This design comes from an exercise in tuning for small area on the open sky130 flow, not from production work.
Function was checked by simulation only, so behaviour that the tests miss may differ from the original.
Not every run is shown, and edits may drop behaviour that the tests do not exercise.
With no activity given, the tool overestimates toggling in this design, so its power and IR-drop figures are unreliable.

### run.sh
#!/bin/bash
# synth_recipe.tcl (not shown) runs the flow's synth.tcl, then flattens the netlist and writes it again
# the make line also repeats each setting of config.mk as NAME=value (left out here)
make -C /OpenROAD-flow-scripts/flow DESIGN_CONFIG=/design/flow/config.mk WORK_HOME=/design/flow/orfs CLKGATE_MAP_FILE= SYNTH_SCRIPT=/design/flow/synth_recipe.tcl finish
### config.mk
export PLATFORM = sky130hd
export DESIGN_NAME = Posit_div_N32_ES6_PIPE12
export DESIGN_NICKNAME = Posit_div_N32_ES6_PIPE12
export VERILOG_FILES = /design/flow/design.v
export SDC_FILE = /design/flow/constraint.sdc
export NUM_CORES = 4
export LEC_CHECK = 0
export CAP_MARGIN = 20
export CORE_MARGIN = 2
export CORE_UTILIZATION = 40
export SLEW_MARGIN = 20
### constraint.sdc
create_clock -name core_clock -period 9.0 [get_ports {clk}]
set_input_delay 1.8000 -clock core_clock [delete_from_list [all_inputs] [get_ports {clk}]]
set_output_delay 1.8000 -clock core_clock [all_outputs]
set_load 0.01 [all_outputs]
### design.v
`timescale 1ns / 1ps
module Posit_div_N32_ES6_PIPE12(clk, in1, in2, start, out, inf, zero, done);
function [31:0] log2;
input reg [31:0] value;
	begin
	value = value-1;
	for (log2=0; value>0; log2=log2+1)
        	value = value>>1;
      	end
endfunction
parameter N = 32;
parameter Bs = log2(N); 
parameter es = 6;
parameter M = N-es;
parameter NR_Iter = 2;
input clk;
input [N-1:0] in1, in2;
input start; 
output reg [N-1:0] out;
output reg inf, zero, done;
wire start0= start;
wire s1 = in1[N-1];
wire s2 = in2[N-1];
wire zero_tmp1 = |in1[N-2:0];
wire zero_tmp2 = |in2[N-2:0];
wire inf1 = in1[N-1] & (~zero_tmp1),
	inf2 = in2[N-1] & (~zero_tmp2);
wire zero1 = ~(in1[N-1] | zero_tmp1),
	zero2 = ~(in2[N-1] | zero_tmp2);
wire inf_t = inf1 | zero2,
	zero_t = zero1 | inf2;
wire rc1, rc2;
wire [Bs-1:0] regime1, regime2;
wire [es-1:0] e1, e2;
wire [M-1:0] mant1, mant2;
wire [N-1:0] xin1 = s1 ? -in1 : in1;
wire [N-1:0] xin2 = s2 ? -in2 : in2;
data_extract_N32_ES6 #(.N(N),.es(es)) uut_de1(.in(xin1), .rc(rc1), .regime(regime1), .exp(e1), .mant(mant1));
data_extract_N32_ES6 #(.N(N),.es(es)) uut_de2(.in(xin2), .rc(rc2), .regime(regime2), .exp(e2), .mant(mant2));
wire [M:0] m1 = {zero_tmp1,mant1}, 
	m2 = {zero_tmp2,mant2};
reg start_r00; 
reg s1_r00, s2_r00, inf_r00, zero_r00, rc1_r00, rc2_r00;
reg [Bs-1:0] regime1_r00, regime2_r00;
reg [es-1:0] e1_r00, e2_r00;
reg [M:0] m1_r00, m2_r00;
reg start_r0; 
reg s1_r0, s2_r0, inf_r0, zero_r0, rc1_r0, rc2_r0;
reg [Bs-1:0] regime1_r0, regime2_r0;
reg [es-1:0] e1_r0, e2_r0;
reg [M:0] m1_r0, m2_r0;
always @(posedge clk) begin
start_r0 <= start0; s1_r0 <= s1; s2_r0 <= s2; 
inf_r0 <= inf_t; zero_r0 <= zero_t; rc1_r0 <= rc1; rc2_r0 <= rc2;
regime1_r0 <= regime1; regime2_r0 <= regime2; 
e1_r0 <= e1; e2_r0 <= e2;
m1_r0 <= m1; m2_r0 <= m2;
end
wire [8:0] m2_inv0_tmp;
a1_inv_8bit9_lat0 i_uut (.clk(),.addr(m2_r0[M-1:M-8]),.dout(m2_inv0_tmp));
wire [2*M+1:0] m2_inv0_r0 = {1'b0, m2_inv0_tmp[8:0], {M-8{1'b0}} , {M{1'b0}}};
wire [2*M+1:0] m2_inv0_X_m2_r1;
wire [33:0] mult_P1;
mult_lat1#( .WIDTH(9) ) m24_1 (.clk(clk), .b({m2_inv0_r0[2*M:2*M-8]}), .a(m2_r0[M:2]), .product(mult_P1));
assign m2_inv0_X_m2_r1 = {mult_P1,14'b0,6'b0};
reg [M:0] two_m2_inv0_X_m2_r2, m2_r1, m2_r2;
reg[2*M+1:0] m2_inv0_r1, m2_inv0_r2;
always @(posedge clk)begin
two_m2_inv0_X_m2_r2 <= {1'b1,{M{1'b0}}} - {1'b0,m2_inv0_X_m2_r1[2*M+1:M+3],|m2_inv0_X_m2_r1[M+2:0]};
m2_inv0_r1 <= m2_inv0_r0; 
m2_inv0_r2 <= m2_inv0_r1;
m2_r1 <= m2_r0; 
m2_r2 <= m2_r1;
end
wire [2*M+1:0] m2_inv1_r3;
wire [33:0] mult_P3;
mult_lat1#( .WIDTH(9) ) m24_2 (.clk(clk), .b({m2_inv0_r2[2*M:2*M-8]}), .a({two_m2_inv0_X_m2_r2[M-1:2],|two_m2_inv0_X_m2_r2[1:0]}), .product(mult_P3));
assign m2_inv1_r3 = {mult_P3,14'b0,6'b0};
reg start_r1, start_r2, start_r3; 
reg s1_r1, s2_r1, inf_r1, zero_r1, rc1_r1, rc2_r1,
s1_r2, s2_r2, inf_r2, zero_r2, rc1_r2, rc2_r2,
s1_r3, s2_r3, inf_r3, zero_r3, rc1_r3, rc2_r3;
reg [Bs-1:0] regime1_r1, regime2_r1, regime1_r2, regime2_r2, regime1_r3, regime2_r3;
reg [es-1:0] e1_r1, e2_r1, e1_r2, e2_r2, e1_r3, e2_r3;
reg [M:0] m1_r1, m1_r2, m1_r3;
reg [M:0] m2_r3;
always @(posedge clk) begin
start_r1 <= start_r0; 
s1_r1 <= s1_r0; 
s2_r1 <= s2_r0; 
start_r2 <= start_r1; 
s1_r2 <= s1_r1; 
s2_r2 <= s2_r1; 
start_r3 <= start_r2; 
s1_r3 <= s1_r2; 
s2_r3 <= s2_r2; 
inf_r1 <= inf_r0; 
zero_r1 <= zero_r0; 
rc1_r1 <= rc1_r0; 
rc2_r1 <= rc2_r0;
inf_r2 <= inf_r1; 
zero_r2 <= zero_r1; 
rc1_r2 <= rc1_r1; 
rc2_r2 <= rc2_r1;
inf_r3 <= inf_r2; 
zero_r3 <= zero_r2; 
rc1_r3 <= rc1_r2; 
rc2_r3 <= rc2_r2;
regime1_r1 <= regime1_r0; 
regime2_r1 <= regime2_r0; 
regime1_r2 <= regime1_r1; 
regime2_r2 <= regime2_r1; 
regime1_r3 <= regime1_r2; 
regime2_r3 <= regime2_r2; 
e1_r1 <= e1_r0; 
e2_r1 <= e2_r0;
e1_r2 <= e1_r1; 
e2_r2 <= e2_r1;
e1_r3 <= e1_r2; 
e2_r3 <= e2_r2;
m1_r1 <= m1_r0; 
m1_r2 <= m1_r1; 
m1_r3 <= m1_r2;
m2_r3 <= m2_r2; 
end
wire [2*M+1:0] m2_inv1_X_m2_r4;
wire [41:0] mult_P4;
mult_lat1#( .WIDTH(17) ) m24_3 (.clk(clk), .b({m2_inv1_r3[2*M:2*M-2*8]}), .a(m2_r3[M:2]), .product(mult_P4));
assign m2_inv1_X_m2_r4 = {mult_P4,6'b0,6'b0};
reg [M:0] two_m2_inv1_X_m2_r5, m2_r4, m2_r5;
reg [2*M+1:0] m2_inv1_r4, m2_inv1_r5;
always @(posedge clk)begin
two_m2_inv1_X_m2_r5 <= {1'b1,{M{1'b0}}} - {1'b0,m2_inv1_X_m2_r4[2*M+1:M+3],|m2_inv1_X_m2_r4[M+2:0]};
m2_inv1_r4 <= m2_inv1_r3; m2_inv1_r5 <= m2_inv1_r4;
m2_r4 <= m2_r3; m2_r5 <= m2_r4;
end
wire [2*M+1:0] m2_inv2_r6;
wire [41:0] mult_P6;
mult_lat1#( .WIDTH(17) ) m24_4 (.clk(clk), .b({m2_inv1_r5[2*M:2*M-2*8]}), .a({two_m2_inv1_X_m2_r5[M-1:2],|two_m2_inv1_X_m2_r5[1:0]}), .product(mult_P6));
assign m2_inv2_r6 = {mult_P6,6'b0,6'b0};
reg start_r4, start_r5, start_r6; 
reg s1_r4, s2_r4, inf_r4, zero_r4, rc1_r4, rc2_r4,
s1_r5, s2_r5, inf_r5, zero_r5, rc1_r5, rc2_r5,
s1_r6, s2_r6, inf_r6, zero_r6, rc1_r6, rc2_r6;
reg [Bs-1:0] regime1_r4, regime2_r4, regime1_r5, regime2_r5, regime1_r6, regime2_r6;
reg [es-1:0] e1_r4, e2_r4, e1_r5, e2_r5, e1_r6, e2_r6;
reg [M:0] m1_r4, m1_r5, m1_r6;
reg [M:0] m2_r6;
always @(posedge clk) begin
start_r4 <= start_r3; 
s1_r4 <= s1_r3; 
s2_r4 <= s2_r3; 
start_r5 <= start_r4; 
s1_r5 <= s1_r4; 
s2_r5 <= s2_r4; 
start_r6 <= start_r5; 
s1_r6 <= s1_r5; 
s2_r6 <= s2_r5; 
inf_r4 <= inf_r3; 
zero_r4 <= zero_r3; 
rc1_r4 <= rc1_r3; 
rc2_r4 <= rc2_r3;
inf_r5 <= inf_r4; 
zero_r5 <= zero_r4; 
rc1_r5 <= rc1_r4; 
rc2_r5 <= rc2_r4;
inf_r6 <= inf_r5; 
zero_r6 <= zero_r5; 
rc1_r6 <= rc1_r5; 
rc2_r6 <= rc2_r5;
regime1_r4 <= regime1_r3; 
regime2_r4 <= regime2_r3; 
regime1_r5 <= regime1_r4; 
regime2_r5 <= regime2_r4; 
regime1_r6 <= regime1_r5; 
regime2_r6 <= regime2_r5; 
e1_r4 <= e1_r3; 
e2_r4 <= e2_r3;
e1_r5 <= e1_r4; 
e2_r5 <= e2_r4;
e1_r6 <= e1_r5; 
e2_r6 <= e2_r5;
m1_r4 <= m1_r3; 
m1_r5 <= m1_r4; 
m1_r6 <= m1_r5;
m2_r6 <= m2_r5;
end
wire [2*M+1:0] div_m;
wire [49:0] mult_P9;
mult_lat3 m24_5 (.clk(clk), .a(m1_r6[M:2]), .b({m2_inv2_r6[2*M:M+2]}), .product(mult_P9));
reg start_r7, start_r8, start_r9; 
reg s1_r7, s2_r7, inf_r7, zero_r7, rc1_r7, rc2_r7;
reg s1_r8, s2_r8, inf_r8, zero_r8, rc1_r8, rc2_r8;
reg s1_r9, s2_r9, inf_r9, zero_r9, rc1_r9, rc2_r9;
reg [Bs-1:0] regime1_r7, regime2_r7, regime1_r8, regime2_r8, regime1_r9, regime2_r9;
reg [es-1:0] e1_r7, e2_r7, e1_r8, e2_r8, e1_r9, e2_r9;
reg [M:0] m1_r7, m2_r7, m1_r8, m2_r8, m1_r9, m2_r9;
always @(posedge clk) begin
start_r7 <= start_r6; 
s1_r7 <= s1_r6; 
s2_r7 <= s2_r6; 
start_r8 <= start_r7; 
s1_r8 <= s1_r7; 
s2_r8 <= s2_r7; 
start_r9 <= start_r8; 
s1_r9 <= s1_r8; 
s2_r9 <= s2_r8; 
inf_r7 <= inf_r6;
zero_r7 <= zero_r6; 
rc1_r7 <= rc1_r6; 
rc2_r7 <= rc2_r6;
inf_r8 <= inf_r7; 
zero_r8 <= zero_r7; 
rc1_r8 <= rc1_r7; 
rc2_r8 <= rc2_r7;
inf_r9 <= inf_r8; 
zero_r9 <= zero_r8; 
rc1_r9 <= rc1_r8; 
rc2_r9 <= rc2_r8;
regime1_r7 <= regime1_r6; 
regime2_r7 <= regime2_r6; 
regime1_r8 <= regime1_r7; 
regime2_r8 <= regime2_r7; 
regime1_r9 <= regime1_r8; 
regime2_r9 <= regime2_r8; 
e1_r7 <= e1_r6; 
e2_r7 <= e2_r6; 
e1_r8 <= e1_r7; 
e2_r8 <= e2_r7; 
e1_r9 <= e1_r8; 
e2_r9 <= e2_r8;
m1_r7 <= m1_r6; 
m2_r7 <= m2_r6; 
m1_r8 <= m1_r7; 
m2_r8 <= m2_r7; 
m1_r9 <= m1_r8; 
m2_r9 <= m2_r8;
end
wire mant2_zero = ~|m2_r9[M-1:0];
assign div_m = mant2_zero ? {1'b0,m1_r9,{M{1'b0}}} : {mult_P9,4'b0};
wire div_m_udf = div_m[2*M+1];
wire [2*M+1:0] div_mN = ~div_m_udf ? div_m << 1'b1 : div_m;
wire div_s = s1_r9 ^ s2_r9;
wire [Bs+1:0] r1 = rc1_r9 ? {2'b0,regime1_r9} : -regime1_r9;
wire [Bs+1:0] r2 = rc2_r9 ? {2'b0,regime2_r9} : -regime2_r9;
wire [Bs+es+1:0] div_e = {r1, e1_r9} - {r2, e2_r9} - 1 + mant2_zero + div_m_udf;
wire [es+Bs:0] div_eN = div_e[es+Bs+1] ? -div_e : div_e;
wire [es-1:0] e_o = div_e[es-1:0];
wire [Bs:0] r_o = (~div_e[es+Bs+1] || (|div_e[es-1:0])) + div_eN[es+Bs:es];
wire [2*N-1+3:0]tmp_o = {{N{~div_e[es+Bs+1]}},div_e[es+Bs+1],e_o,div_mN[2*M:2*M-(N-es-1)+1], div_mN[2*M-(N-es-1):2*M-(N-es-1)-1],|div_mN[2*M-(N-es-1)-2:0] };	 
reg start_r10, div_s_r10, inf_r10, zero_r10;
reg [2*N-1+3:0] tmp_o_r10;
reg [Bs:0] r_o_r10;
reg [2*M+1:0] div_mN_r10;
always @(posedge clk) begin
start_r10 <= start_r9; div_s_r10 <= div_s; inf_r10 <= inf_r9; zero_r10 <= zero_r9;
r_o_r10 <= r_o;
tmp_o_r10 <= tmp_o;
div_mN_r10 <= div_mN;
end
wire [3*N-1+3:0] tmp1_o;
DSR_right_64_lat1 #(.N(3*N+3)) dsr2 (.clk(clk), .a({tmp_o,{N{1'b0}}}), .b(r_o[Bs] ? {Bs{1'b1}} : r_o), .c(tmp1_o));
wire L = tmp1_o[N+4], G = tmp1_o[N+3], R = tmp1_o[N+2], St = |tmp1_o[N+1:0],
     ulp = ((G & (R | St)) | (L & G & ~(R | St)));
wire [N-1:0] rnd_ulp = {{N-1{1'b0}},ulp};
wire [N-1:0] tmp1_o_rnd = (r_o_r10 < M-2) ? tmp1_o[2*N-1+3:N+3] + rnd_ulp : tmp1_o[2*N-1+3:N+3];	 
wire [N-1:0] tmp1_oN = div_s_r10 ? -tmp1_o_rnd : tmp1_o_rnd;
wire[N-1:0] out_tmp = inf_r10|zero_r10|(~div_mN_r10[2*M+1]) ? {inf_r10,{N-1{1'b0}}} : {div_s_r10, tmp1_oN[N-1:1]};
always @(posedge clk) begin
out <= out_tmp;
done <= start_r10;
inf <= inf_r10;
zero <= zero_r10;
end
endmodule
module data_extract_N32_ES6(in, rc, regime, exp, mant);
function [31:0] log2;
input reg [31:0] value;
	begin
	value = value-1;
	for (log2=0; value>0; log2=log2+1)
        	value = value>>1;
    end
endfunction
parameter N=32;
parameter Bs=log2(N);
parameter es = 6;
input [N-1:0] in;
output rc;
output [Bs-1:0] regime;
output [es-1:0] exp;
output [N-es-1:0] mant;
wire [N-1:0] xin = in;
assign rc = xin[N-2];
wire [N-1:0] xin_r = rc ? ~xin : xin;
wire [Bs-1:0] k;
LOD_32 uut_lod32_5 (.in({xin_r[N-2:0],rc^1'b0}), .out(k));
assign regime = rc ? k-1 : k;
wire [N-1:0] xin_tmp;
DSR_left_N_S #(.N(N), .S(Bs)) ls (.a({xin[N-3:0],2'b0}),.b(k),.c(xin_tmp));
assign exp= xin_tmp[N-1:N-es];
assign mant= xin_tmp[N-es-1:0];
endmodule
module DSR_left_N_S(a,b,c);
        parameter N=16;
        parameter S=4;
        input [N-1:0] a;
        input [S-1:0] b;
        output [N-1:0] c;
wire [N-1:0] tmp [S-1:0];
assign tmp[0]  = b[0] ? a << 7'd1  : a; 
genvar i;
generate
	for (i=1; i<S; i=i+1)begin:loop_blk
		assign tmp[i] = b[i] ? tmp[i-1] << 2**i : tmp[i-1];
	end
endgenerate
assign c = tmp[S-1];
endmodule
module DSR_right_64_lat1(clk,a,b,c);
        parameter N=32;
	input clk;
        input [N-1:0] a;
        input [5:0] b;
        output [N-1:0] c;
        wire [N-1:0] tmp32, tmp16, tmp8,  tmp4, tmp2, tmp1;
assign tmp32 = b[5] ? a >> 7'd32 : a;
assign tmp16 = b[4] ? tmp32 >> 7'd16 : tmp32;
assign tmp8  = b[3] ? tmp16 >> 7'd8  : tmp16;
reg[N-1:0] tmp8_r;
reg [5:0] b_r;
always @(posedge clk)begin
	tmp8_r <= tmp8;
	b_r <= b;
end
assign tmp4  = b_r[2] ? tmp8_r  >> 7'd4  : tmp8_r;
assign tmp2  = b_r[1] ? tmp4  >> 7'd2  : tmp4;
assign tmp1  = b_r[0] ? tmp2  >> 7'd1  : tmp2; 
assign c = tmp1;
endmodule
module LOD_32(in, out);
input [31:0] in;
output [4:0] out;
wire [3:0] out_l, out_h;
wire out_vl, out_vh;
LOD16_4 pl(.in(in[15:0]), .out(out_l), .out_v(out_vl));
LOD16_4 ph(.in(in[31:16]), .out(out_h), .out_v(out_vh));
assign out = out_vh ? {1'b0,out_h} : {out_vl,out_l};
endmodule
module LOD16_4(in, out, out_v);
input [15:0] in;
output [3:0] out;
output out_v;
wire [2:0] out_l, out_h;
wire out_vl, out_vh;
LOD8_3 pl(.in(in[7:0]), .out(out_l), .out_v(out_vl));
LOD8_3 ph(.in(in[15:8]), .out(out_h), .out_v(out_vh));
assign out = out_vh ? {1'b0,out_h} : {out_vl,out_l};
assign out_v = out_vl | out_vh;
endmodule
module LOD8_3(in, out, out_v);
input [7:0] in;
output [2:0] out;
output out_v;
wire [1:0] out_l, out_h;
wire out_vl, out_vh;
LOD4_2 pl(.in(in[3:0]), .out(out_l), .out_v(out_vl));
LOD4_2 ph(.in(in[7:4]), .out(out_h), .out_v(out_vh));
assign out = out_vh ? {1'b0,out_h} : {out_vl,out_l};
assign out_v = out_vl | out_vh;
endmodule
module LOD4_2(in, out, out_v);
input [3:0] in;
output [1:0] out;
output out_v;
wire out_l, out_h;
wire out_vl, out_vh;
LOD2_1 pl(.in(in[1:0]), .out(out_l), .out_v(out_vl));
LOD2_1 ph(.in(in[3:2]), .out(out_h), .out_v(out_vh));
assign out = out_vh ? {1'b0,out_h} : {out_vl,out_l};
assign out_v = out_vl | out_vh;
endmodule
module LOD2_1(in, out, out_v);
input [1:0] in;
output out;
output out_v;
assign out = ~in[1] & in[0];
assign out_v = |in;
endmodule
module a1_inv_8bit9_lat0 (clk, addr, dout);
  input clk;
  output reg [8 : 0] dout;
  input  [7 : 0] addr;
   reg [8:0] a1_inv_rom [(2**8-1):0];
always @(*) begin 
	case (addr) 
		8'd000	:       dout <= 9'h1ff;
		8'd001  :       dout <= 9'h1fe;
		8'd002  :       dout <= 9'h1fc;
        8'd003  :       dout <= 9'h1fa;
	    8'd004  :       dout <= 9'h1f8;
                8'd005  :       dout <= 9'h1f6;
                8'd006  :       dout <= 9'h1f4;
                8'd007  :       dout <= 9'h1f2;
                8'd008	:       dout <= 9'h1f0;
                8'd009  :       dout <= 9'h1ee;
                8'd010  :       dout <= 9'h1ec;
                8'd011  :       dout <= 9'h1ea;
                8'd012  :       dout <= 9'h1e9;
                8'd013  :       dout <= 9'h1e7;
                8'd014  :       dout <= 9'h1e5;
                8'd015  :       dout <= 9'h1e3;
                8'd016  :       dout <= 9'h1e1;
                8'd017  :       dout <= 9'h1e0;
                8'd018	:       dout <= 9'h1de;
                8'd019  :       dout <= 9'h1dc;
                8'd020  :       dout <= 9'h1da;
                8'd021  :       dout <= 9'h1d9;
                8'd022  :       dout <= 9'h1d7;
                8'd023  :       dout <= 9'h1d5;
                8'd024  :       dout <= 9'h1d4;
                8'd025  :       dout <= 9'h1d2;
                8'd026  :       dout <= 9'h1d0;
                8'd027  :       dout <= 9'h1cf;
                8'd028	:       dout <= 9'h1cd;
                8'd029  :       dout <= 9'h1cb;
                8'd030  :       dout <= 9'h1ca;
                8'd031  :       dout <= 9'h1c8;
                8'd032  :       dout <= 9'h1c7;
                8'd033  :       dout <= 9'h1c5;
                8'd034  :       dout <= 9'h1c3;
                8'd035  :       dout <= 9'h1c2;
                8'd036  :       dout <= 9'h1c0;
                8'd037  :       dout <= 9'h1bf;
                8'd038	:       dout <= 9'h1bd;
                8'd039  :       dout <= 9'h1bc;
                8'd040  :       dout <= 9'h1ba;
                8'd041  :       dout <= 9'h1b9;
                8'd042  :       dout <= 9'h1b7;
                8'd043  :       dout <= 9'h1b6;
                8'd044  :       dout <= 9'h1b4;
                8'd045  :       dout <= 9'h1b3;
                8'd046  :       dout <= 9'h1b2;
                8'd047  :       dout <= 9'h1b0;
                8'd048	:       dout <= 9'h1af;
                8'd049  :       dout <= 9'h1ad;
                8'd050  :       dout <= 9'h1ac;
                8'd051  :       dout <= 9'h1aa;
                8'd052  :       dout <= 9'h1a9;
                8'd053  :       dout <= 9'h1a8;
                8'd054  :       dout <= 9'h1a6;
                8'd055  :       dout <= 9'h1a5;
                8'd056  :       dout <= 9'h1a4;
                8'd057  :       dout <= 9'h1a2;
                8'd058	:       dout <= 9'h1a1;
                8'd059  :       dout <= 9'h1a0;
                8'd060  :       dout <= 9'h19e;
                8'd061  :       dout <= 9'h19d;
                8'd062  :       dout <= 9'h19c;
                8'd063  :       dout <= 9'h19a;
                8'd064  :       dout <= 9'h199;
                8'd065  :       dout <= 9'h198;
                8'd066  :       dout <= 9'h197;
                8'd067  :       dout <= 9'h195;
                8'd068	:       dout <= 9'h194;
                8'd069  :       dout <= 9'h193;
                8'd070  :       dout <= 9'h192;
                8'd071  :       dout <= 9'h190;
                8'd072  :       dout <= 9'h18f;
                8'd073  :       dout <= 9'h18e;
                8'd074  :       dout <= 9'h18d;
                8'd075  :       dout <= 9'h18b;
                8'd076  :       dout <= 9'h18a;
                8'd077  :       dout <= 9'h189;
                8'd078	:       dout <= 9'h188;
                8'd079  :       dout <= 9'h187;
                8'd080  :       dout <= 9'h186;
                8'd081  :       dout <= 9'h184;
                8'd082  :       dout <= 9'h183;
                8'd083  :       dout <= 9'h182;
                8'd084  :       dout <= 9'h181;
                8'd085  :       dout <= 9'h180;
                8'd086  :       dout <= 9'h17f;
                8'd087  :       dout <= 9'h17e;
                8'd088	:       dout <= 9'h17d;
                8'd089  :       dout <= 9'h17b;
                8'd090  :       dout <= 9'h17a;
                8'd091  :       dout <= 9'h179;
                8'd092  :       dout <= 9'h178;
                8'd093  :       dout <= 9'h177;
                8'd094  :       dout <= 9'h176;
                8'd095  :       dout <= 9'h175;
                8'd096  :       dout <= 9'h174;
                8'd097  :       dout <= 9'h173;
                8'd098	:       dout <= 9'h172;
                8'd099  :       dout <= 9'h171;
                8'd100  :       dout <= 9'h170;
                8'd101  :       dout <= 9'h16f;
                8'd102  :       dout <= 9'h16e;
                8'd103  :       dout <= 9'h16d;
                8'd104  :       dout <= 9'h16c;
                8'd105  :       dout <= 9'h16b;
                8'd106  :       dout <= 9'h16a;
                8'd107  :       dout <= 9'h169;
                8'd108	:       dout <= 9'h168;
                8'd109  :       dout <= 9'h167;
                8'd110  :       dout <= 9'h166;
                8'd111  :       dout <= 9'h165;
                8'd112  :       dout <= 9'h164;
                8'd113  :       dout <= 9'h163;
                8'd114  :       dout <= 9'h162;
                8'd115  :       dout <= 9'h161;
                8'd116  :       dout <= 9'h160;
                8'd117  :       dout <= 9'h15f;
                8'd118	:       dout <= 9'h15e;
                8'd119  :       dout <= 9'h15d;
                8'd120  :       dout <= 9'h15c;
                8'd121  :       dout <= 9'h15b;
                8'd122  :       dout <= 9'h15a;
                8'd123  :       dout <= 9'h159;
                8'd124  :       dout <= 9'h158;
                8'd125  :       dout <= 9'h158;
                8'd126  :       dout <= 9'h157;
                8'd127  :       dout <= 9'h156;
                8'd128	:       dout <= 9'h155;
                8'd129  :       dout <= 9'h154;
                8'd130  :       dout <= 9'h153;
                8'd131  :       dout <= 9'h152;
                8'd132  :       dout <= 9'h151;
                8'd133  :       dout <= 9'h150;
                8'd134  :       dout <= 9'h150;
                8'd135  :       dout <= 9'h14f;
                8'd136  :       dout <= 9'h14e;
                8'd137  :       dout <= 9'h14d;
                8'd138	:       dout <= 9'h14c;
                8'd139  :       dout <= 9'h14b;
                8'd140  :       dout <= 9'h14a;
                8'd141  :       dout <= 9'h14a;
                8'd142  :       dout <= 9'h149;
                8'd143  :       dout <= 9'h148;
                8'd144  :       dout <= 9'h147;
                8'd145  :       dout <= 9'h146;
                8'd146  :       dout <= 9'h146;
                8'd147  :       dout <= 9'h145;
                8'd148	:       dout <= 9'h144;
                8'd149  :       dout <= 9'h143;
                8'd150  :       dout <= 9'h142;
                8'd151  :       dout <= 9'h142;
                8'd152  :       dout <= 9'h141;
                8'd153  :       dout <= 9'h140;
                8'd154  :       dout <= 9'h13f;
                8'd155  :       dout <= 9'h13e;
                8'd156  :       dout <= 9'h13e;
                8'd157  :       dout <= 9'h13d;
                8'd158	:       dout <= 9'h13c;
                8'd159  :       dout <= 9'h13b;
                8'd160  :       dout <= 9'h13b;
                8'd161  :       dout <= 9'h13a;
                8'd162  :       dout <= 9'h139;
                8'd163  :       dout <= 9'h138;
                8'd164  :       dout <= 9'h138;
                8'd165  :       dout <= 9'h137;
                8'd166  :       dout <= 9'h136;
                8'd167  :       dout <= 9'h135;
                8'd168	:       dout <= 9'h135;
                8'd169  :       dout <= 9'h134;
                8'd170  :       dout <= 9'h133;
                8'd171  :       dout <= 9'h132;
                8'd172  :       dout <= 9'h132;
                8'd173  :       dout <= 9'h131;
                8'd174  :       dout <= 9'h130;
                8'd175  :       dout <= 9'h130;
                8'd176  :       dout <= 9'h12f;
                8'd177  :       dout <= 9'h12e;
                8'd178	:       dout <= 9'h12e;
                8'd179  :       dout <= 9'h12d;
                8'd180  :       dout <= 9'h12c;
                8'd181  :       dout <= 9'h12b;
                8'd182  :       dout <= 9'h12b;
                8'd183  :       dout <= 9'h12a;
                8'd184  :       dout <= 9'h129;
                8'd185  :       dout <= 9'h129;
                8'd186  :       dout <= 9'h128;
                8'd187  :       dout <= 9'h127;
                8'd188	:       dout <= 9'h127;
                8'd189  :       dout <= 9'h126;
                8'd190  :       dout <= 9'h125;
                8'd191  :       dout <= 9'h125;
                8'd192  :       dout <= 9'h124;
                8'd193  :       dout <= 9'h123;
                8'd194  :       dout <= 9'h123;
                8'd195  :       dout <= 9'h122;
                8'd196  :       dout <= 9'h121;
                8'd197  :       dout <= 9'h121;
                8'd198	:       dout <= 9'h120;
                8'd199  :       dout <= 9'h120;
                8'd200  :       dout <= 9'h11f;
                8'd201  :       dout <= 9'h11e;
                8'd202  :       dout <= 9'h11e;
                8'd203  :       dout <= 9'h11d;
                8'd204  :       dout <= 9'h11c;
                8'd205  :       dout <= 9'h11c;
                8'd206  :       dout <= 9'h11b;
                8'd207  :       dout <= 9'h11b;
                8'd208	:       dout <= 9'h11a;
                8'd209  :       dout <= 9'h119;
                8'd210  :       dout <= 9'h119;
                8'd211  :       dout <= 9'h118;
                8'd212  :       dout <= 9'h118;
                8'd213  :       dout <= 9'h117;
                8'd214  :       dout <= 9'h116;
                8'd215  :       dout <= 9'h116;
                8'd216  :       dout <= 9'h115;
                8'd217  :       dout <= 9'h115;
                8'd218	:       dout <= 9'h114;
                8'd219  :       dout <= 9'h113;
                8'd220  :       dout <= 9'h113;
                8'd221  :       dout <= 9'h112;
                8'd222  :       dout <= 9'h112;
                8'd223  :       dout <= 9'h111;
                8'd224  :       dout <= 9'h111;
                8'd225  :       dout <= 9'h110;
                8'd226  :       dout <= 9'h10f;
                8'd227  :       dout <= 9'h10f;
                8'd228	:       dout <= 9'h10e;
                8'd229  :       dout <= 9'h10e;
                8'd230  :       dout <= 9'h10d;
                8'd231  :       dout <= 9'h10d;
                8'd232  :       dout <= 9'h10c;
                8'd233  :       dout <= 9'h10c;
                8'd234  :       dout <= 9'h10b;
                8'd235  :       dout <= 9'h10a;
                8'd236  :       dout <= 9'h10a;
                8'd237  :       dout <= 9'h109;
                8'd238	:       dout <= 9'h109;
                8'd239  :       dout <= 9'h108;
                8'd240  :       dout <= 9'h108;
                8'd241  :       dout <= 9'h107;
                8'd242  :       dout <= 9'h107;
                8'd243  :       dout <= 9'h106;
                8'd244  :       dout <= 9'h106;
                8'd245  :       dout <= 9'h105;
                8'd246  :       dout <= 9'h105;
                8'd247  :       dout <= 9'h104;
                8'd248	:       dout <= 9'h104;
                8'd249  :       dout <= 9'h103;
                8'd250  :       dout <= 9'h103;
                8'd251  :       dout <= 9'h102;
                8'd252  :       dout <= 9'h102;
                8'd253  :       dout <= 9'h101;
                8'd254  :       dout <= 9'h101;
                8'd255  :       dout <= 9'h100;
		default : 	dout <= 9'h0;
	endcase
end
endmodule
module mult_lat1
#(
parameter WIDTH = 9
)
(
input clk,
input [25 - 1 : 0] a,
input [WIDTH - 1 : 0] b,
output [ 25 + WIDTH - 1 : 0] product
);
wire a_MSB = a[ 25 - 1 ];
wire[ 25 - 2 : 0 ] a_l = a[ 25 - 2 : 0 ];
wire [ 24 + WIDTH - 1 : 0 ] product_l;
wire [ WIDTH - 1 : 0 ] product_h;
wire [ 25 + WIDTH - 1 : 0 ] product_h_ls;
assign product_l = a_l * b;
assign product_h = a_MSB ? b : 0;
assign product_h_ls = { product_h, 24'd0 };
reg[25 + WIDTH - 1 : 0] product_reg;
always@( posedge clk ) begin
    product_reg <= { 1'b0, product_l} + product_h_ls;
end
assign product = product_reg;
endmodule
module mult_lat3
(
input clk,
input [25 - 1 : 0] a,
input [25 - 1 : 0] b,
output [ 25 + 25 - 1 : 0] product
);
wire[ 25 - 1 : 16 ] b_h = b[ 25 - 1 : 16 ];
wire[ 16 - 1 : 0 ] b_l = b[ 16 - 1 : 0 ];
wire[ 25 + 9 - 1 : 0 ] product_h;
wire[ 25 + 16 - 1 : 0 ] product_l;
mult_lat1 #( .WIDTH( 16 ) ) mult_25x16( .clk(clk), .a(a), .b(b_l), .product( product_l ) );
mult_lat1 #( .WIDTH( 9 ) ) mult_25x9( .clk(clk), .a(a), .b(b_h), .product( product_h ) );
wire [ 50 - 1 : 0 ] product_h_ls = { product_h, 16'd0 };
reg [ 50 - 1 : 0 ] product_reg;
reg [ 50 - 1 : 0 ] product_reg1;
always@( posedge clk ) begin
    product_reg <= product_h_ls + { 9'b0, product_l};
    product_reg1 <= product_reg;
end
assign product = product_reg1;
endmodule
==> impl_results.md, run 1 <==
* Status: no timing/DRC/antenna violations
* Endpoint, Worst Hold: m1_r6[20]$_DFF_P_
* Post-route design area at 113000 um2
* Slew Limit Fails at 0
* Core area at 254000 um2
* First-pass GRT wire length at 422000 um
* Number of global-route vias before repair at 76300
* Setup TNS at 0 ps
* Number of CTS-inserted buffers at 139
* Routability Congestion at 0.879
* Fin crit period at 8300 ps
* Area after DPL at 108000 um2
* Initial antenna violation count at 9
* Mapped Avg Cell Area at 9.51 um2
* Vias per cell at 4.99
* Global routing usage on met2 at 34.5%
* Critical setup path kind: flop to flop
* R2R cell count at 24
* Yosys cell types at 109
* Register area share after synthesis at 25.3%
* Clk buf depth at 3
* Io pins at 101
* Largest net degree at the start of global routing at 54
* MaxCap Viol Count at 0
* NumNets Final at 13100
* Crit. End Element: flop
* Crit Path Max Fanout at 10
* Root buffer cell: clkbuf_16
* CP arrival at 9010 ps
* Port buffer count at 100
* Area Growth Syn to Fin at 10.4%
* Max transition margin at 23.4%
* Drc violations at 0
* Die height at 510 um
* Register-to-register setup slack at 700 ps
* Worst-margin pin slew at 1140 ps
* Number of buffers inserted by hold repair at cts at 0
* TritonCTS Sinks at 1293
* Fmax at 120 MHz
* Final core occ at 44.5%
* Synth Cell Area at 102000 um2
* Wire length per cell at 18.3 um
* Startpoint Class: flop
* Yosys reg bits at 1293
* CTS resizes at 0
* Post-synth EDFFs at 0
* Site row count at 185
* Total Routed Length at 262000 um
* Clock Skew at 73.9 ps
* GRT Residual Overflow at 0
* Met3 Usage GRT at 3.05%
* Ys Warns at 8
* Aggregate global-route resource usage at 20.5%
* Layout cell share with drive strength beyond 1 at 6.05%
* Met1 Use GR at 27.2%
* Clock transition at path regs at 70 ps
* Final period util at 92.2%
* CTS tree: built
* CTS H-tree depth at 4
* RSZ-0062 raised after global routing: no
* Dpl cells at 14100
* Largest register FFs at 60
* ANT nets after route at 0
* Non-Filler Instances at 14400
* Final count of hold timing violations at 0
* Source of the worst register-to-register timing path: m24_4.product_reg[19]$_DFF_P_
* Global-route layer with the greatest usage: met2
* Syn Inst Count at 10800
* Hold Crit Depth at 0
* Hold wc startpoint: m1_r5[20]$_DFF_P_
* DP HPWL at 207000 um
* Initial Util at 40.3%
* TritonRoute pass-1 iters at 6
* Clock latency on the worst-skew pair at 830 ps
* Hold Path Class: flop to flop
* Post-CTS Setup Bufs at 0
* Worst Path Required at 9710 ps
* Worst reg2reg endpoint: m24_5.mult_25x16.product_reg[40]$_DFF_P_
* DIE WIDTH at 510 um
* Final setup viols at 0
* Drt initial violations at 4274
* Top FF cell, synth: dfxtp_1
* Full die area at 260000 um2
* Via count at 71500
* Async S/R FF share, synth at 0%
-- run 1: cell usage in the layout, fill, tap and decap left out, types with 18 or more instances in the layout --
cell type        count
bufinv_16           18
mux2_2              42
buf_4              263
clkbuf_1            23
o41ai_1             20
nand2b_1            54
nand2_1           1352
o21bai_1            23
nand3_1            105
and3_1              39
nor3_1             147
mux2i_1            199
clkdlybuf4s50_1     99
a31oi_1             32
a211oi_1            48
mux4_2              26
xor2_1             127
clkbuf_8            19
a21boi_0            20
nor2_1             399
a21o_1              47
o22ai_1             32
inv_1             2013
xnor2_1            258
o21ai_0            202
o211ai_1            31
nor2b_1             41
nand4_1             29
a21oi_1            284
o31ai_1             25
or2_2               33
ha_1               681
and2_1             832
nor4_1              42
o21a_1              34
or3_1               62
dfxtp_1           1290
clkbuf_16          140
fa_1              1505
-- run 1: cell usage after synthesis (all sizes together) (10+ instances only) --
library cell,n,area share (%)
and2,833,5.1
nand4,29,0.18
dfxtp,1293,25
o221ai,11,0.11
o21ai,209,1.0
a31oi,32,0.20
mux2,43,0.48
a32oi,10,0.093
inv,2023,7.4
o211ai,33,0.26
o22ai,32,0.20
fa,1505,29
xnor2,260,2.2
buf,62,0.36
nand2b,54,0.33
a22oi,16,0.12
a21o,47,0.34
nor4,43,0.28
a21boi,21,0.15
nor3,148,0.73
ha,681,8.3
o21bai,23,0.17
nand3,105,0.51
mux4,26,0.57
or2,34,0.21
and3,39,0.24
a211oi,48,0.35
or4,17,0.13
nor2,406,1.5
mux2i,199,1.9
a21oi,285,1.4
nand2,1354,5.0
nor2b,42,0.26
xor2,128,1.1
or3,62,0.38
clkbuf,348,1.3
o211a,10,0.098
a41o,11,0.11
a311oi,10,0.086
o21a,34,0.25
nor3b,10,0.073
o31ai,26,0.20
o41ai,24,0.24
-- run 1: logic make-up (layout without fill, tap and decap cells) --
group / after synthesis / in the layout / synth area share [%]
flops: 1293 / 1293 / 25.3
compound gates: 1000 / 1000 / 6.50
other cells: 1 / 5 / 0.00366
buf+inv: 2433 / 2642 / 9.05
simple gates: 3203 / 3203 / 15.1
fa+ha+maj: 2187 / 2187 / 37.7
xor+xnor: 388 / 388 / 3.32
mux: 268 / 268 / 2.99
-- run 1: worst max-delay path by stage --
stage	startpoint	end	cells past startpoint
finish	m24_4.product_reg[19]$_DFF_P_	m24_5.mult_25x16.product_reg[40]$_DFF_P_	24
global route	m24_4.product_reg[19]$_DFF_P_	m24_5.mult_25x16.product_reg[40]$_DFF_P_	28
CTS	m24_4.product_reg[19]$_DFF_P_	m24_5.mult_25x16.product_reg[40]$_DFF_P_	24
detailed placement	in2[1]	m24_1.b[1]$_DFF_P_	26
global placement	in2[1]	m24_1.b[1]$_DFF_P_	26
floorplan	in2[0]	m24_1.b[1]$_DFF_P_	26
-- run 1: layer usage --
layer  vias to the layer above  wire (um)  part of all wire [%]
li1                      33500          -                     -
met1                     35700     115000                    44
met2                      1956     125000                    48
met3                       414      14500                   5.5
met4                         4       7730                   2.9
met5                         -         30                 0.011
-- run 1: layout make-up --
class	count	area, um2
Multi-Input combinational cell	7048	67400
Clock inverter	68	1140
Antenna cell	3	7.51
Inverter	2023	7600
Fill cell	24200	141000
Sequential cell	1293	25900
Clock buffer	182	3850
Tap cell	3366	4210
Timing Repair Buffer	369	3090
-- run 1: critical path, cell delays in order (launching register included) --
cell       delay [ps]
dfxtp_1           750
nand2_1           150
fa_1              520
inv_1              60
fa_1              500
fa_1              510
inv_1              50
fa_1              550
fa_1              430
fa_1              500
inv_1              50
ha_1              220
o41ai_1           780
o211a_1           300
a211oi_1          100
a41o_1            270
o41ai_1           580
a2bb2oi_1         590
a21oi_1           230
a211o_1           340
nand2_1           130
o31a_1            180
o21ai_0           100
a21oi_1           190
xnor2_1            80
-- run 1: per-stage QoR --
stage	hold slack [ps]	setup slack, ps
3_3_place_gp	310	280
6_report	293	700
3_5_place_dp	312	263
4_1_cts	292	710
5_1_grt	309	255
2_1_floorplan	310	1200
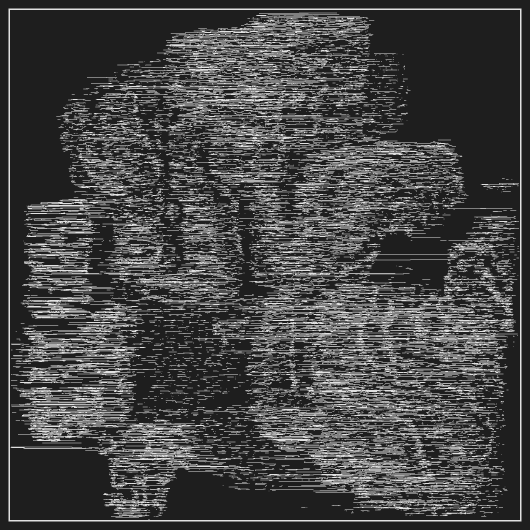
*Met1 routing, run 1*
Drawn at 1 px/um.
main direction: horizontal
wire length on this layer: 115 mm

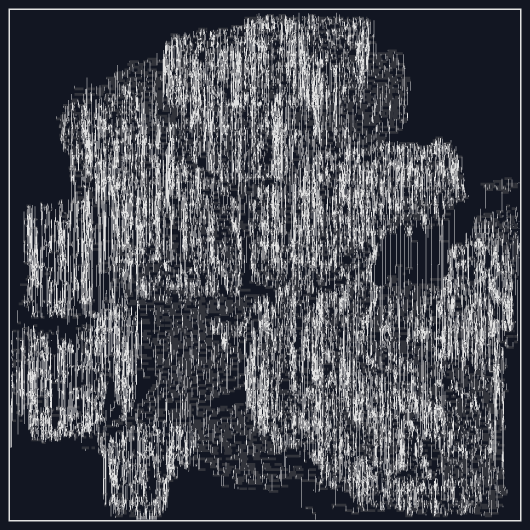
*M2 wires, run 1*
Drawn at 1 px/um. Cells faint in the background.
nets with wire on the layer: 10914
longest straight run: 122 um

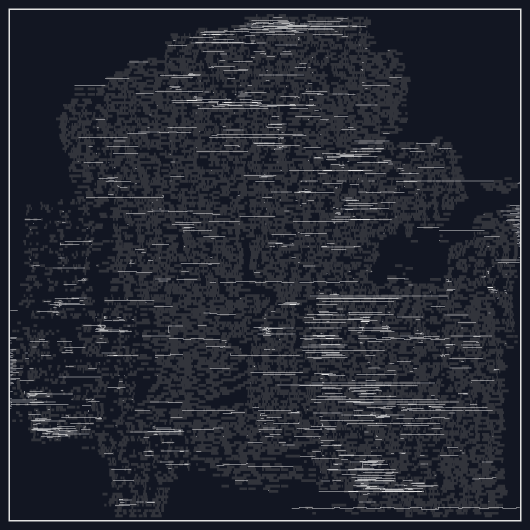
*The metal 3 layer, run 1*
Drawn at 1 px/um. Cells faint in the background.
longest straight run: 138 um
share of all routed wire: 5.5%
main direction: horizontal

### IR drop map, run 1

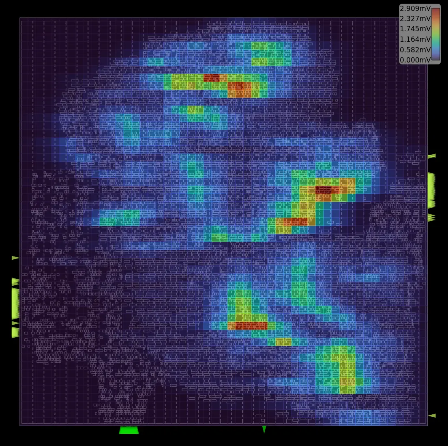

==> run 2: too many edits to list; what changed since run 1 <==
design.v: 702 -> 3101 lines; modules unchanged: 0
  Posit_div_N32_ES6_PIPE12: edited, 274 -> 2818 lines
  posit_dec: new, 17 lines
  recip_tab: new, 265 lines
  removed: data_extract_N32_ES6, DSR_left_N_S, DSR_right_64_lat1, LOD_32, LOD16_4, LOD8_3, LOD4_2, LOD2_1, a1_inv_8bit9_lat0, mult_lat1, mult_lat3
==> module posit_dec as of run 2 <==
module posit_dec(input [31:0] x, output rc, output [4:0] k, output [5:0] e, output [25:0] mant);
wire [31:0] xin = x[31] ? -x : x;
assign rc = xin[30];
wire [31:0] xr = rc ? ~xin : xin;
wire [31:0] lz_in = {xr[30:0], rc};
reg [4:0] kk;
integer i;
always @(*) begin
  kk = 5'd0;
  for (i = 0; i < 32; i = i + 1)
    if (lz_in[i]) kk = 5'd31 - i[4:0];
end
assign k = kk;
wire [31:0] sh = {xin[29:0], 2'b0} << kk;
assign e = sh[31:26];
assign mant = sh[25:0];
endmodule
==> module recip_tab as of run 2 <==
module recip_tab (addr, dout);
  output reg [8 : 0] dout;
  input  [7 : 0] addr;
always @(*) begin 
	case (addr) 
		8'd000	:       dout <= 9'h1ff;
		8'd001  :       dout <= 9'h1fe;
		8'd002  :       dout <= 9'h1fc;
        8'd003  :       dout <= 9'h1fa;
	    8'd004  :       dout <= 9'h1f8;
                8'd005  :       dout <= 9'h1f6;
                8'd006  :       dout <= 9'h1f4;
                8'd007  :       dout <= 9'h1f2;
                8'd008	:       dout <= 9'h1f0;
                8'd009  :       dout <= 9'h1ee;
                8'd010  :       dout <= 9'h1ec;
                8'd011  :       dout <= 9'h1ea;
                8'd012  :       dout <= 9'h1e9;
                8'd013  :       dout <= 9'h1e7;
                8'd014  :       dout <= 9'h1e5;
                8'd015  :       dout <= 9'h1e3;
                8'd016  :       dout <= 9'h1e1;
                8'd017  :       dout <= 9'h1e0;
                8'd018	:       dout <= 9'h1de;
                8'd019  :       dout <= 9'h1dc;
                8'd020  :       dout <= 9'h1da;
                8'd021  :       dout <= 9'h1d9;
                8'd022  :       dout <= 9'h1d7;
                8'd023  :       dout <= 9'h1d5;
                8'd024  :       dout <= 9'h1d4;
                8'd025  :       dout <= 9'h1d2;
                8'd026  :       dout <= 9'h1d0;
                8'd027  :       dout <= 9'h1cf;
                8'd028	:       dout <= 9'h1cd;
                8'd029  :       dout <= 9'h1cb;
                8'd030  :       dout <= 9'h1ca;
                8'd031  :       dout <= 9'h1c8;
                8'd032  :       dout <= 9'h1c7;
                8'd033  :       dout <= 9'h1c5;
                8'd034  :       dout <= 9'h1c3;
                8'd035  :       dout <= 9'h1c2;
                8'd036  :       dout <= 9'h1c0;
                8'd037  :       dout <= 9'h1bf;
                8'd038	:       dout <= 9'h1bd;
                8'd039  :       dout <= 9'h1bc;
                8'd040  :       dout <= 9'h1ba;
                8'd041  :       dout <= 9'h1b9;
                8'd042  :       dout <= 9'h1b7;
                8'd043  :       dout <= 9'h1b6;
                8'd044  :       dout <= 9'h1b4;
                8'd045  :       dout <= 9'h1b3;
                8'd046  :       dout <= 9'h1b2;
                8'd047  :       dout <= 9'h1b0;
                8'd048	:       dout <= 9'h1af;
                8'd049  :       dout <= 9'h1ad;
                8'd050  :       dout <= 9'h1ac;
                8'd051  :       dout <= 9'h1aa;
                8'd052  :       dout <= 9'h1a9;
                8'd053  :       dout <= 9'h1a8;
                8'd054  :       dout <= 9'h1a6;
                8'd055  :       dout <= 9'h1a5;
                8'd056  :       dout <= 9'h1a4;
                8'd057  :       dout <= 9'h1a2;
                8'd058	:       dout <= 9'h1a1;
                8'd059  :       dout <= 9'h1a0;
                8'd060  :       dout <= 9'h19e;
                8'd061  :       dout <= 9'h19d;
                8'd062  :       dout <= 9'h19c;
                8'd063  :       dout <= 9'h19a;
                8'd064  :       dout <= 9'h199;
                8'd065  :       dout <= 9'h198;
                8'd066  :       dout <= 9'h197;
                8'd067  :       dout <= 9'h195;
                8'd068	:       dout <= 9'h194;
                8'd069  :       dout <= 9'h193;
                8'd070  :       dout <= 9'h192;
                8'd071  :       dout <= 9'h190;
                8'd072  :       dout <= 9'h18f;
                8'd073  :       dout <= 9'h18e;
                8'd074  :       dout <= 9'h18d;
                8'd075  :       dout <= 9'h18b;
                8'd076  :       dout <= 9'h18a;
                8'd077  :       dout <= 9'h189;
                8'd078	:       dout <= 9'h188;
                8'd079  :       dout <= 9'h187;
                8'd080  :       dout <= 9'h186;
                8'd081  :       dout <= 9'h184;
                8'd082  :       dout <= 9'h183;
                8'd083  :       dout <= 9'h182;
                8'd084  :       dout <= 9'h181;
                8'd085  :       dout <= 9'h180;
                8'd086  :       dout <= 9'h17f;
                8'd087  :       dout <= 9'h17e;
                8'd088	:       dout <= 9'h17d;
                8'd089  :       dout <= 9'h17b;
                8'd090  :       dout <= 9'h17a;
                8'd091  :       dout <= 9'h179;
                8'd092  :       dout <= 9'h178;
                8'd093  :       dout <= 9'h177;
                8'd094  :       dout <= 9'h176;
                8'd095  :       dout <= 9'h175;
                8'd096  :       dout <= 9'h174;
                8'd097  :       dout <= 9'h173;
                8'd098	:       dout <= 9'h172;
                8'd099  :       dout <= 9'h171;
                8'd100  :       dout <= 9'h170;
                8'd101  :       dout <= 9'h16f;
                8'd102  :       dout <= 9'h16e;
                8'd103  :       dout <= 9'h16d;
                8'd104  :       dout <= 9'h16c;
                8'd105  :       dout <= 9'h16b;
                8'd106  :       dout <= 9'h16a;
                8'd107  :       dout <= 9'h169;
                8'd108	:       dout <= 9'h168;
                8'd109  :       dout <= 9'h167;
                8'd110  :       dout <= 9'h166;
                8'd111  :       dout <= 9'h165;
                8'd112  :       dout <= 9'h164;
                8'd113  :       dout <= 9'h163;
                8'd114  :       dout <= 9'h162;
                8'd115  :       dout <= 9'h161;
                8'd116  :       dout <= 9'h160;
                8'd117  :       dout <= 9'h15f;
                8'd118	:       dout <= 9'h15e;
                8'd119  :       dout <= 9'h15d;
                8'd120  :       dout <= 9'h15c;
                8'd121  :       dout <= 9'h15b;
                8'd122  :       dout <= 9'h15a;
                8'd123  :       dout <= 9'h159;
                8'd124  :       dout <= 9'h158;
                8'd125  :       dout <= 9'h158;
                8'd126  :       dout <= 9'h157;
                8'd127  :       dout <= 9'h156;
                8'd128	:       dout <= 9'h155;
                8'd129  :       dout <= 9'h154;
                8'd130  :       dout <= 9'h153;
                8'd131  :       dout <= 9'h152;
                8'd132  :       dout <= 9'h151;
                8'd133  :       dout <= 9'h150;
                8'd134  :       dout <= 9'h150;
                8'd135  :       dout <= 9'h14f;
                8'd136  :       dout <= 9'h14e;
                8'd137  :       dout <= 9'h14d;
                8'd138	:       dout <= 9'h14c;
                8'd139  :       dout <= 9'h14b;
                8'd140  :       dout <= 9'h14a;
                8'd141  :       dout <= 9'h14a;
                8'd142  :       dout <= 9'h149;
                8'd143  :       dout <= 9'h148;
                8'd144  :       dout <= 9'h147;
                8'd145  :       dout <= 9'h146;
                8'd146  :       dout <= 9'h146;
                8'd147  :       dout <= 9'h145;
                8'd148	:       dout <= 9'h144;
                8'd149  :       dout <= 9'h143;
                8'd150  :       dout <= 9'h142;
                8'd151  :       dout <= 9'h142;
                8'd152  :       dout <= 9'h141;
                8'd153  :       dout <= 9'h140;
                8'd154  :       dout <= 9'h13f;
                8'd155  :       dout <= 9'h13e;
                8'd156  :       dout <= 9'h13e;
                8'd157  :       dout <= 9'h13d;
                8'd158	:       dout <= 9'h13c;
                8'd159  :       dout <= 9'h13b;
                8'd160  :       dout <= 9'h13b;
                8'd161  :       dout <= 9'h13a;
                8'd162  :       dout <= 9'h139;
                8'd163  :       dout <= 9'h138;
                8'd164  :       dout <= 9'h138;
                8'd165  :       dout <= 9'h137;
                8'd166  :       dout <= 9'h136;
                8'd167  :       dout <= 9'h135;
                8'd168	:       dout <= 9'h135;
                8'd169  :       dout <= 9'h134;
                8'd170  :       dout <= 9'h133;
                8'd171  :       dout <= 9'h132;
                8'd172  :       dout <= 9'h132;
                8'd173  :       dout <= 9'h131;
                8'd174  :       dout <= 9'h130;
                8'd175  :       dout <= 9'h130;
                8'd176  :       dout <= 9'h12f;
                8'd177  :       dout <= 9'h12e;
                8'd178	:       dout <= 9'h12e;
                8'd179  :       dout <= 9'h12d;
                8'd180  :       dout <= 9'h12c;
                8'd181  :       dout <= 9'h12b;
                8'd182  :       dout <= 9'h12b;
                8'd183  :       dout <= 9'h12a;
                8'd184  :       dout <= 9'h129;
                8'd185  :       dout <= 9'h129;
                8'd186  :       dout <= 9'h128;
                8'd187  :       dout <= 9'h127;
                8'd188	:       dout <= 9'h127;
                8'd189  :       dout <= 9'h126;
                8'd190  :       dout <= 9'h125;
                8'd191  :       dout <= 9'h125;
                8'd192  :       dout <= 9'h124;
                8'd193  :       dout <= 9'h123;
                8'd194  :       dout <= 9'h123;
                8'd195  :       dout <= 9'h122;
                8'd196  :       dout <= 9'h121;
                8'd197  :       dout <= 9'h121;
                8'd198	:       dout <= 9'h120;
                8'd199  :       dout <= 9'h120;
                8'd200  :       dout <= 9'h11f;
                8'd201  :       dout <= 9'h11e;
                8'd202  :       dout <= 9'h11e;
                8'd203  :       dout <= 9'h11d;
                8'd204  :       dout <= 9'h11c;
                8'd205  :       dout <= 9'h11c;
                8'd206  :       dout <= 9'h11b;
                8'd207  :       dout <= 9'h11b;
                8'd208	:       dout <= 9'h11a;
                8'd209  :       dout <= 9'h119;
                8'd210  :       dout <= 9'h119;
                8'd211  :       dout <= 9'h118;
                8'd212  :       dout <= 9'h118;
                8'd213  :       dout <= 9'h117;
                8'd214  :       dout <= 9'h116;
                8'd215  :       dout <= 9'h116;
                8'd216  :       dout <= 9'h115;
                8'd217  :       dout <= 9'h115;
                8'd218	:       dout <= 9'h114;
                8'd219  :       dout <= 9'h113;
                8'd220  :       dout <= 9'h113;
                8'd221  :       dout <= 9'h112;
                8'd222  :       dout <= 9'h112;
                8'd223  :       dout <= 9'h111;
                8'd224  :       dout <= 9'h111;
                8'd225  :       dout <= 9'h110;
                8'd226  :       dout <= 9'h10f;
                8'd227  :       dout <= 9'h10f;
                8'd228	:       dout <= 9'h10e;
                8'd229  :       dout <= 9'h10e;
                8'd230  :       dout <= 9'h10d;
                8'd231  :       dout <= 9'h10d;
                8'd232  :       dout <= 9'h10c;
                8'd233  :       dout <= 9'h10c;
                8'd234  :       dout <= 9'h10b;
                8'd235  :       dout <= 9'h10a;
                8'd236  :       dout <= 9'h10a;
                8'd237  :       dout <= 9'h109;
                8'd238	:       dout <= 9'h109;
                8'd239  :       dout <= 9'h108;
                8'd240  :       dout <= 9'h108;
                8'd241  :       dout <= 9'h107;
                8'd242  :       dout <= 9'h107;
                8'd243  :       dout <= 9'h106;
                8'd244  :       dout <= 9'h106;
                8'd245  :       dout <= 9'h105;
                8'd246  :       dout <= 9'h105;
                8'd247  :       dout <= 9'h104;
                8'd248	:       dout <= 9'h104;
                8'd249  :       dout <= 9'h103;
                8'd250  :       dout <= 9'h103;
                8'd251  :       dout <= 9'h102;
                8'd252  :       dout <= 9'h102;
                8'd253  :       dout <= 9'h101;
                8'd254  :       dout <= 9'h101;
                8'd255  :       dout <= 9'h100;
		default : 	dout <= 9'h0;
	endcase
end
endmodule
--- a/config.mk
+++ b/config.mk
@@ -6,6 +6,7 @@
 export NUM_CORES = 4
 export LEC_CHECK = 0
+export ABC_AREA = 1
 export CAP_MARGIN = 20
 export CORE_MARGIN = 2
-export CORE_UTILIZATION = 40
+export CORE_UTILIZATION = 50
 export SLEW_MARGIN = 20
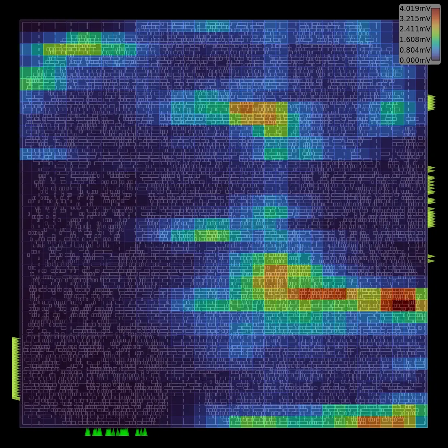
*IR drop map, run 2*

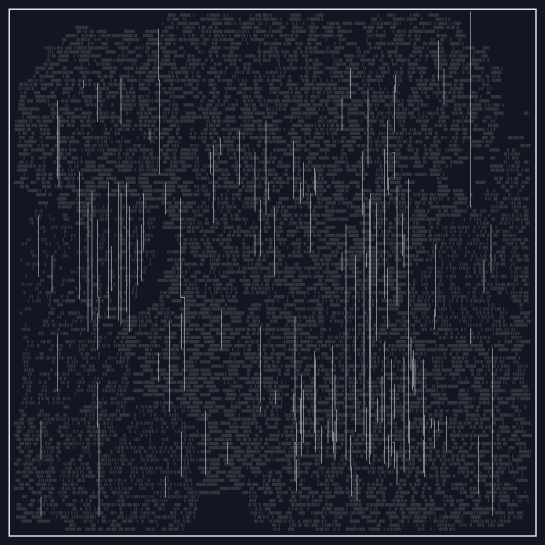
*M4 wires, run 2*
Drawn at 1.5 px/um. Cells faint in the background.
main direction: vertical
wire length on this layer: 5670 um
share of all routed wire: 3.1%
nets with wire on the layer: 104

==> impl_results.md, run 2 <==
* Slew Limit Fails at 0
* DP HPWL at 142000 um
* Largest register FFs at 29
* Root buffer cell: clkbuf_16
* Dpl cells at 9342
* Clk buf depth at 3
* TritonCTS Sinks at 452
* Slowest-stage cell, CP: clkdlybuf4s50_1
* CP arrival at 6320 ps
* Yosys cell types at 67
* Register area share after synthesis at 15.1%
* Ant diodes at 0
* Clock transition at path regs at 80 ps
* Final setup viols at 0
* Syn Inst Count at 7855
* Ys Warns at 3
* Synth top cells by count: inv_1, nand2_1, xor2_1, o22ai_1, fa_1
* Status: no timing/DRC/antenna violations
* Aggregate global-route resource usage at 29.6%
* Final count of hold timing violations at 0
* Layout cell share with drive strength beyond 1 at 5.76%
* Most frequent cells in the layout: inv_1, nand2_1, xor2_1
* First-pass GRT wire length at 288000 um
* DIE WIDTH at 350 um
* Setup crit start: pm_r6[28]$_SDFF_PP0_
* Initial antenna violation count at 2
* Drc violations at 0
* Largest net degree at the start of global routing at 49
* Wire length per cell at 19.1 um
* Crit Path Max Fanout at 35
* Number of buffers inserted by hold repair at cts at 0
* Crit. End Element: output pin
* Post-synth EDFFs at 0
* TritonRoute pass-1 iters at 6
* Worst Path Required at 7200 ps
* Synth area leaders: fa_1, dfxtp_1, xor2_1, inv_1, ha_1
* Io pins at 101
* Final period util at 90.2%
* Most common cell after layout, fill and taps aside: inv_1
* Drt initial violations at 4550
* CTS H-tree depth at 2
* MaxCap Viol Count at 0
* Vias per cell at 5.52
* RSZ-0062 raised after global routing: no
* Port buffer count at 100
* Fin crit period at 8120 ps
* Clock Skew at 65.1 ps
* NumNets Final at 8835
* Most used cell, CP: nand2_1
* Number of global-route vias before repair at 51500
* Worst-margin pin slew at 989 ps
* ANT nets after route at 0
* Non-Filler Instances at 9440
* GRT Residual Overflow at 0
* Startpoint Class: flop
* Initial Util at 50.2%
* Area Growth Syn to Fin at 7.50%
* Biggest register: pm_r6
* Hold Path Class: flop to flop
* Leading area contributor after synthesis: fa_1
* Top FF cell, synth: dfxtp_1
* Source of the worst register-to-register timing path: Rf_r5[1]$_DFF_P_
* Hold wc startpoint: m1_r3[24]$_DFF_P_
* Slowest stage delay, CP at 600 ps
* Mapped Avg Cell Area at 7.63 um2
* Clock latency on the worst-skew pair at 680 ps
* Routability Congestion at 0.946
* Synth top area share at 20.8%
* Via count at 52100
* # fillers at 11800
* Async S/R FF share, synth at 0%
* CTS tree: built
* Core area at 119000 um2
* Number of CTS-inserted buffers at 50
* Site row count at 127
* Fmax at 123 MHz
* Top-count cell post-synth: inv_1
* Full die area at 123000 um2
* Yosys reg bits at 452
* Die height at 350 um
* Setup TNS at 0 ps
* Critical setup path kind: flop to output pin
* Max transition margin at 33.9%
* Synth Cell Area at 59900 um2
* Total Routed Length at 180000 um
## run 2: path summary, 6_finish.rpt
| check | to | slack, ps | cells after the start |
|---|---|---|---|
| worst min register to register | m1_r4[24]$_DFF_P_ | 310 | 0 |
| worst max register to register | pm_r6[26]$_DFF_P_ | 950 | 36 |
| worst min-delay path | m1_r4[24]$_DFF_P_ | 310 | 0 |
| worst max-delay path | out[25] | 880 | 36 |
## run 2: area by class of cell
type                            instances  area, um2  share of cell area (%)
Inverter                             1419       5340                    8.29
Sequential cell                       452       9050                    14.0
Multi-Input combinational cell       5626      44100                    68.5
Timing Repair inverter                  4       27.5                  0.0427
Tap cell                             1612       2020                    3.13
Clock inverter                         29        507                   0.786
Clock buffer                           64       1370                    2.13
Timing Repair Buffer                  234       2010                    3.11
## run 2: critical path, delay by kind of cell (launching register included)
family	cells	cell delay [ps]
fa+ha+maj	1	250
flops	1	340
simple gates	19	2070
compound gates	8	1590
buf+inv	8	1460
## run 2: stage by stage
step           util (%)  worst slack (ps)  hold slack [ps]  cell area, um2
2_1_floorplan         -              2190              310           59900
3_3_place_gp       52.3               575              311           62500
3_5_place_dp       52.3               593              312           62500
4_1_cts            53.9               425              308           64400
5_1_grt            53.9              29.6              316           64400
6_report           53.9               878              309           64400
## run 2: logic make-up after synthesis
logic type	after synthesis	synth area share [%]
AOI/OAI and AO/OA	1585	15.2
xor gates and xnor gates	1034	15.1
adders and majority gates	982	28.3
buffers and inverters	1778	11.4
DFF	452	15.1
muxes	27	0.470
other	1	0.00626
and+or+nand+nor	1996	14.3
## run 2: repair_timing
item | in CTS | in global routing
endpoints found under the setup margin | 0 | 7
buffers inserted | 0 | 1
resized for setup | 0 | 11
hold endpoints to repair | 0 | 0
## run 2: layer usage
layer	up-vias	global-route usage (%)	wire length, um
li1	25000	-	-
met1	24800	41.0	80200
met2	2021	47.4	80300
met3	285	4.80	14200
met4	0	8.93	5670
met5	-	0	0
### Met1 routing, run 2

Drawn at 1 px/um.
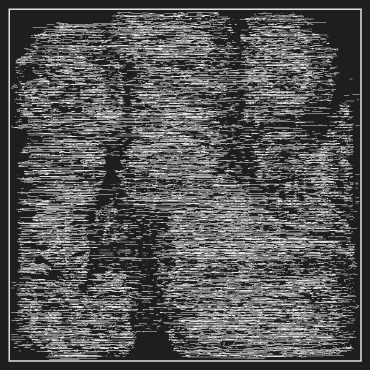

==> run 3, diff against run 2 <==
--- a/config.mk
+++ b/config.mk
@@ -5,8 +5,7 @@
 export SDC_FILE = /design/flow/constraint.sdc
 export NUM_CORES = 4
 export LEC_CHECK = 0
-export ABC_AREA = 1
 export CAP_MARGIN = 20
 export CORE_MARGIN = 2
-export CORE_UTILIZATION = 50
+export CORE_UTILIZATION = 40
 export SLEW_MARGIN = 20
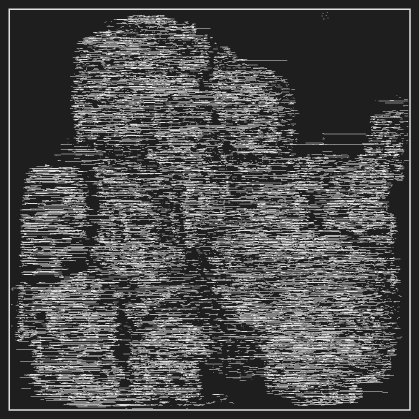
*Met1 routing, run 3*
Drawn at 1 px/um.
main direction: horizontal
longest straight run: 78.2 um
share of all routed wire: 44%
wire length on this layer: 83.1 mm

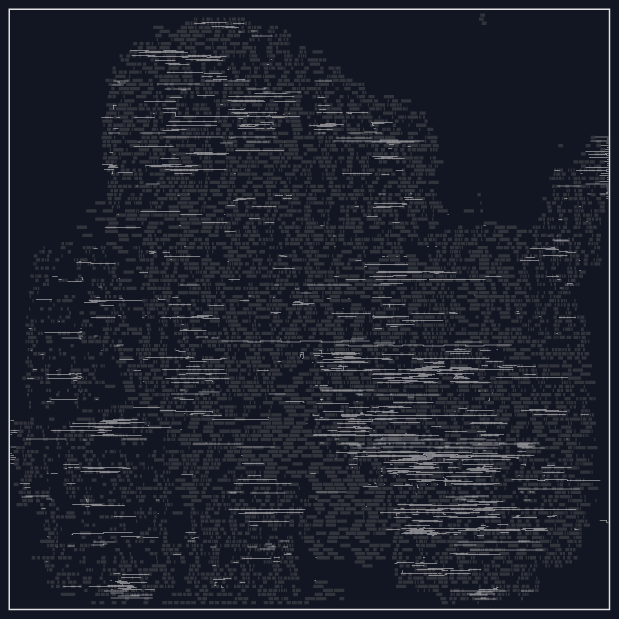
*The metal 3 layer, run 3*
Drawn at 1.5 px/um. Cells faint in the background.
share of all routed wire: 5.7%
wire length on this layer: 10700 um
longest straight run: 90.2 um
main direction: horizontal

==> impl_results.md, run 3 <==
* Status: no timing/DRC/antenna violations
* Yosys cell types at 116
* Total Routed Length at 189000 um
* Slowest stage delay, CP at 840 ps
* Area share of fa/ha/maj cells after synthesis at 27.2%
* Worst Setup Slack, final at 544 ps
* Crit Path Max Fanout at 63
* GRT Residual Overflow at 0
* Io pins at 101
* Worst Path Required at 7200 ps
* Clock transition at path regs at 70 ps
* Post-Synth Simple-Gate Area at 10.9%
* MaxCap Viol Count at 0
* Top FF cell, synth: dfxtp_1
* Most common cell after layout, fill and taps aside: inv_1
* RSZ-0062 raised after global routing: no
* Biggest register: pm_r6
* Core area at 156000 um2
* Clock latency on the worst-skew pair at 640 ps
* Number of global-route vias before repair at 53000
* Crit. End Element: output pin
* Clock Skew at 48.2 ps
* Aggregate global-route resource usage at 23.5%
* Multi-input logic area at 47900 um2
* Synth top area share at 20.0%
* Die height at 399 um
* CP arrival at 6660 ps
* DP Worst Slack at -54.4 ps
* Top-count cell post-synth: inv_1
* TritonCTS Sinks at 452
* CTS tree: built
* Mapped Avg Cell Area at 8.49 um2
* Root buffer cell: clkbuf_16
* Critical setup path kind: flop to output pin
* Post-synth EDFFs at 0
* Ant diodes at 0
* Hold Path Class: flop to flop
* CTS H-tree depth at 2
* First-pass GRT wire length at 302000 um
* DP HPWL at 146000 um
* Initial antenna violation count at 1
* Fmax at 118 MHz
* Area Growth Syn to Fin at 8.37%
* FF+latch area at 9050 um2
* Number of buffers inserted by hold repair at cts at 0
* Mux contribution to synthesized area at 5.14%
* Clk buf depth at 3
* Final period util at 94.0%
* Worst-margin pin slew at 1170 ps
* Layout cell share with drive strength beyond 1 at 7.14%
* Syn Inst Count at 7356
* Post-CTS Setup Bufs at 0
* Synth top cells by count: inv_1, xnor2_1, fa_1, a22oi_1, dfxtp_1
* Site row count at 145
* DIE WIDTH at 399 um
* Synth area leaders: fa_1, dfxtp_1, xnor2_1, ha_1, a22oi_1
* Most frequent cells in the layout: inv_1, xnor2_1, fa_1
* Register-to-register setup slack at 580 ps
* Number of CTS-inserted buffers at 53
* CTS resizes at 0
* Setup TNS at 0 ps
* ANT nets after route at 0
* Synth Cell Area at 62500 um2
* Yosys reg bits at 452
* Routability Congestion at 0.913
* Largest register FFs at 29
* Largest family of logic cells by synthesized area: adder cells
* Slowest-stage cell, CP: mux2_2
* Startpoint Class: flop
* # fillers at 15400
* Wire length per cell at 20.2 um
[run 3: cell types whose count changed after synthesis, moves of 79 or more]
cell and delta:
xnor2_1 +561, o21ai_0 -218, nand2b_1 +79, a211oi_1 +90, mux2i_1 +220, xor2_1 -612, inv_1 -458, clkbuf_1 +122
nand3_1 -161, nand2_1 -665, a22oi_1 +572, o22ai_1 -617
[run 3: through the flow]
stage                     instances  instance area [um2]  utilization, %  hold WS [ps]
after floorplan                7357                62500               -           310
after global placement         9241                65900            42.3           310
after detailed placement       9241                65900            42.3           312
after CTS                      9337                67700            43.5           305
after global routing           9337                67700            43.5           312
final                          9337                67700            43.5           311
[run 3: worst max-delay path: cells and delay by family, from the launching register on]
| family | cells | cell delay [ps] |
|---|---|---|
| xor+xnor | 1 | 120 |
| fa+ha+maj | 2 | 410 |
| flops | 1 | 360 |
| compound gates | 4 | 580 |
| buf+inv | 3 | 1110 |
| simple gates | 11 | 2620 |
| mux | 1 | 840 |
[run 3: final timing paths]
path	depth (start not counted)	from	endpoint
worst min-delay path	0	vld_r5$_DFF_P_	vld_r6$_DFF_P_
worst max register to register	33	Rf_r5[3]$_DFF_P_	pm_r6[28]$_SDFF_PP0_
worst max-delay path	22	pm_r6[28]$_SDFF_PP0_	out[20]
worst min register to register	0	vld_r5$_DFF_P_	vld_r6$_DFF_P_
[run 3: layer usage]
layer	up-vias	part of all wire, %	global-route usage (%)
met5	-	0.0074	0
met4	2	3.0	7.28
met3	280	5.7	2.33
met2	1749	47	39.8
met1	25800	44	31.6
li1	24700	-	-
[run 3: area by class of cell]
class                   count  area share [%]
well taps                2058            3.80
clock inverters            39           0.640
multi-input cells        5475            70.8
flip-flops and latches    452            13.4
repair buffers            354            4.35
inverters                 902            5.01
clock buffers              57            2.00
[run 3: cells by family (layout without fill, tap and decap cells)]
group,after synthesis,in the layout
adder cells (fa/ha/maj),983,983
XOR/XNOR,981,981
multiplexers,306,306
AO/OA/AOI/OAI,1777,1777
flip-flops,452,452
other,1,2
AND/OR/NAND/NOR,1426,1426
buffers and inverters,1430,1352
### Path with the least slack, run 3

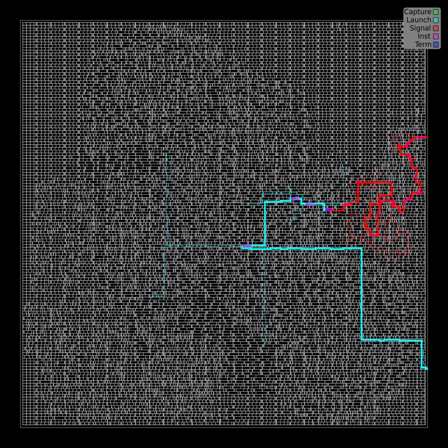

--- run 4: outline of the changes from run 3 ---
design.v: 3101 -> 3103 lines; modules unchanged: 2
  recip_tab: edited, 265 -> 267 lines
==> module recip_tab as of run 4 <==
module recip_tab (addr, dout);
input [7:0] addr;
output [8:0] dout;
reg [5:0] c;
always @(*) begin
  case (addr)
    8'd0: c = 6'd0;
    8'd1: c = 6'd0;
    8'd2: c = 6'd1;
    8'd3: c = 6'd2;
    8'd4: c = 6'd3;
    8'd5: c = 6'd4;
    8'd6: c = 6'd5;
    8'd7: c = 6'd6;
    8'd8: c = 6'd7;
    8'd9: c = 6'd8;
    8'd10: c = 6'd9;
    8'd11: c = 6'd10;
    8'd12: c = 6'd10;
    8'd13: c = 6'd11;
    8'd14: c = 6'd12;
    8'd15: c = 6'd13;
    8'd16: c = 6'd14;
    8'd17: c = 6'd14;
    8'd18: c = 6'd15;
    8'd19: c = 6'd16;
    8'd20: c = 6'd17;
    8'd21: c = 6'd17;
    8'd22: c = 6'd18;
    8'd23: c = 6'd19;
    8'd24: c = 6'd19;
    8'd25: c = 6'd20;
    8'd26: c = 6'd21;
    8'd27: c = 6'd21;
    8'd28: c = 6'd22;
    8'd29: c = 6'd23;
    8'd30: c = 6'd23;
    8'd31: c = 6'd24;
    8'd32: c = 6'd24;
    8'd33: c = 6'd25;
    8'd34: c = 6'd26;
    8'd35: c = 6'd26;
    8'd36: c = 6'd27;
    8'd37: c = 6'd27;
    8'd38: c = 6'd28;
    8'd39: c = 6'd28;
    8'd40: c = 6'd29;
    8'd41: c = 6'd29;
    8'd42: c = 6'd30;
    8'd43: c = 6'd30;
    8'd44: c = 6'd31;
    8'd45: c = 6'd31;
    8'd46: c = 6'd31;
    8'd47: c = 6'd32;
    8'd48: c = 6'd32;
    8'd49: c = 6'd33;
    8'd50: c = 6'd33;
    8'd51: c = 6'd34;
    8'd52: c = 6'd34;
    8'd53: c = 6'd34;
    8'd54: c = 6'd35;
    8'd55: c = 6'd35;
    8'd56: c = 6'd35;
    8'd57: c = 6'd36;
    8'd58: c = 6'd36;
    8'd59: c = 6'd36;
    8'd60: c = 6'd37;
    8'd61: c = 6'd37;
    8'd62: c = 6'd37;
    8'd63: c = 6'd38;
    8'd64: c = 6'd38;
    8'd65: c = 6'd38;
    8'd66: c = 6'd38;
    8'd67: c = 6'd39;
    8'd68: c = 6'd39;
    8'd69: c = 6'd39;
    8'd70: c = 6'd39;
    8'd71: c = 6'd40;
    8'd72: c = 6'd40;
    8'd73: c = 6'd40;
    8'd74: c = 6'd40;
    8'd75: c = 6'd41;
    8'd76: c = 6'd41;
    8'd77: c = 6'd41;
    8'd78: c = 6'd41;
    8'd79: c = 6'd41;
    8'd80: c = 6'd41;
    8'd81: c = 6'd42;
    8'd82: c = 6'd42;
    8'd83: c = 6'd42;
    8'd84: c = 6'd42;
    8'd85: c = 6'd42;
    8'd86: c = 6'd42;
    8'd87: c = 6'd42;
    8'd88: c = 6'd42;
    8'd89: c = 6'd43;
    8'd90: c = 6'd43;
    8'd91: c = 6'd43;
    8'd92: c = 6'd43;
    8'd93: c = 6'd43;
    8'd94: c = 6'd43;
    8'd95: c = 6'd43;
    8'd96: c = 6'd43;
    8'd97: c = 6'd43;
    8'd98: c = 6'd43;
    8'd99: c = 6'd43;
    8'd100: c = 6'd43;
    8'd101: c = 6'd43;
    8'd102: c = 6'd43;
    8'd103: c = 6'd43;
    8'd104: c = 6'd43;
    8'd105: c = 6'd43;
    8'd106: c = 6'd43;
    8'd107: c = 6'd43;
    8'd108: c = 6'd43;
    8'd109: c = 6'd43;
    8'd110: c = 6'd43;
    8'd111: c = 6'd43;
    8'd112: c = 6'd43;
    8'd113: c = 6'd43;
    8'd114: c = 6'd43;
    8'd115: c = 6'd43;
    8'd116: c = 6'd43;
    8'd117: c = 6'd43;
    8'd118: c = 6'd43;
    8'd119: c = 6'd43;
    8'd120: c = 6'd43;
    8'd121: c = 6'd43;
    8'd122: c = 6'd43;
    8'd123: c = 6'd43;
    8'd124: c = 6'd43;
    8'd125: c = 6'd42;
    8'd126: c = 6'd42;
    8'd127: c = 6'd42;
    8'd128: c = 6'd42;
    8'd129: c = 6'd42;
    8'd130: c = 6'd42;
    8'd131: c = 6'd42;
    8'd132: c = 6'd42;
    8'd133: c = 6'd42;
    8'd134: c = 6'd41;
    8'd135: c = 6'd41;
    8'd136: c = 6'd41;
    8'd137: c = 6'd41;
    8'd138: c = 6'd41;
    8'd139: c = 6'd41;
    8'd140: c = 6'd41;
    8'd141: c = 6'd40;
    8'd142: c = 6'd40;
    8'd143: c = 6'd40;
    8'd144: c = 6'd40;
    8'd145: c = 6'd40;
    8'd146: c = 6'd39;
    8'd147: c = 6'd39;
    8'd148: c = 6'd39;
    8'd149: c = 6'd39;
    8'd150: c = 6'd39;
    8'd151: c = 6'd38;
    8'd152: c = 6'd38;
    8'd153: c = 6'd38;
    8'd154: c = 6'd38;
    8'd155: c = 6'd38;
    8'd156: c = 6'd37;
    8'd157: c = 6'd37;
    8'd158: c = 6'd37;
    8'd159: c = 6'd37;
    8'd160: c = 6'd36;
    8'd161: c = 6'd36;
    8'd162: c = 6'd36;
    8'd163: c = 6'd36;
    8'd164: c = 6'd35;
    8'd165: c = 6'd35;
    8'd166: c = 6'd35;
    8'd167: c = 6'd35;
    8'd168: c = 6'd34;
    8'd169: c = 6'd34;
    8'd170: c = 6'd34;
    8'd171: c = 6'd34;
    8'd172: c = 6'd33;
    8'd173: c = 6'd33;
    8'd174: c = 6'd33;
    8'd175: c = 6'd32;
    8'd176: c = 6'd32;
    8'd177: c = 6'd32;
    8'd178: c = 6'd31;
    8'd179: c = 6'd31;
    8'd180: c = 6'd31;
    8'd181: c = 6'd31;
    8'd182: c = 6'd30;
    8'd183: c = 6'd30;
    8'd184: c = 6'd30;
    8'd185: c = 6'd29;
    8'd186: c = 6'd29;
    8'd187: c = 6'd29;
    8'd188: c = 6'd28;
    8'd189: c = 6'd28;
    8'd190: c = 6'd28;
    8'd191: c = 6'd27;
    8'd192: c = 6'd27;
    8'd193: c = 6'd27;
    8'd194: c = 6'd26;
    8'd195: c = 6'd26;
    8'd196: c = 6'd26;
    8'd197: c = 6'd25;
    8'd198: c = 6'd25;
    8'd199: c = 6'd24;
    8'd200: c = 6'd24;
    8'd201: c = 6'd24;
    8'd202: c = 6'd23;
    8'd203: c = 6'd23;
    8'd204: c = 6'd23;
    8'd205: c = 6'd22;
    8'd206: c = 6'd22;
    8'd207: c = 6'd21;
    8'd208: c = 6'd21;
    8'd209: c = 6'd21;
    8'd210: c = 6'd20;
    8'd211: c = 6'd20;
    8'd212: c = 6'd19;
    8'd213: c = 6'd19;
    8'd214: c = 6'd19;
    8'd215: c = 6'd18;
    8'd216: c = 6'd18;
    8'd217: c = 6'd17;
    8'd218: c = 6'd17;
    8'd219: c = 6'd17;
    8'd220: c = 6'd16;
    8'd221: c = 6'd16;
    8'd222: c = 6'd15;
    8'd223: c = 6'd15;
    8'd224: c = 6'd14;
    8'd225: c = 6'd14;
    8'd226: c = 6'd14;
    8'd227: c = 6'd13;
    8'd228: c = 6'd13;
    8'd229: c = 6'd12;
    8'd230: c = 6'd12;
    8'd231: c = 6'd11;
    8'd232: c = 6'd11;
    8'd233: c = 6'd10;
    8'd234: c = 6'd10;
    8'd235: c = 6'd10;
    8'd236: c = 6'd9;
    8'd237: c = 6'd9;
    8'd238: c = 6'd8;
    8'd239: c = 6'd8;
    8'd240: c = 6'd7;
    8'd241: c = 6'd7;
    8'd242: c = 6'd6;
    8'd243: c = 6'd6;
    8'd244: c = 6'd5;
    8'd245: c = 6'd5;
    8'd246: c = 6'd4;
    8'd247: c = 6'd4;
    8'd248: c = 6'd3;
    8'd249: c = 6'd3;
    8'd250: c = 6'd2;
    8'd251: c = 6'd2;
    8'd252: c = 6'd1;
    8'd253: c = 6'd1;
    8'd254: c = 6'd0;
    8'd255: c = 6'd0;
    default: c = 6'd0;
  endcase
end
assign dout = 9'd511 - {1'b0, addr} - {3'b0, c};
endmodule
==> flow/run.sh (new file) <==
#!/bin/bash
# Standard ORFS layout, with one extra netlist pass between synthesis and floorplan:
# flow/polar.py flips the polarity of full-adder cells (FA(~a,~b,~c) = ~FA(a,b,c))
# where that removes inverters.  Registers and everything else are left as synthesized.
set -euo pipefail
WH=$(grep -o 'WORK_HOME=[^ ]*' standard.sh | head -1 | cut -d= -f2)
R=$WH/results/sky130hd/Posit_div_N32_ES6_PIPE12/base
bash standard.sh "$R/1_2_yosys.v" > synth_make.log 2>&1
cp "$R/1_2_yosys.v" "$R/1_2_yosys.std.v"
python3 flow/polar.py "$R/1_2_yosys.std.v" "$R/1_2_yosys.pol.v" > polar.log 2>&1
cp "$R/1_2_yosys.pol.v" "$R/1_2_yosys.v"
bash standard.sh > layout_make.log 2>&1
==> flow/polar.py (new file) <==
#!/usr/bin/env python3
"""Remove inverters around sky130 full adders by flipping adder polarity.

A full adder is self-dual: FA(~a,~b,~c) = (~sum, ~cout).  For each fa cell we may
feed it the complements of its inputs and take the complements of its outputs;
this is done greedily whenever it reduces the number of inverters.
usage: polar.py in.v out.v
"""
import re, sys
from collections import defaultdict

src = open(sys.argv[1]).read()
cell_re = re.compile(r'^(\s*)(sky130_fd_sc_hd__\w+)\s+(\S+)\s*\((.*?)\);\s*$', re.S | re.M)
pin_re = re.compile(r'\.(\w+)\(\s*([^()]*?)\s*\)')

OUTPINS = {'X', 'Y', 'Q', 'Q_N', 'SUM', 'COUT', 'HI', 'LO'}
cells = {}      # name -> [type, {pin: net}]
order = []
pieces = []
pos = 0
for m in cell_re.finditer(src):
    pieces.append(src[pos:m.start()])
    pieces.append(('CELL', m.group(3)))
    pos = m.end()
    pins = dict(pin_re.findall(m.group(4)))
    cells[m.group(3)] = [m.group(2), pins]
    order.append(m.group(3))
pieces.append(src[pos:])
# nets used outside cells (assigns, ports) are external
ext = set()
for p in pieces:
    if isinstance(p, str):
        for line in p.split('\n'):
            l = line.strip()
            if l.startswith('assign') or l.startswith('output') or l.startswith('input'):
                for tok in re.findall(r'\\\S+|[A-Za-z_][\w$]*(?:\[\d+\])?', l):
                    ext.add(tok)
                    ext.add(re.sub(r'\[\d+\]$', '', tok))

def is_ext(net):
    return net in ext or re.sub(r'\[\d+\]$', '', net) in ext

driver = {}
loads = defaultdict(set)
def rebuild():
    driver.clear(); loads.clear()
    for c, (t, pins) in cells.items():
        for p, n in pins.items():
            if p in OUTPINS: driver[n] = (c, p)
            else: loads[n].add((c, p))
rebuild()

def is_inv(c): return cells[c][0].startswith('sky130_fd_sc_hd__inv_')
newid = [0]
newnets = []
def new_net():
    newid[0] += 1
    n = f"_pol{newid[0]}_"
    newnets.append(n)
    return n
def inv_of(net):
    """an existing inverter driven by net, if any"""
    for c, p in loads.get(net, ()):
        if is_inv(c): return c
    return None
def add_inv(a, y):
    newid[0] += 1
    c = f"_polinv{newid[0]}_"
    cells[c] = ['sky130_fd_sc_hd__inv_1', {'A': a, 'Y': y}]
    order.append(c)
    driver[y] = (c, 'Y'); loads[a].add((c, 'A'))
    return c
def del_cell(c):
    t, pins = cells.pop(c)
    for p, n in pins.items():
        if p in OUTPINS: driver.pop(n, None)
        else: loads[n].discard((c, p))
def connect(c, p, net):
    old = cells[c][1][p]
    if p in OUTPINS: driver.pop(old, None); driver[net] = (c, p)
    else: loads[old].discard((c, p)); loads[net].add((c, p))
    cells[c][1][p] = net

XSWAP = {'sky130_fd_sc_hd__xor2_1': 'sky130_fd_sc_hd__xnor2_1',
         'sky130_fd_sc_hd__xnor2_1': 'sky130_fd_sc_hd__xor2_1'}
def is_x(c): return cells[c][0] in XSWAP
def xswap(c):
    t, pins = cells[c]
    nt = XSWAP[t]
    cells[c][0] = nt
    if 'X' in pins: pins['Y'] = pins.pop('X'); driver[pins['Y']] = (c, 'Y')
    elif 'Y' in pins: pins['X'] = pins.pop('Y'); driver[pins['X']] = (c, 'X')
def free_compl_driver(n):
    """driver cell whose type can be swapped to complement net n for free"""
    d = driver.get(n)
    if d and is_x(d[0]) and len(loads[n]) == 1 and not is_ext(n): return d[0]
    return None

def gain(f):
    pins = cells[f][1]
    g = 0
    for p in ('A', 'B', 'CIN'):
        n = pins[p]
        d = driver.get(n)
        if d and is_inv(d[0]):
            # complement available for free; inverter removable if only load
            if len(loads[n]) == 1 and not is_ext(n): g += 1
        elif free_compl_driver(n):
            pass
        else:
            if inv_of(n) is None: g -= 1
    for p in ('SUM', 'COUT'):
        n = pins[p]
        ld = loads.get(n, set())
        invl = [c for c, q in ld if is_inv(c)]
        xl = [c for c, q in ld if is_x(c)]
        other = len(ld) - len(invl) - len(xl)
        g += len(invl)
        if other > 0 or is_ext(n): g -= 1
    return g

def flip(f):
    pins = cells[f][1]
    for p in ('A', 'B', 'CIN'):
        n = pins[p]
        d = driver.get(n)
        if d and is_inv(d[0]):
            src_net = cells[d[0]][1]['A']
            connect(f, p, src_net)
            if not loads[n] and not is_ext(n): del_cell(d[0])
        elif free_compl_driver(n):
            xswap(free_compl_driver(n))
        else:
            i = inv_of(n)
            if i is None:
                y = new_net(); add_inv(n, y)
            else:
                y = cells[i][1]['Y']
            connect(f, p, y)
    for p in ('SUM', 'COUT'):
        n = pins[p]
        phys = new_net()
        connect(f, p, phys)
        for c, q in list(loads.get(n, ())):
            if is_inv(c):
                y = cells[c][1]['Y']
                for c2, q2 in list(loads.get(y, ())):
                    connect(c2, q2, phys)
                if is_ext(y):
                    # keep a buffer-free path: y must still be driven -> keep inverter off phys? use buf
                    cells[c][1]['A'] = phys; loads[n].discard((c, 'A')); loads[phys].add((c, 'A'))
                    cells[c][0] = 'sky130_fd_sc_hd__buf_1'
                else:
                    del_cell(c)
            elif is_x(c):
                xswap(c)
                connect(c, q, phys)
        if loads.get(n) or is_ext(n):
            add_inv(phys, n)

fas = [c for c in order if cells[c][0].startswith('sky130_fd_sc_hd__fa_')]
ninv0 = sum(1 for c in cells if is_inv(c))
total = 0
for it in range(20):
    changed = 0
    for f in fas:
        if f in cells and gain(f) > 0:
            flip(f); changed += 1
    total += changed
    if not changed: break
# cleanup: absorb remaining inverters into xor/xnor cells
for c in list(cells):
    if c not in cells or not is_inv(c): continue
    a = cells[c][1]['A']; y = cells[c][1]['Y']
    if is_ext(y): continue
    d = free_compl_driver(a)
    if d:
        xswap(d)
        for c2, q2 in list(loads.get(y, ())): connect(c2, q2, a)
        del_cell(c); continue
    ld = list(loads.get(y, ()))
    if ld and all(is_x(c2) for c2, q2 in ld) and len(set(c2 for c2, q2 in ld)) == len(ld):
        for c2, q2 in ld:
            xswap(c2)
            connect(c2, q2, a)
        del_cell(c)
ninv1 = sum(1 for c in cells if is_inv(c))
sys.stderr.write(f"polar: flipped {total} adders, inverters {ninv0} -> {ninv1}\n")

# write out
out = []
first_cell = True
for p in pieces:
    if isinstance(p, str):
        out.append(p)
    else:
        c = p[1]
        if first_cell:
            first_cell = False
            out.append("".join(f"  wire {n};\n" for n in newnets))
            # new cells
            for c2 in order:
                if c2.startswith('_polinv') and c2 in cells:
                    t, pins = cells[c2]
                    out.append(f"  {t} {c2} (\n" + ",\n".join(f"    .{k}({v}{' ' if v.startswith(chr(92)) else ''})" for k, v in pins.items()) + "\n  );\n")
        if c in cells:
            t, pins = cells[c]
            out.append(f"  {t} {c} (\n" + ",\n".join(f"    .{k}({v}{' ' if v.startswith(chr(92)) else ''})" for k, v in pins.items()) + "\n  );")
        else:
            out.append("")
open(sys.argv[2], 'w').write("".join(out))
==> standard.sh (new file) <==
#!/bin/bash
# synth_recipe.tcl (not shown) runs the flow's synth.tcl, then flattens the netlist and writes it again
# the make line also repeats each setting of config.mk as NAME=value (left out here)
make -C /OpenROAD-flow-scripts/flow DESIGN_CONFIG=/design/flow/config.mk WORK_HOME=/design/flow/orfs CLKGATE_MAP_FILE= SYNTH_SCRIPT=/design/flow/synth_recipe.tcl "${@:-finish}"
--- a/config.mk
+++ b/config.mk
@@ -6,4 +6,5 @@
 export NUM_CORES = 4
 export LEC_CHECK = 0
+export ABC_AREA = 1
 export CAP_MARGIN = 20
 export CORE_MARGIN = 2
removed: run.sh
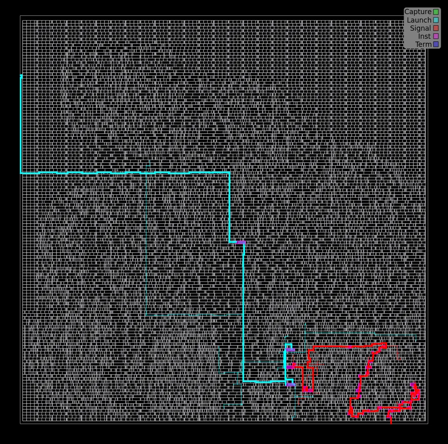
*Path with the least slack, run 4*
setup TNS: 0 ps
fin crit period: 8300 ps
Worst Setup Slack, final: 704 ps

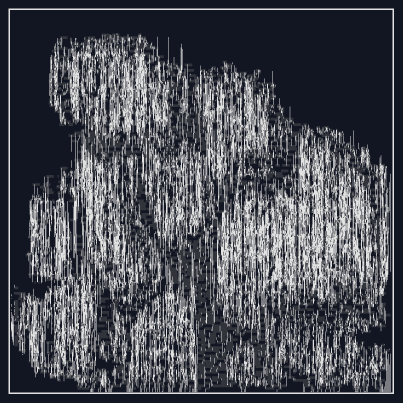
*M2 wires, run 4*
Drawn at 1 px/um. Cells faint in the background.
wire length on this layer: 76.8 mm
longest straight run: 97.9 um
share of all routed wire: 46%
main direction: vertical
nets with wire on the layer: 6655

==> impl_results.md, run 4 <==
* Ys Warns at 3
* Largest register FFs at 29
* Drc violations at 0
* Number of CTS-inserted buffers at 52
* Hold WS at 297 ps
* Clock transition at path regs at 70 ps
* Drt initial violations at 3819
* Met3 wire length at 10900 um
* Most frequent cells in the layout: nand2_1, inv_1, xor2_1
* CTS H-tree depth at 2
* Area after DPL at 60400 um2
* Most common cell after layout, fill and taps aside: nand2_1
* TritonRoute pass-1 iters at 6
* Vias per cell at 5.40
* Source of the worst register-to-register timing path: Rf_r5[1]$_DFF_P_
* First-pass GRT wire length at 266000 um
* Startpoint Class: flop
* Top layer in use: met4
* CP arrival at 6500 ps
* TritonCTS Sinks at 451
* Via count at 48900
* Die height at 383 um
* Worst Path Required at 7200 ps
* Final count of hold timing violations at 0
* Non-Filler Instances at 9041
* Layout cell share with drive strength beyond 1 at 6.52%
* Crit. End Element: output pin
* RSZ-0062 raised after global routing: no
* Initial antenna violation count at 3
* Initial Util at 40.4%
* Status: no timing/DRC/antenna violations
* Critical setup path kind: flop to output pin
* Crit Path Max Fanout at 19
* Max transition margin at 28.0%
* Dpl cells at 8938
* Routability Congestion at 0.941
* Area Growth Syn to Fin at 8.73%
* MaxCap Viol Count at 0
* Met2 WL at 76800 um
* Worst-margin pin slew at 1080 ps
* Final core occ at 43.9%
* Post-route design area at 62300 um2
* Biggest register: pm_r6
* Clock latency on the worst-skew pair at 640 ps
* Slew Limit Fails at 0
* CTS tree: built
* M1 WL at 72800 um
* DP Worst Slack at 984 ps
* Final period util at 92.2%
* Full die area at 146000 um2
* ANT nets after route at 0
* Root buffer cell: clkbuf_16
* Total Routed Length at 165000 um
* DIE WIDTH at 383 um
* Port buffer count at 100
* Io pins at 101
* Mapped Avg Cell Area at 8.03 um2
* Most used cell, CP: nor2_2
* Synth Cell Area at 57300 um2
* Number of global-route vias before repair at 48800
* Clk buf depth at 3
* Slowest-stage cell, CP: clkdlybuf4s50_1
* DP HPWL at 130000 um
* Final setup viols at 0
* Site row count at 138
* Largest net degree at the start of global routing at 46
* Syn Inst Count at 7139
* Aggregate global-route resource usage at 22.2%
* Hold wc startpoint: m1_r2[14]$_DFF_P_
* Slowest stage delay, CP at 540 ps
* Fmax at 121 MHz
* Setup crit start: pm_r6[28]$_SDFF_PP0_
* Clock Skew at 31.8 ps
* GRT Residual Overflow at 0
* Hold Path Class: flop to flop
* NumNets Final at 8162
* Wire length per cell at 18.3 um
* Core area at 142000 um2
run 4: final timing paths:
check                               to  slack [ps]  cells after the start
setup reg to reg  pm_r6[27]$_SDFF_PP1_        1080                     35
setup / recovery               out[29]         700                     47
hold / removal       m1_r3[14]$_DFF_P_         300                      0
hold reg to reg      m1_r3[14]$_DFF_P_         300                      0
run 4: per-layer routing:
metal,track usage (%),up-vias
met3,3.46,299
met5,0,-
met2,37.1,1666
met1,29.5,23400
li1,-,23500
met4,6.69,0
run 4: timing repair:
item | 4_1_cts | 5_1_grt
gates resized for setup | 0 | 16
hold buffers | 0 | 0
setup endpoints to repair | 0 | 5
buffers inserted | 0 | 1
run 4: critical path, delay by kind of cell (launching register included):
family,cells,cell delay (ps)
simple gates,24,1850
buf+inv,13,1720
compound gates,7,1360
flops,1,390
fa+ha+maj,1,230
mux,1,150
xor+xnor,1,150
run 4: layout make-up:
cell class | instances | area [um2]
fillers | 14300 | 79600
well taps | 1890 | 2360
inverters | 802 | 3040
clock buffers | 59 | 1380
repair buffers | 258 | 2190
flip-flops and latches | 451 | 9030
clock inverters | 39 | 518
repair inverters | 2 | 11.3
diodes | 2 | 5.00
multi-input cells | 5538 | 43800

==> screenshots <==
M4 wires.
image #1
Drawn at 1 px/um. Cells faint in the background.
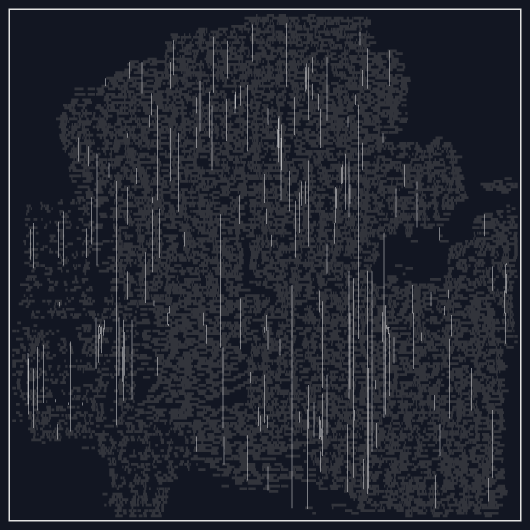
image #2
Drawn at 1.5 px/um. Cells faint in the background.
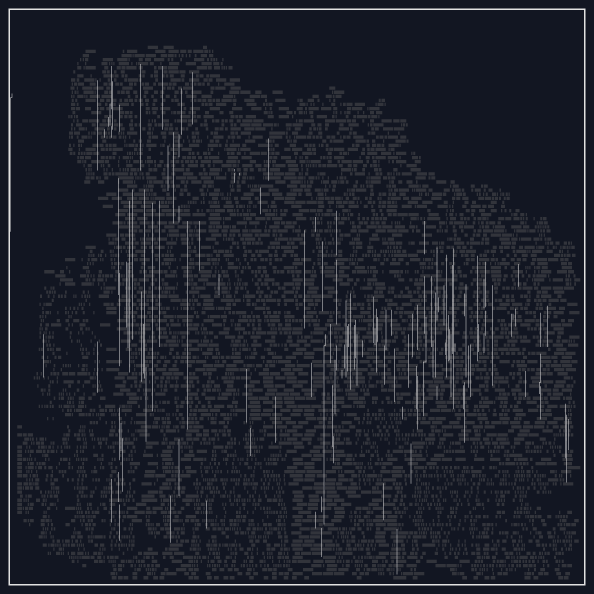
image #3
Drawn at 1.5 px/um. Cells faint in the background.
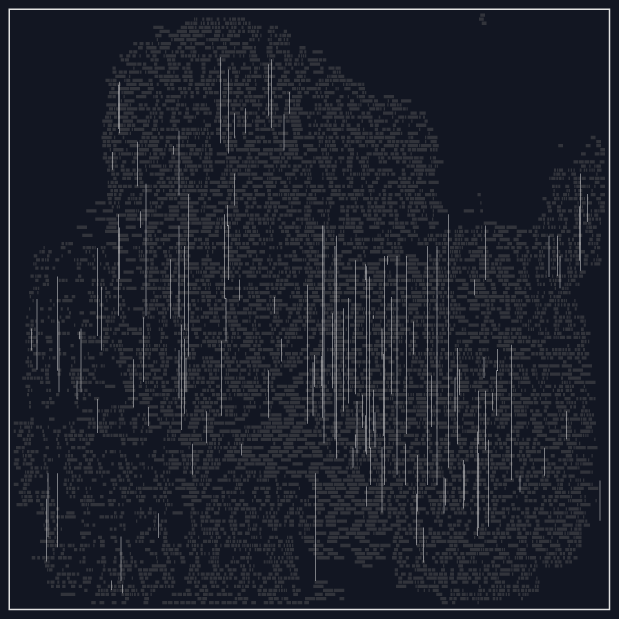
image #3: run 3
image #2: run 4
image #1: run 1
Of these, largest die: image #1

static timing again, ports no longer ideal:
No port has a modelled driver above. Below, the same layouts with a new extraction and two added sets of constraints.
Step 1 sets driving cells, clkbuf_16 on the clock port and buf_2 on the other inputs (assumed; they add their load-dependent delay and slew).
Step 2 adds t to the input delays and takes it off the output delays; t is the mean of the earliest and latest rising clock arrival at the registers after step 1. Input paths then give back, and output paths get back, about the clock's delay inside the block.
a / b / c = no drivers / after step 1 / after step 2; a / b = the first two.
run	t (ns)	slack for setup (ns)	hold WS [ns]	slew at the worst register clock pin (ns)	cell pins on the clock port's net
run 1	0.889	0.700 / 0.700 / 0.270	0.293 / 0.293 / 0.293	0.07 / 0.07	1
run 2	0.717	0.878 / 0.801 / 0.509	0.309 / 0.309 / 0.309	0.08 / 0.08	1
run 3	0.688	0.544 / 0.468 / -0.086	0.311 / 0.311 / 0.311	0.07 / 0.07	1
run 4	0.701	0.704 / 0.628 / 0.901	0.297 / 0.297 / 0.297	0.08 / 0.08	1
With both steps, setup timing fails in run 3, where it was met with ideal ports. For run 3, which loses most, drivers alone change the setup slack by -0.076 ns; drivers and shift together by -0.630 ns.
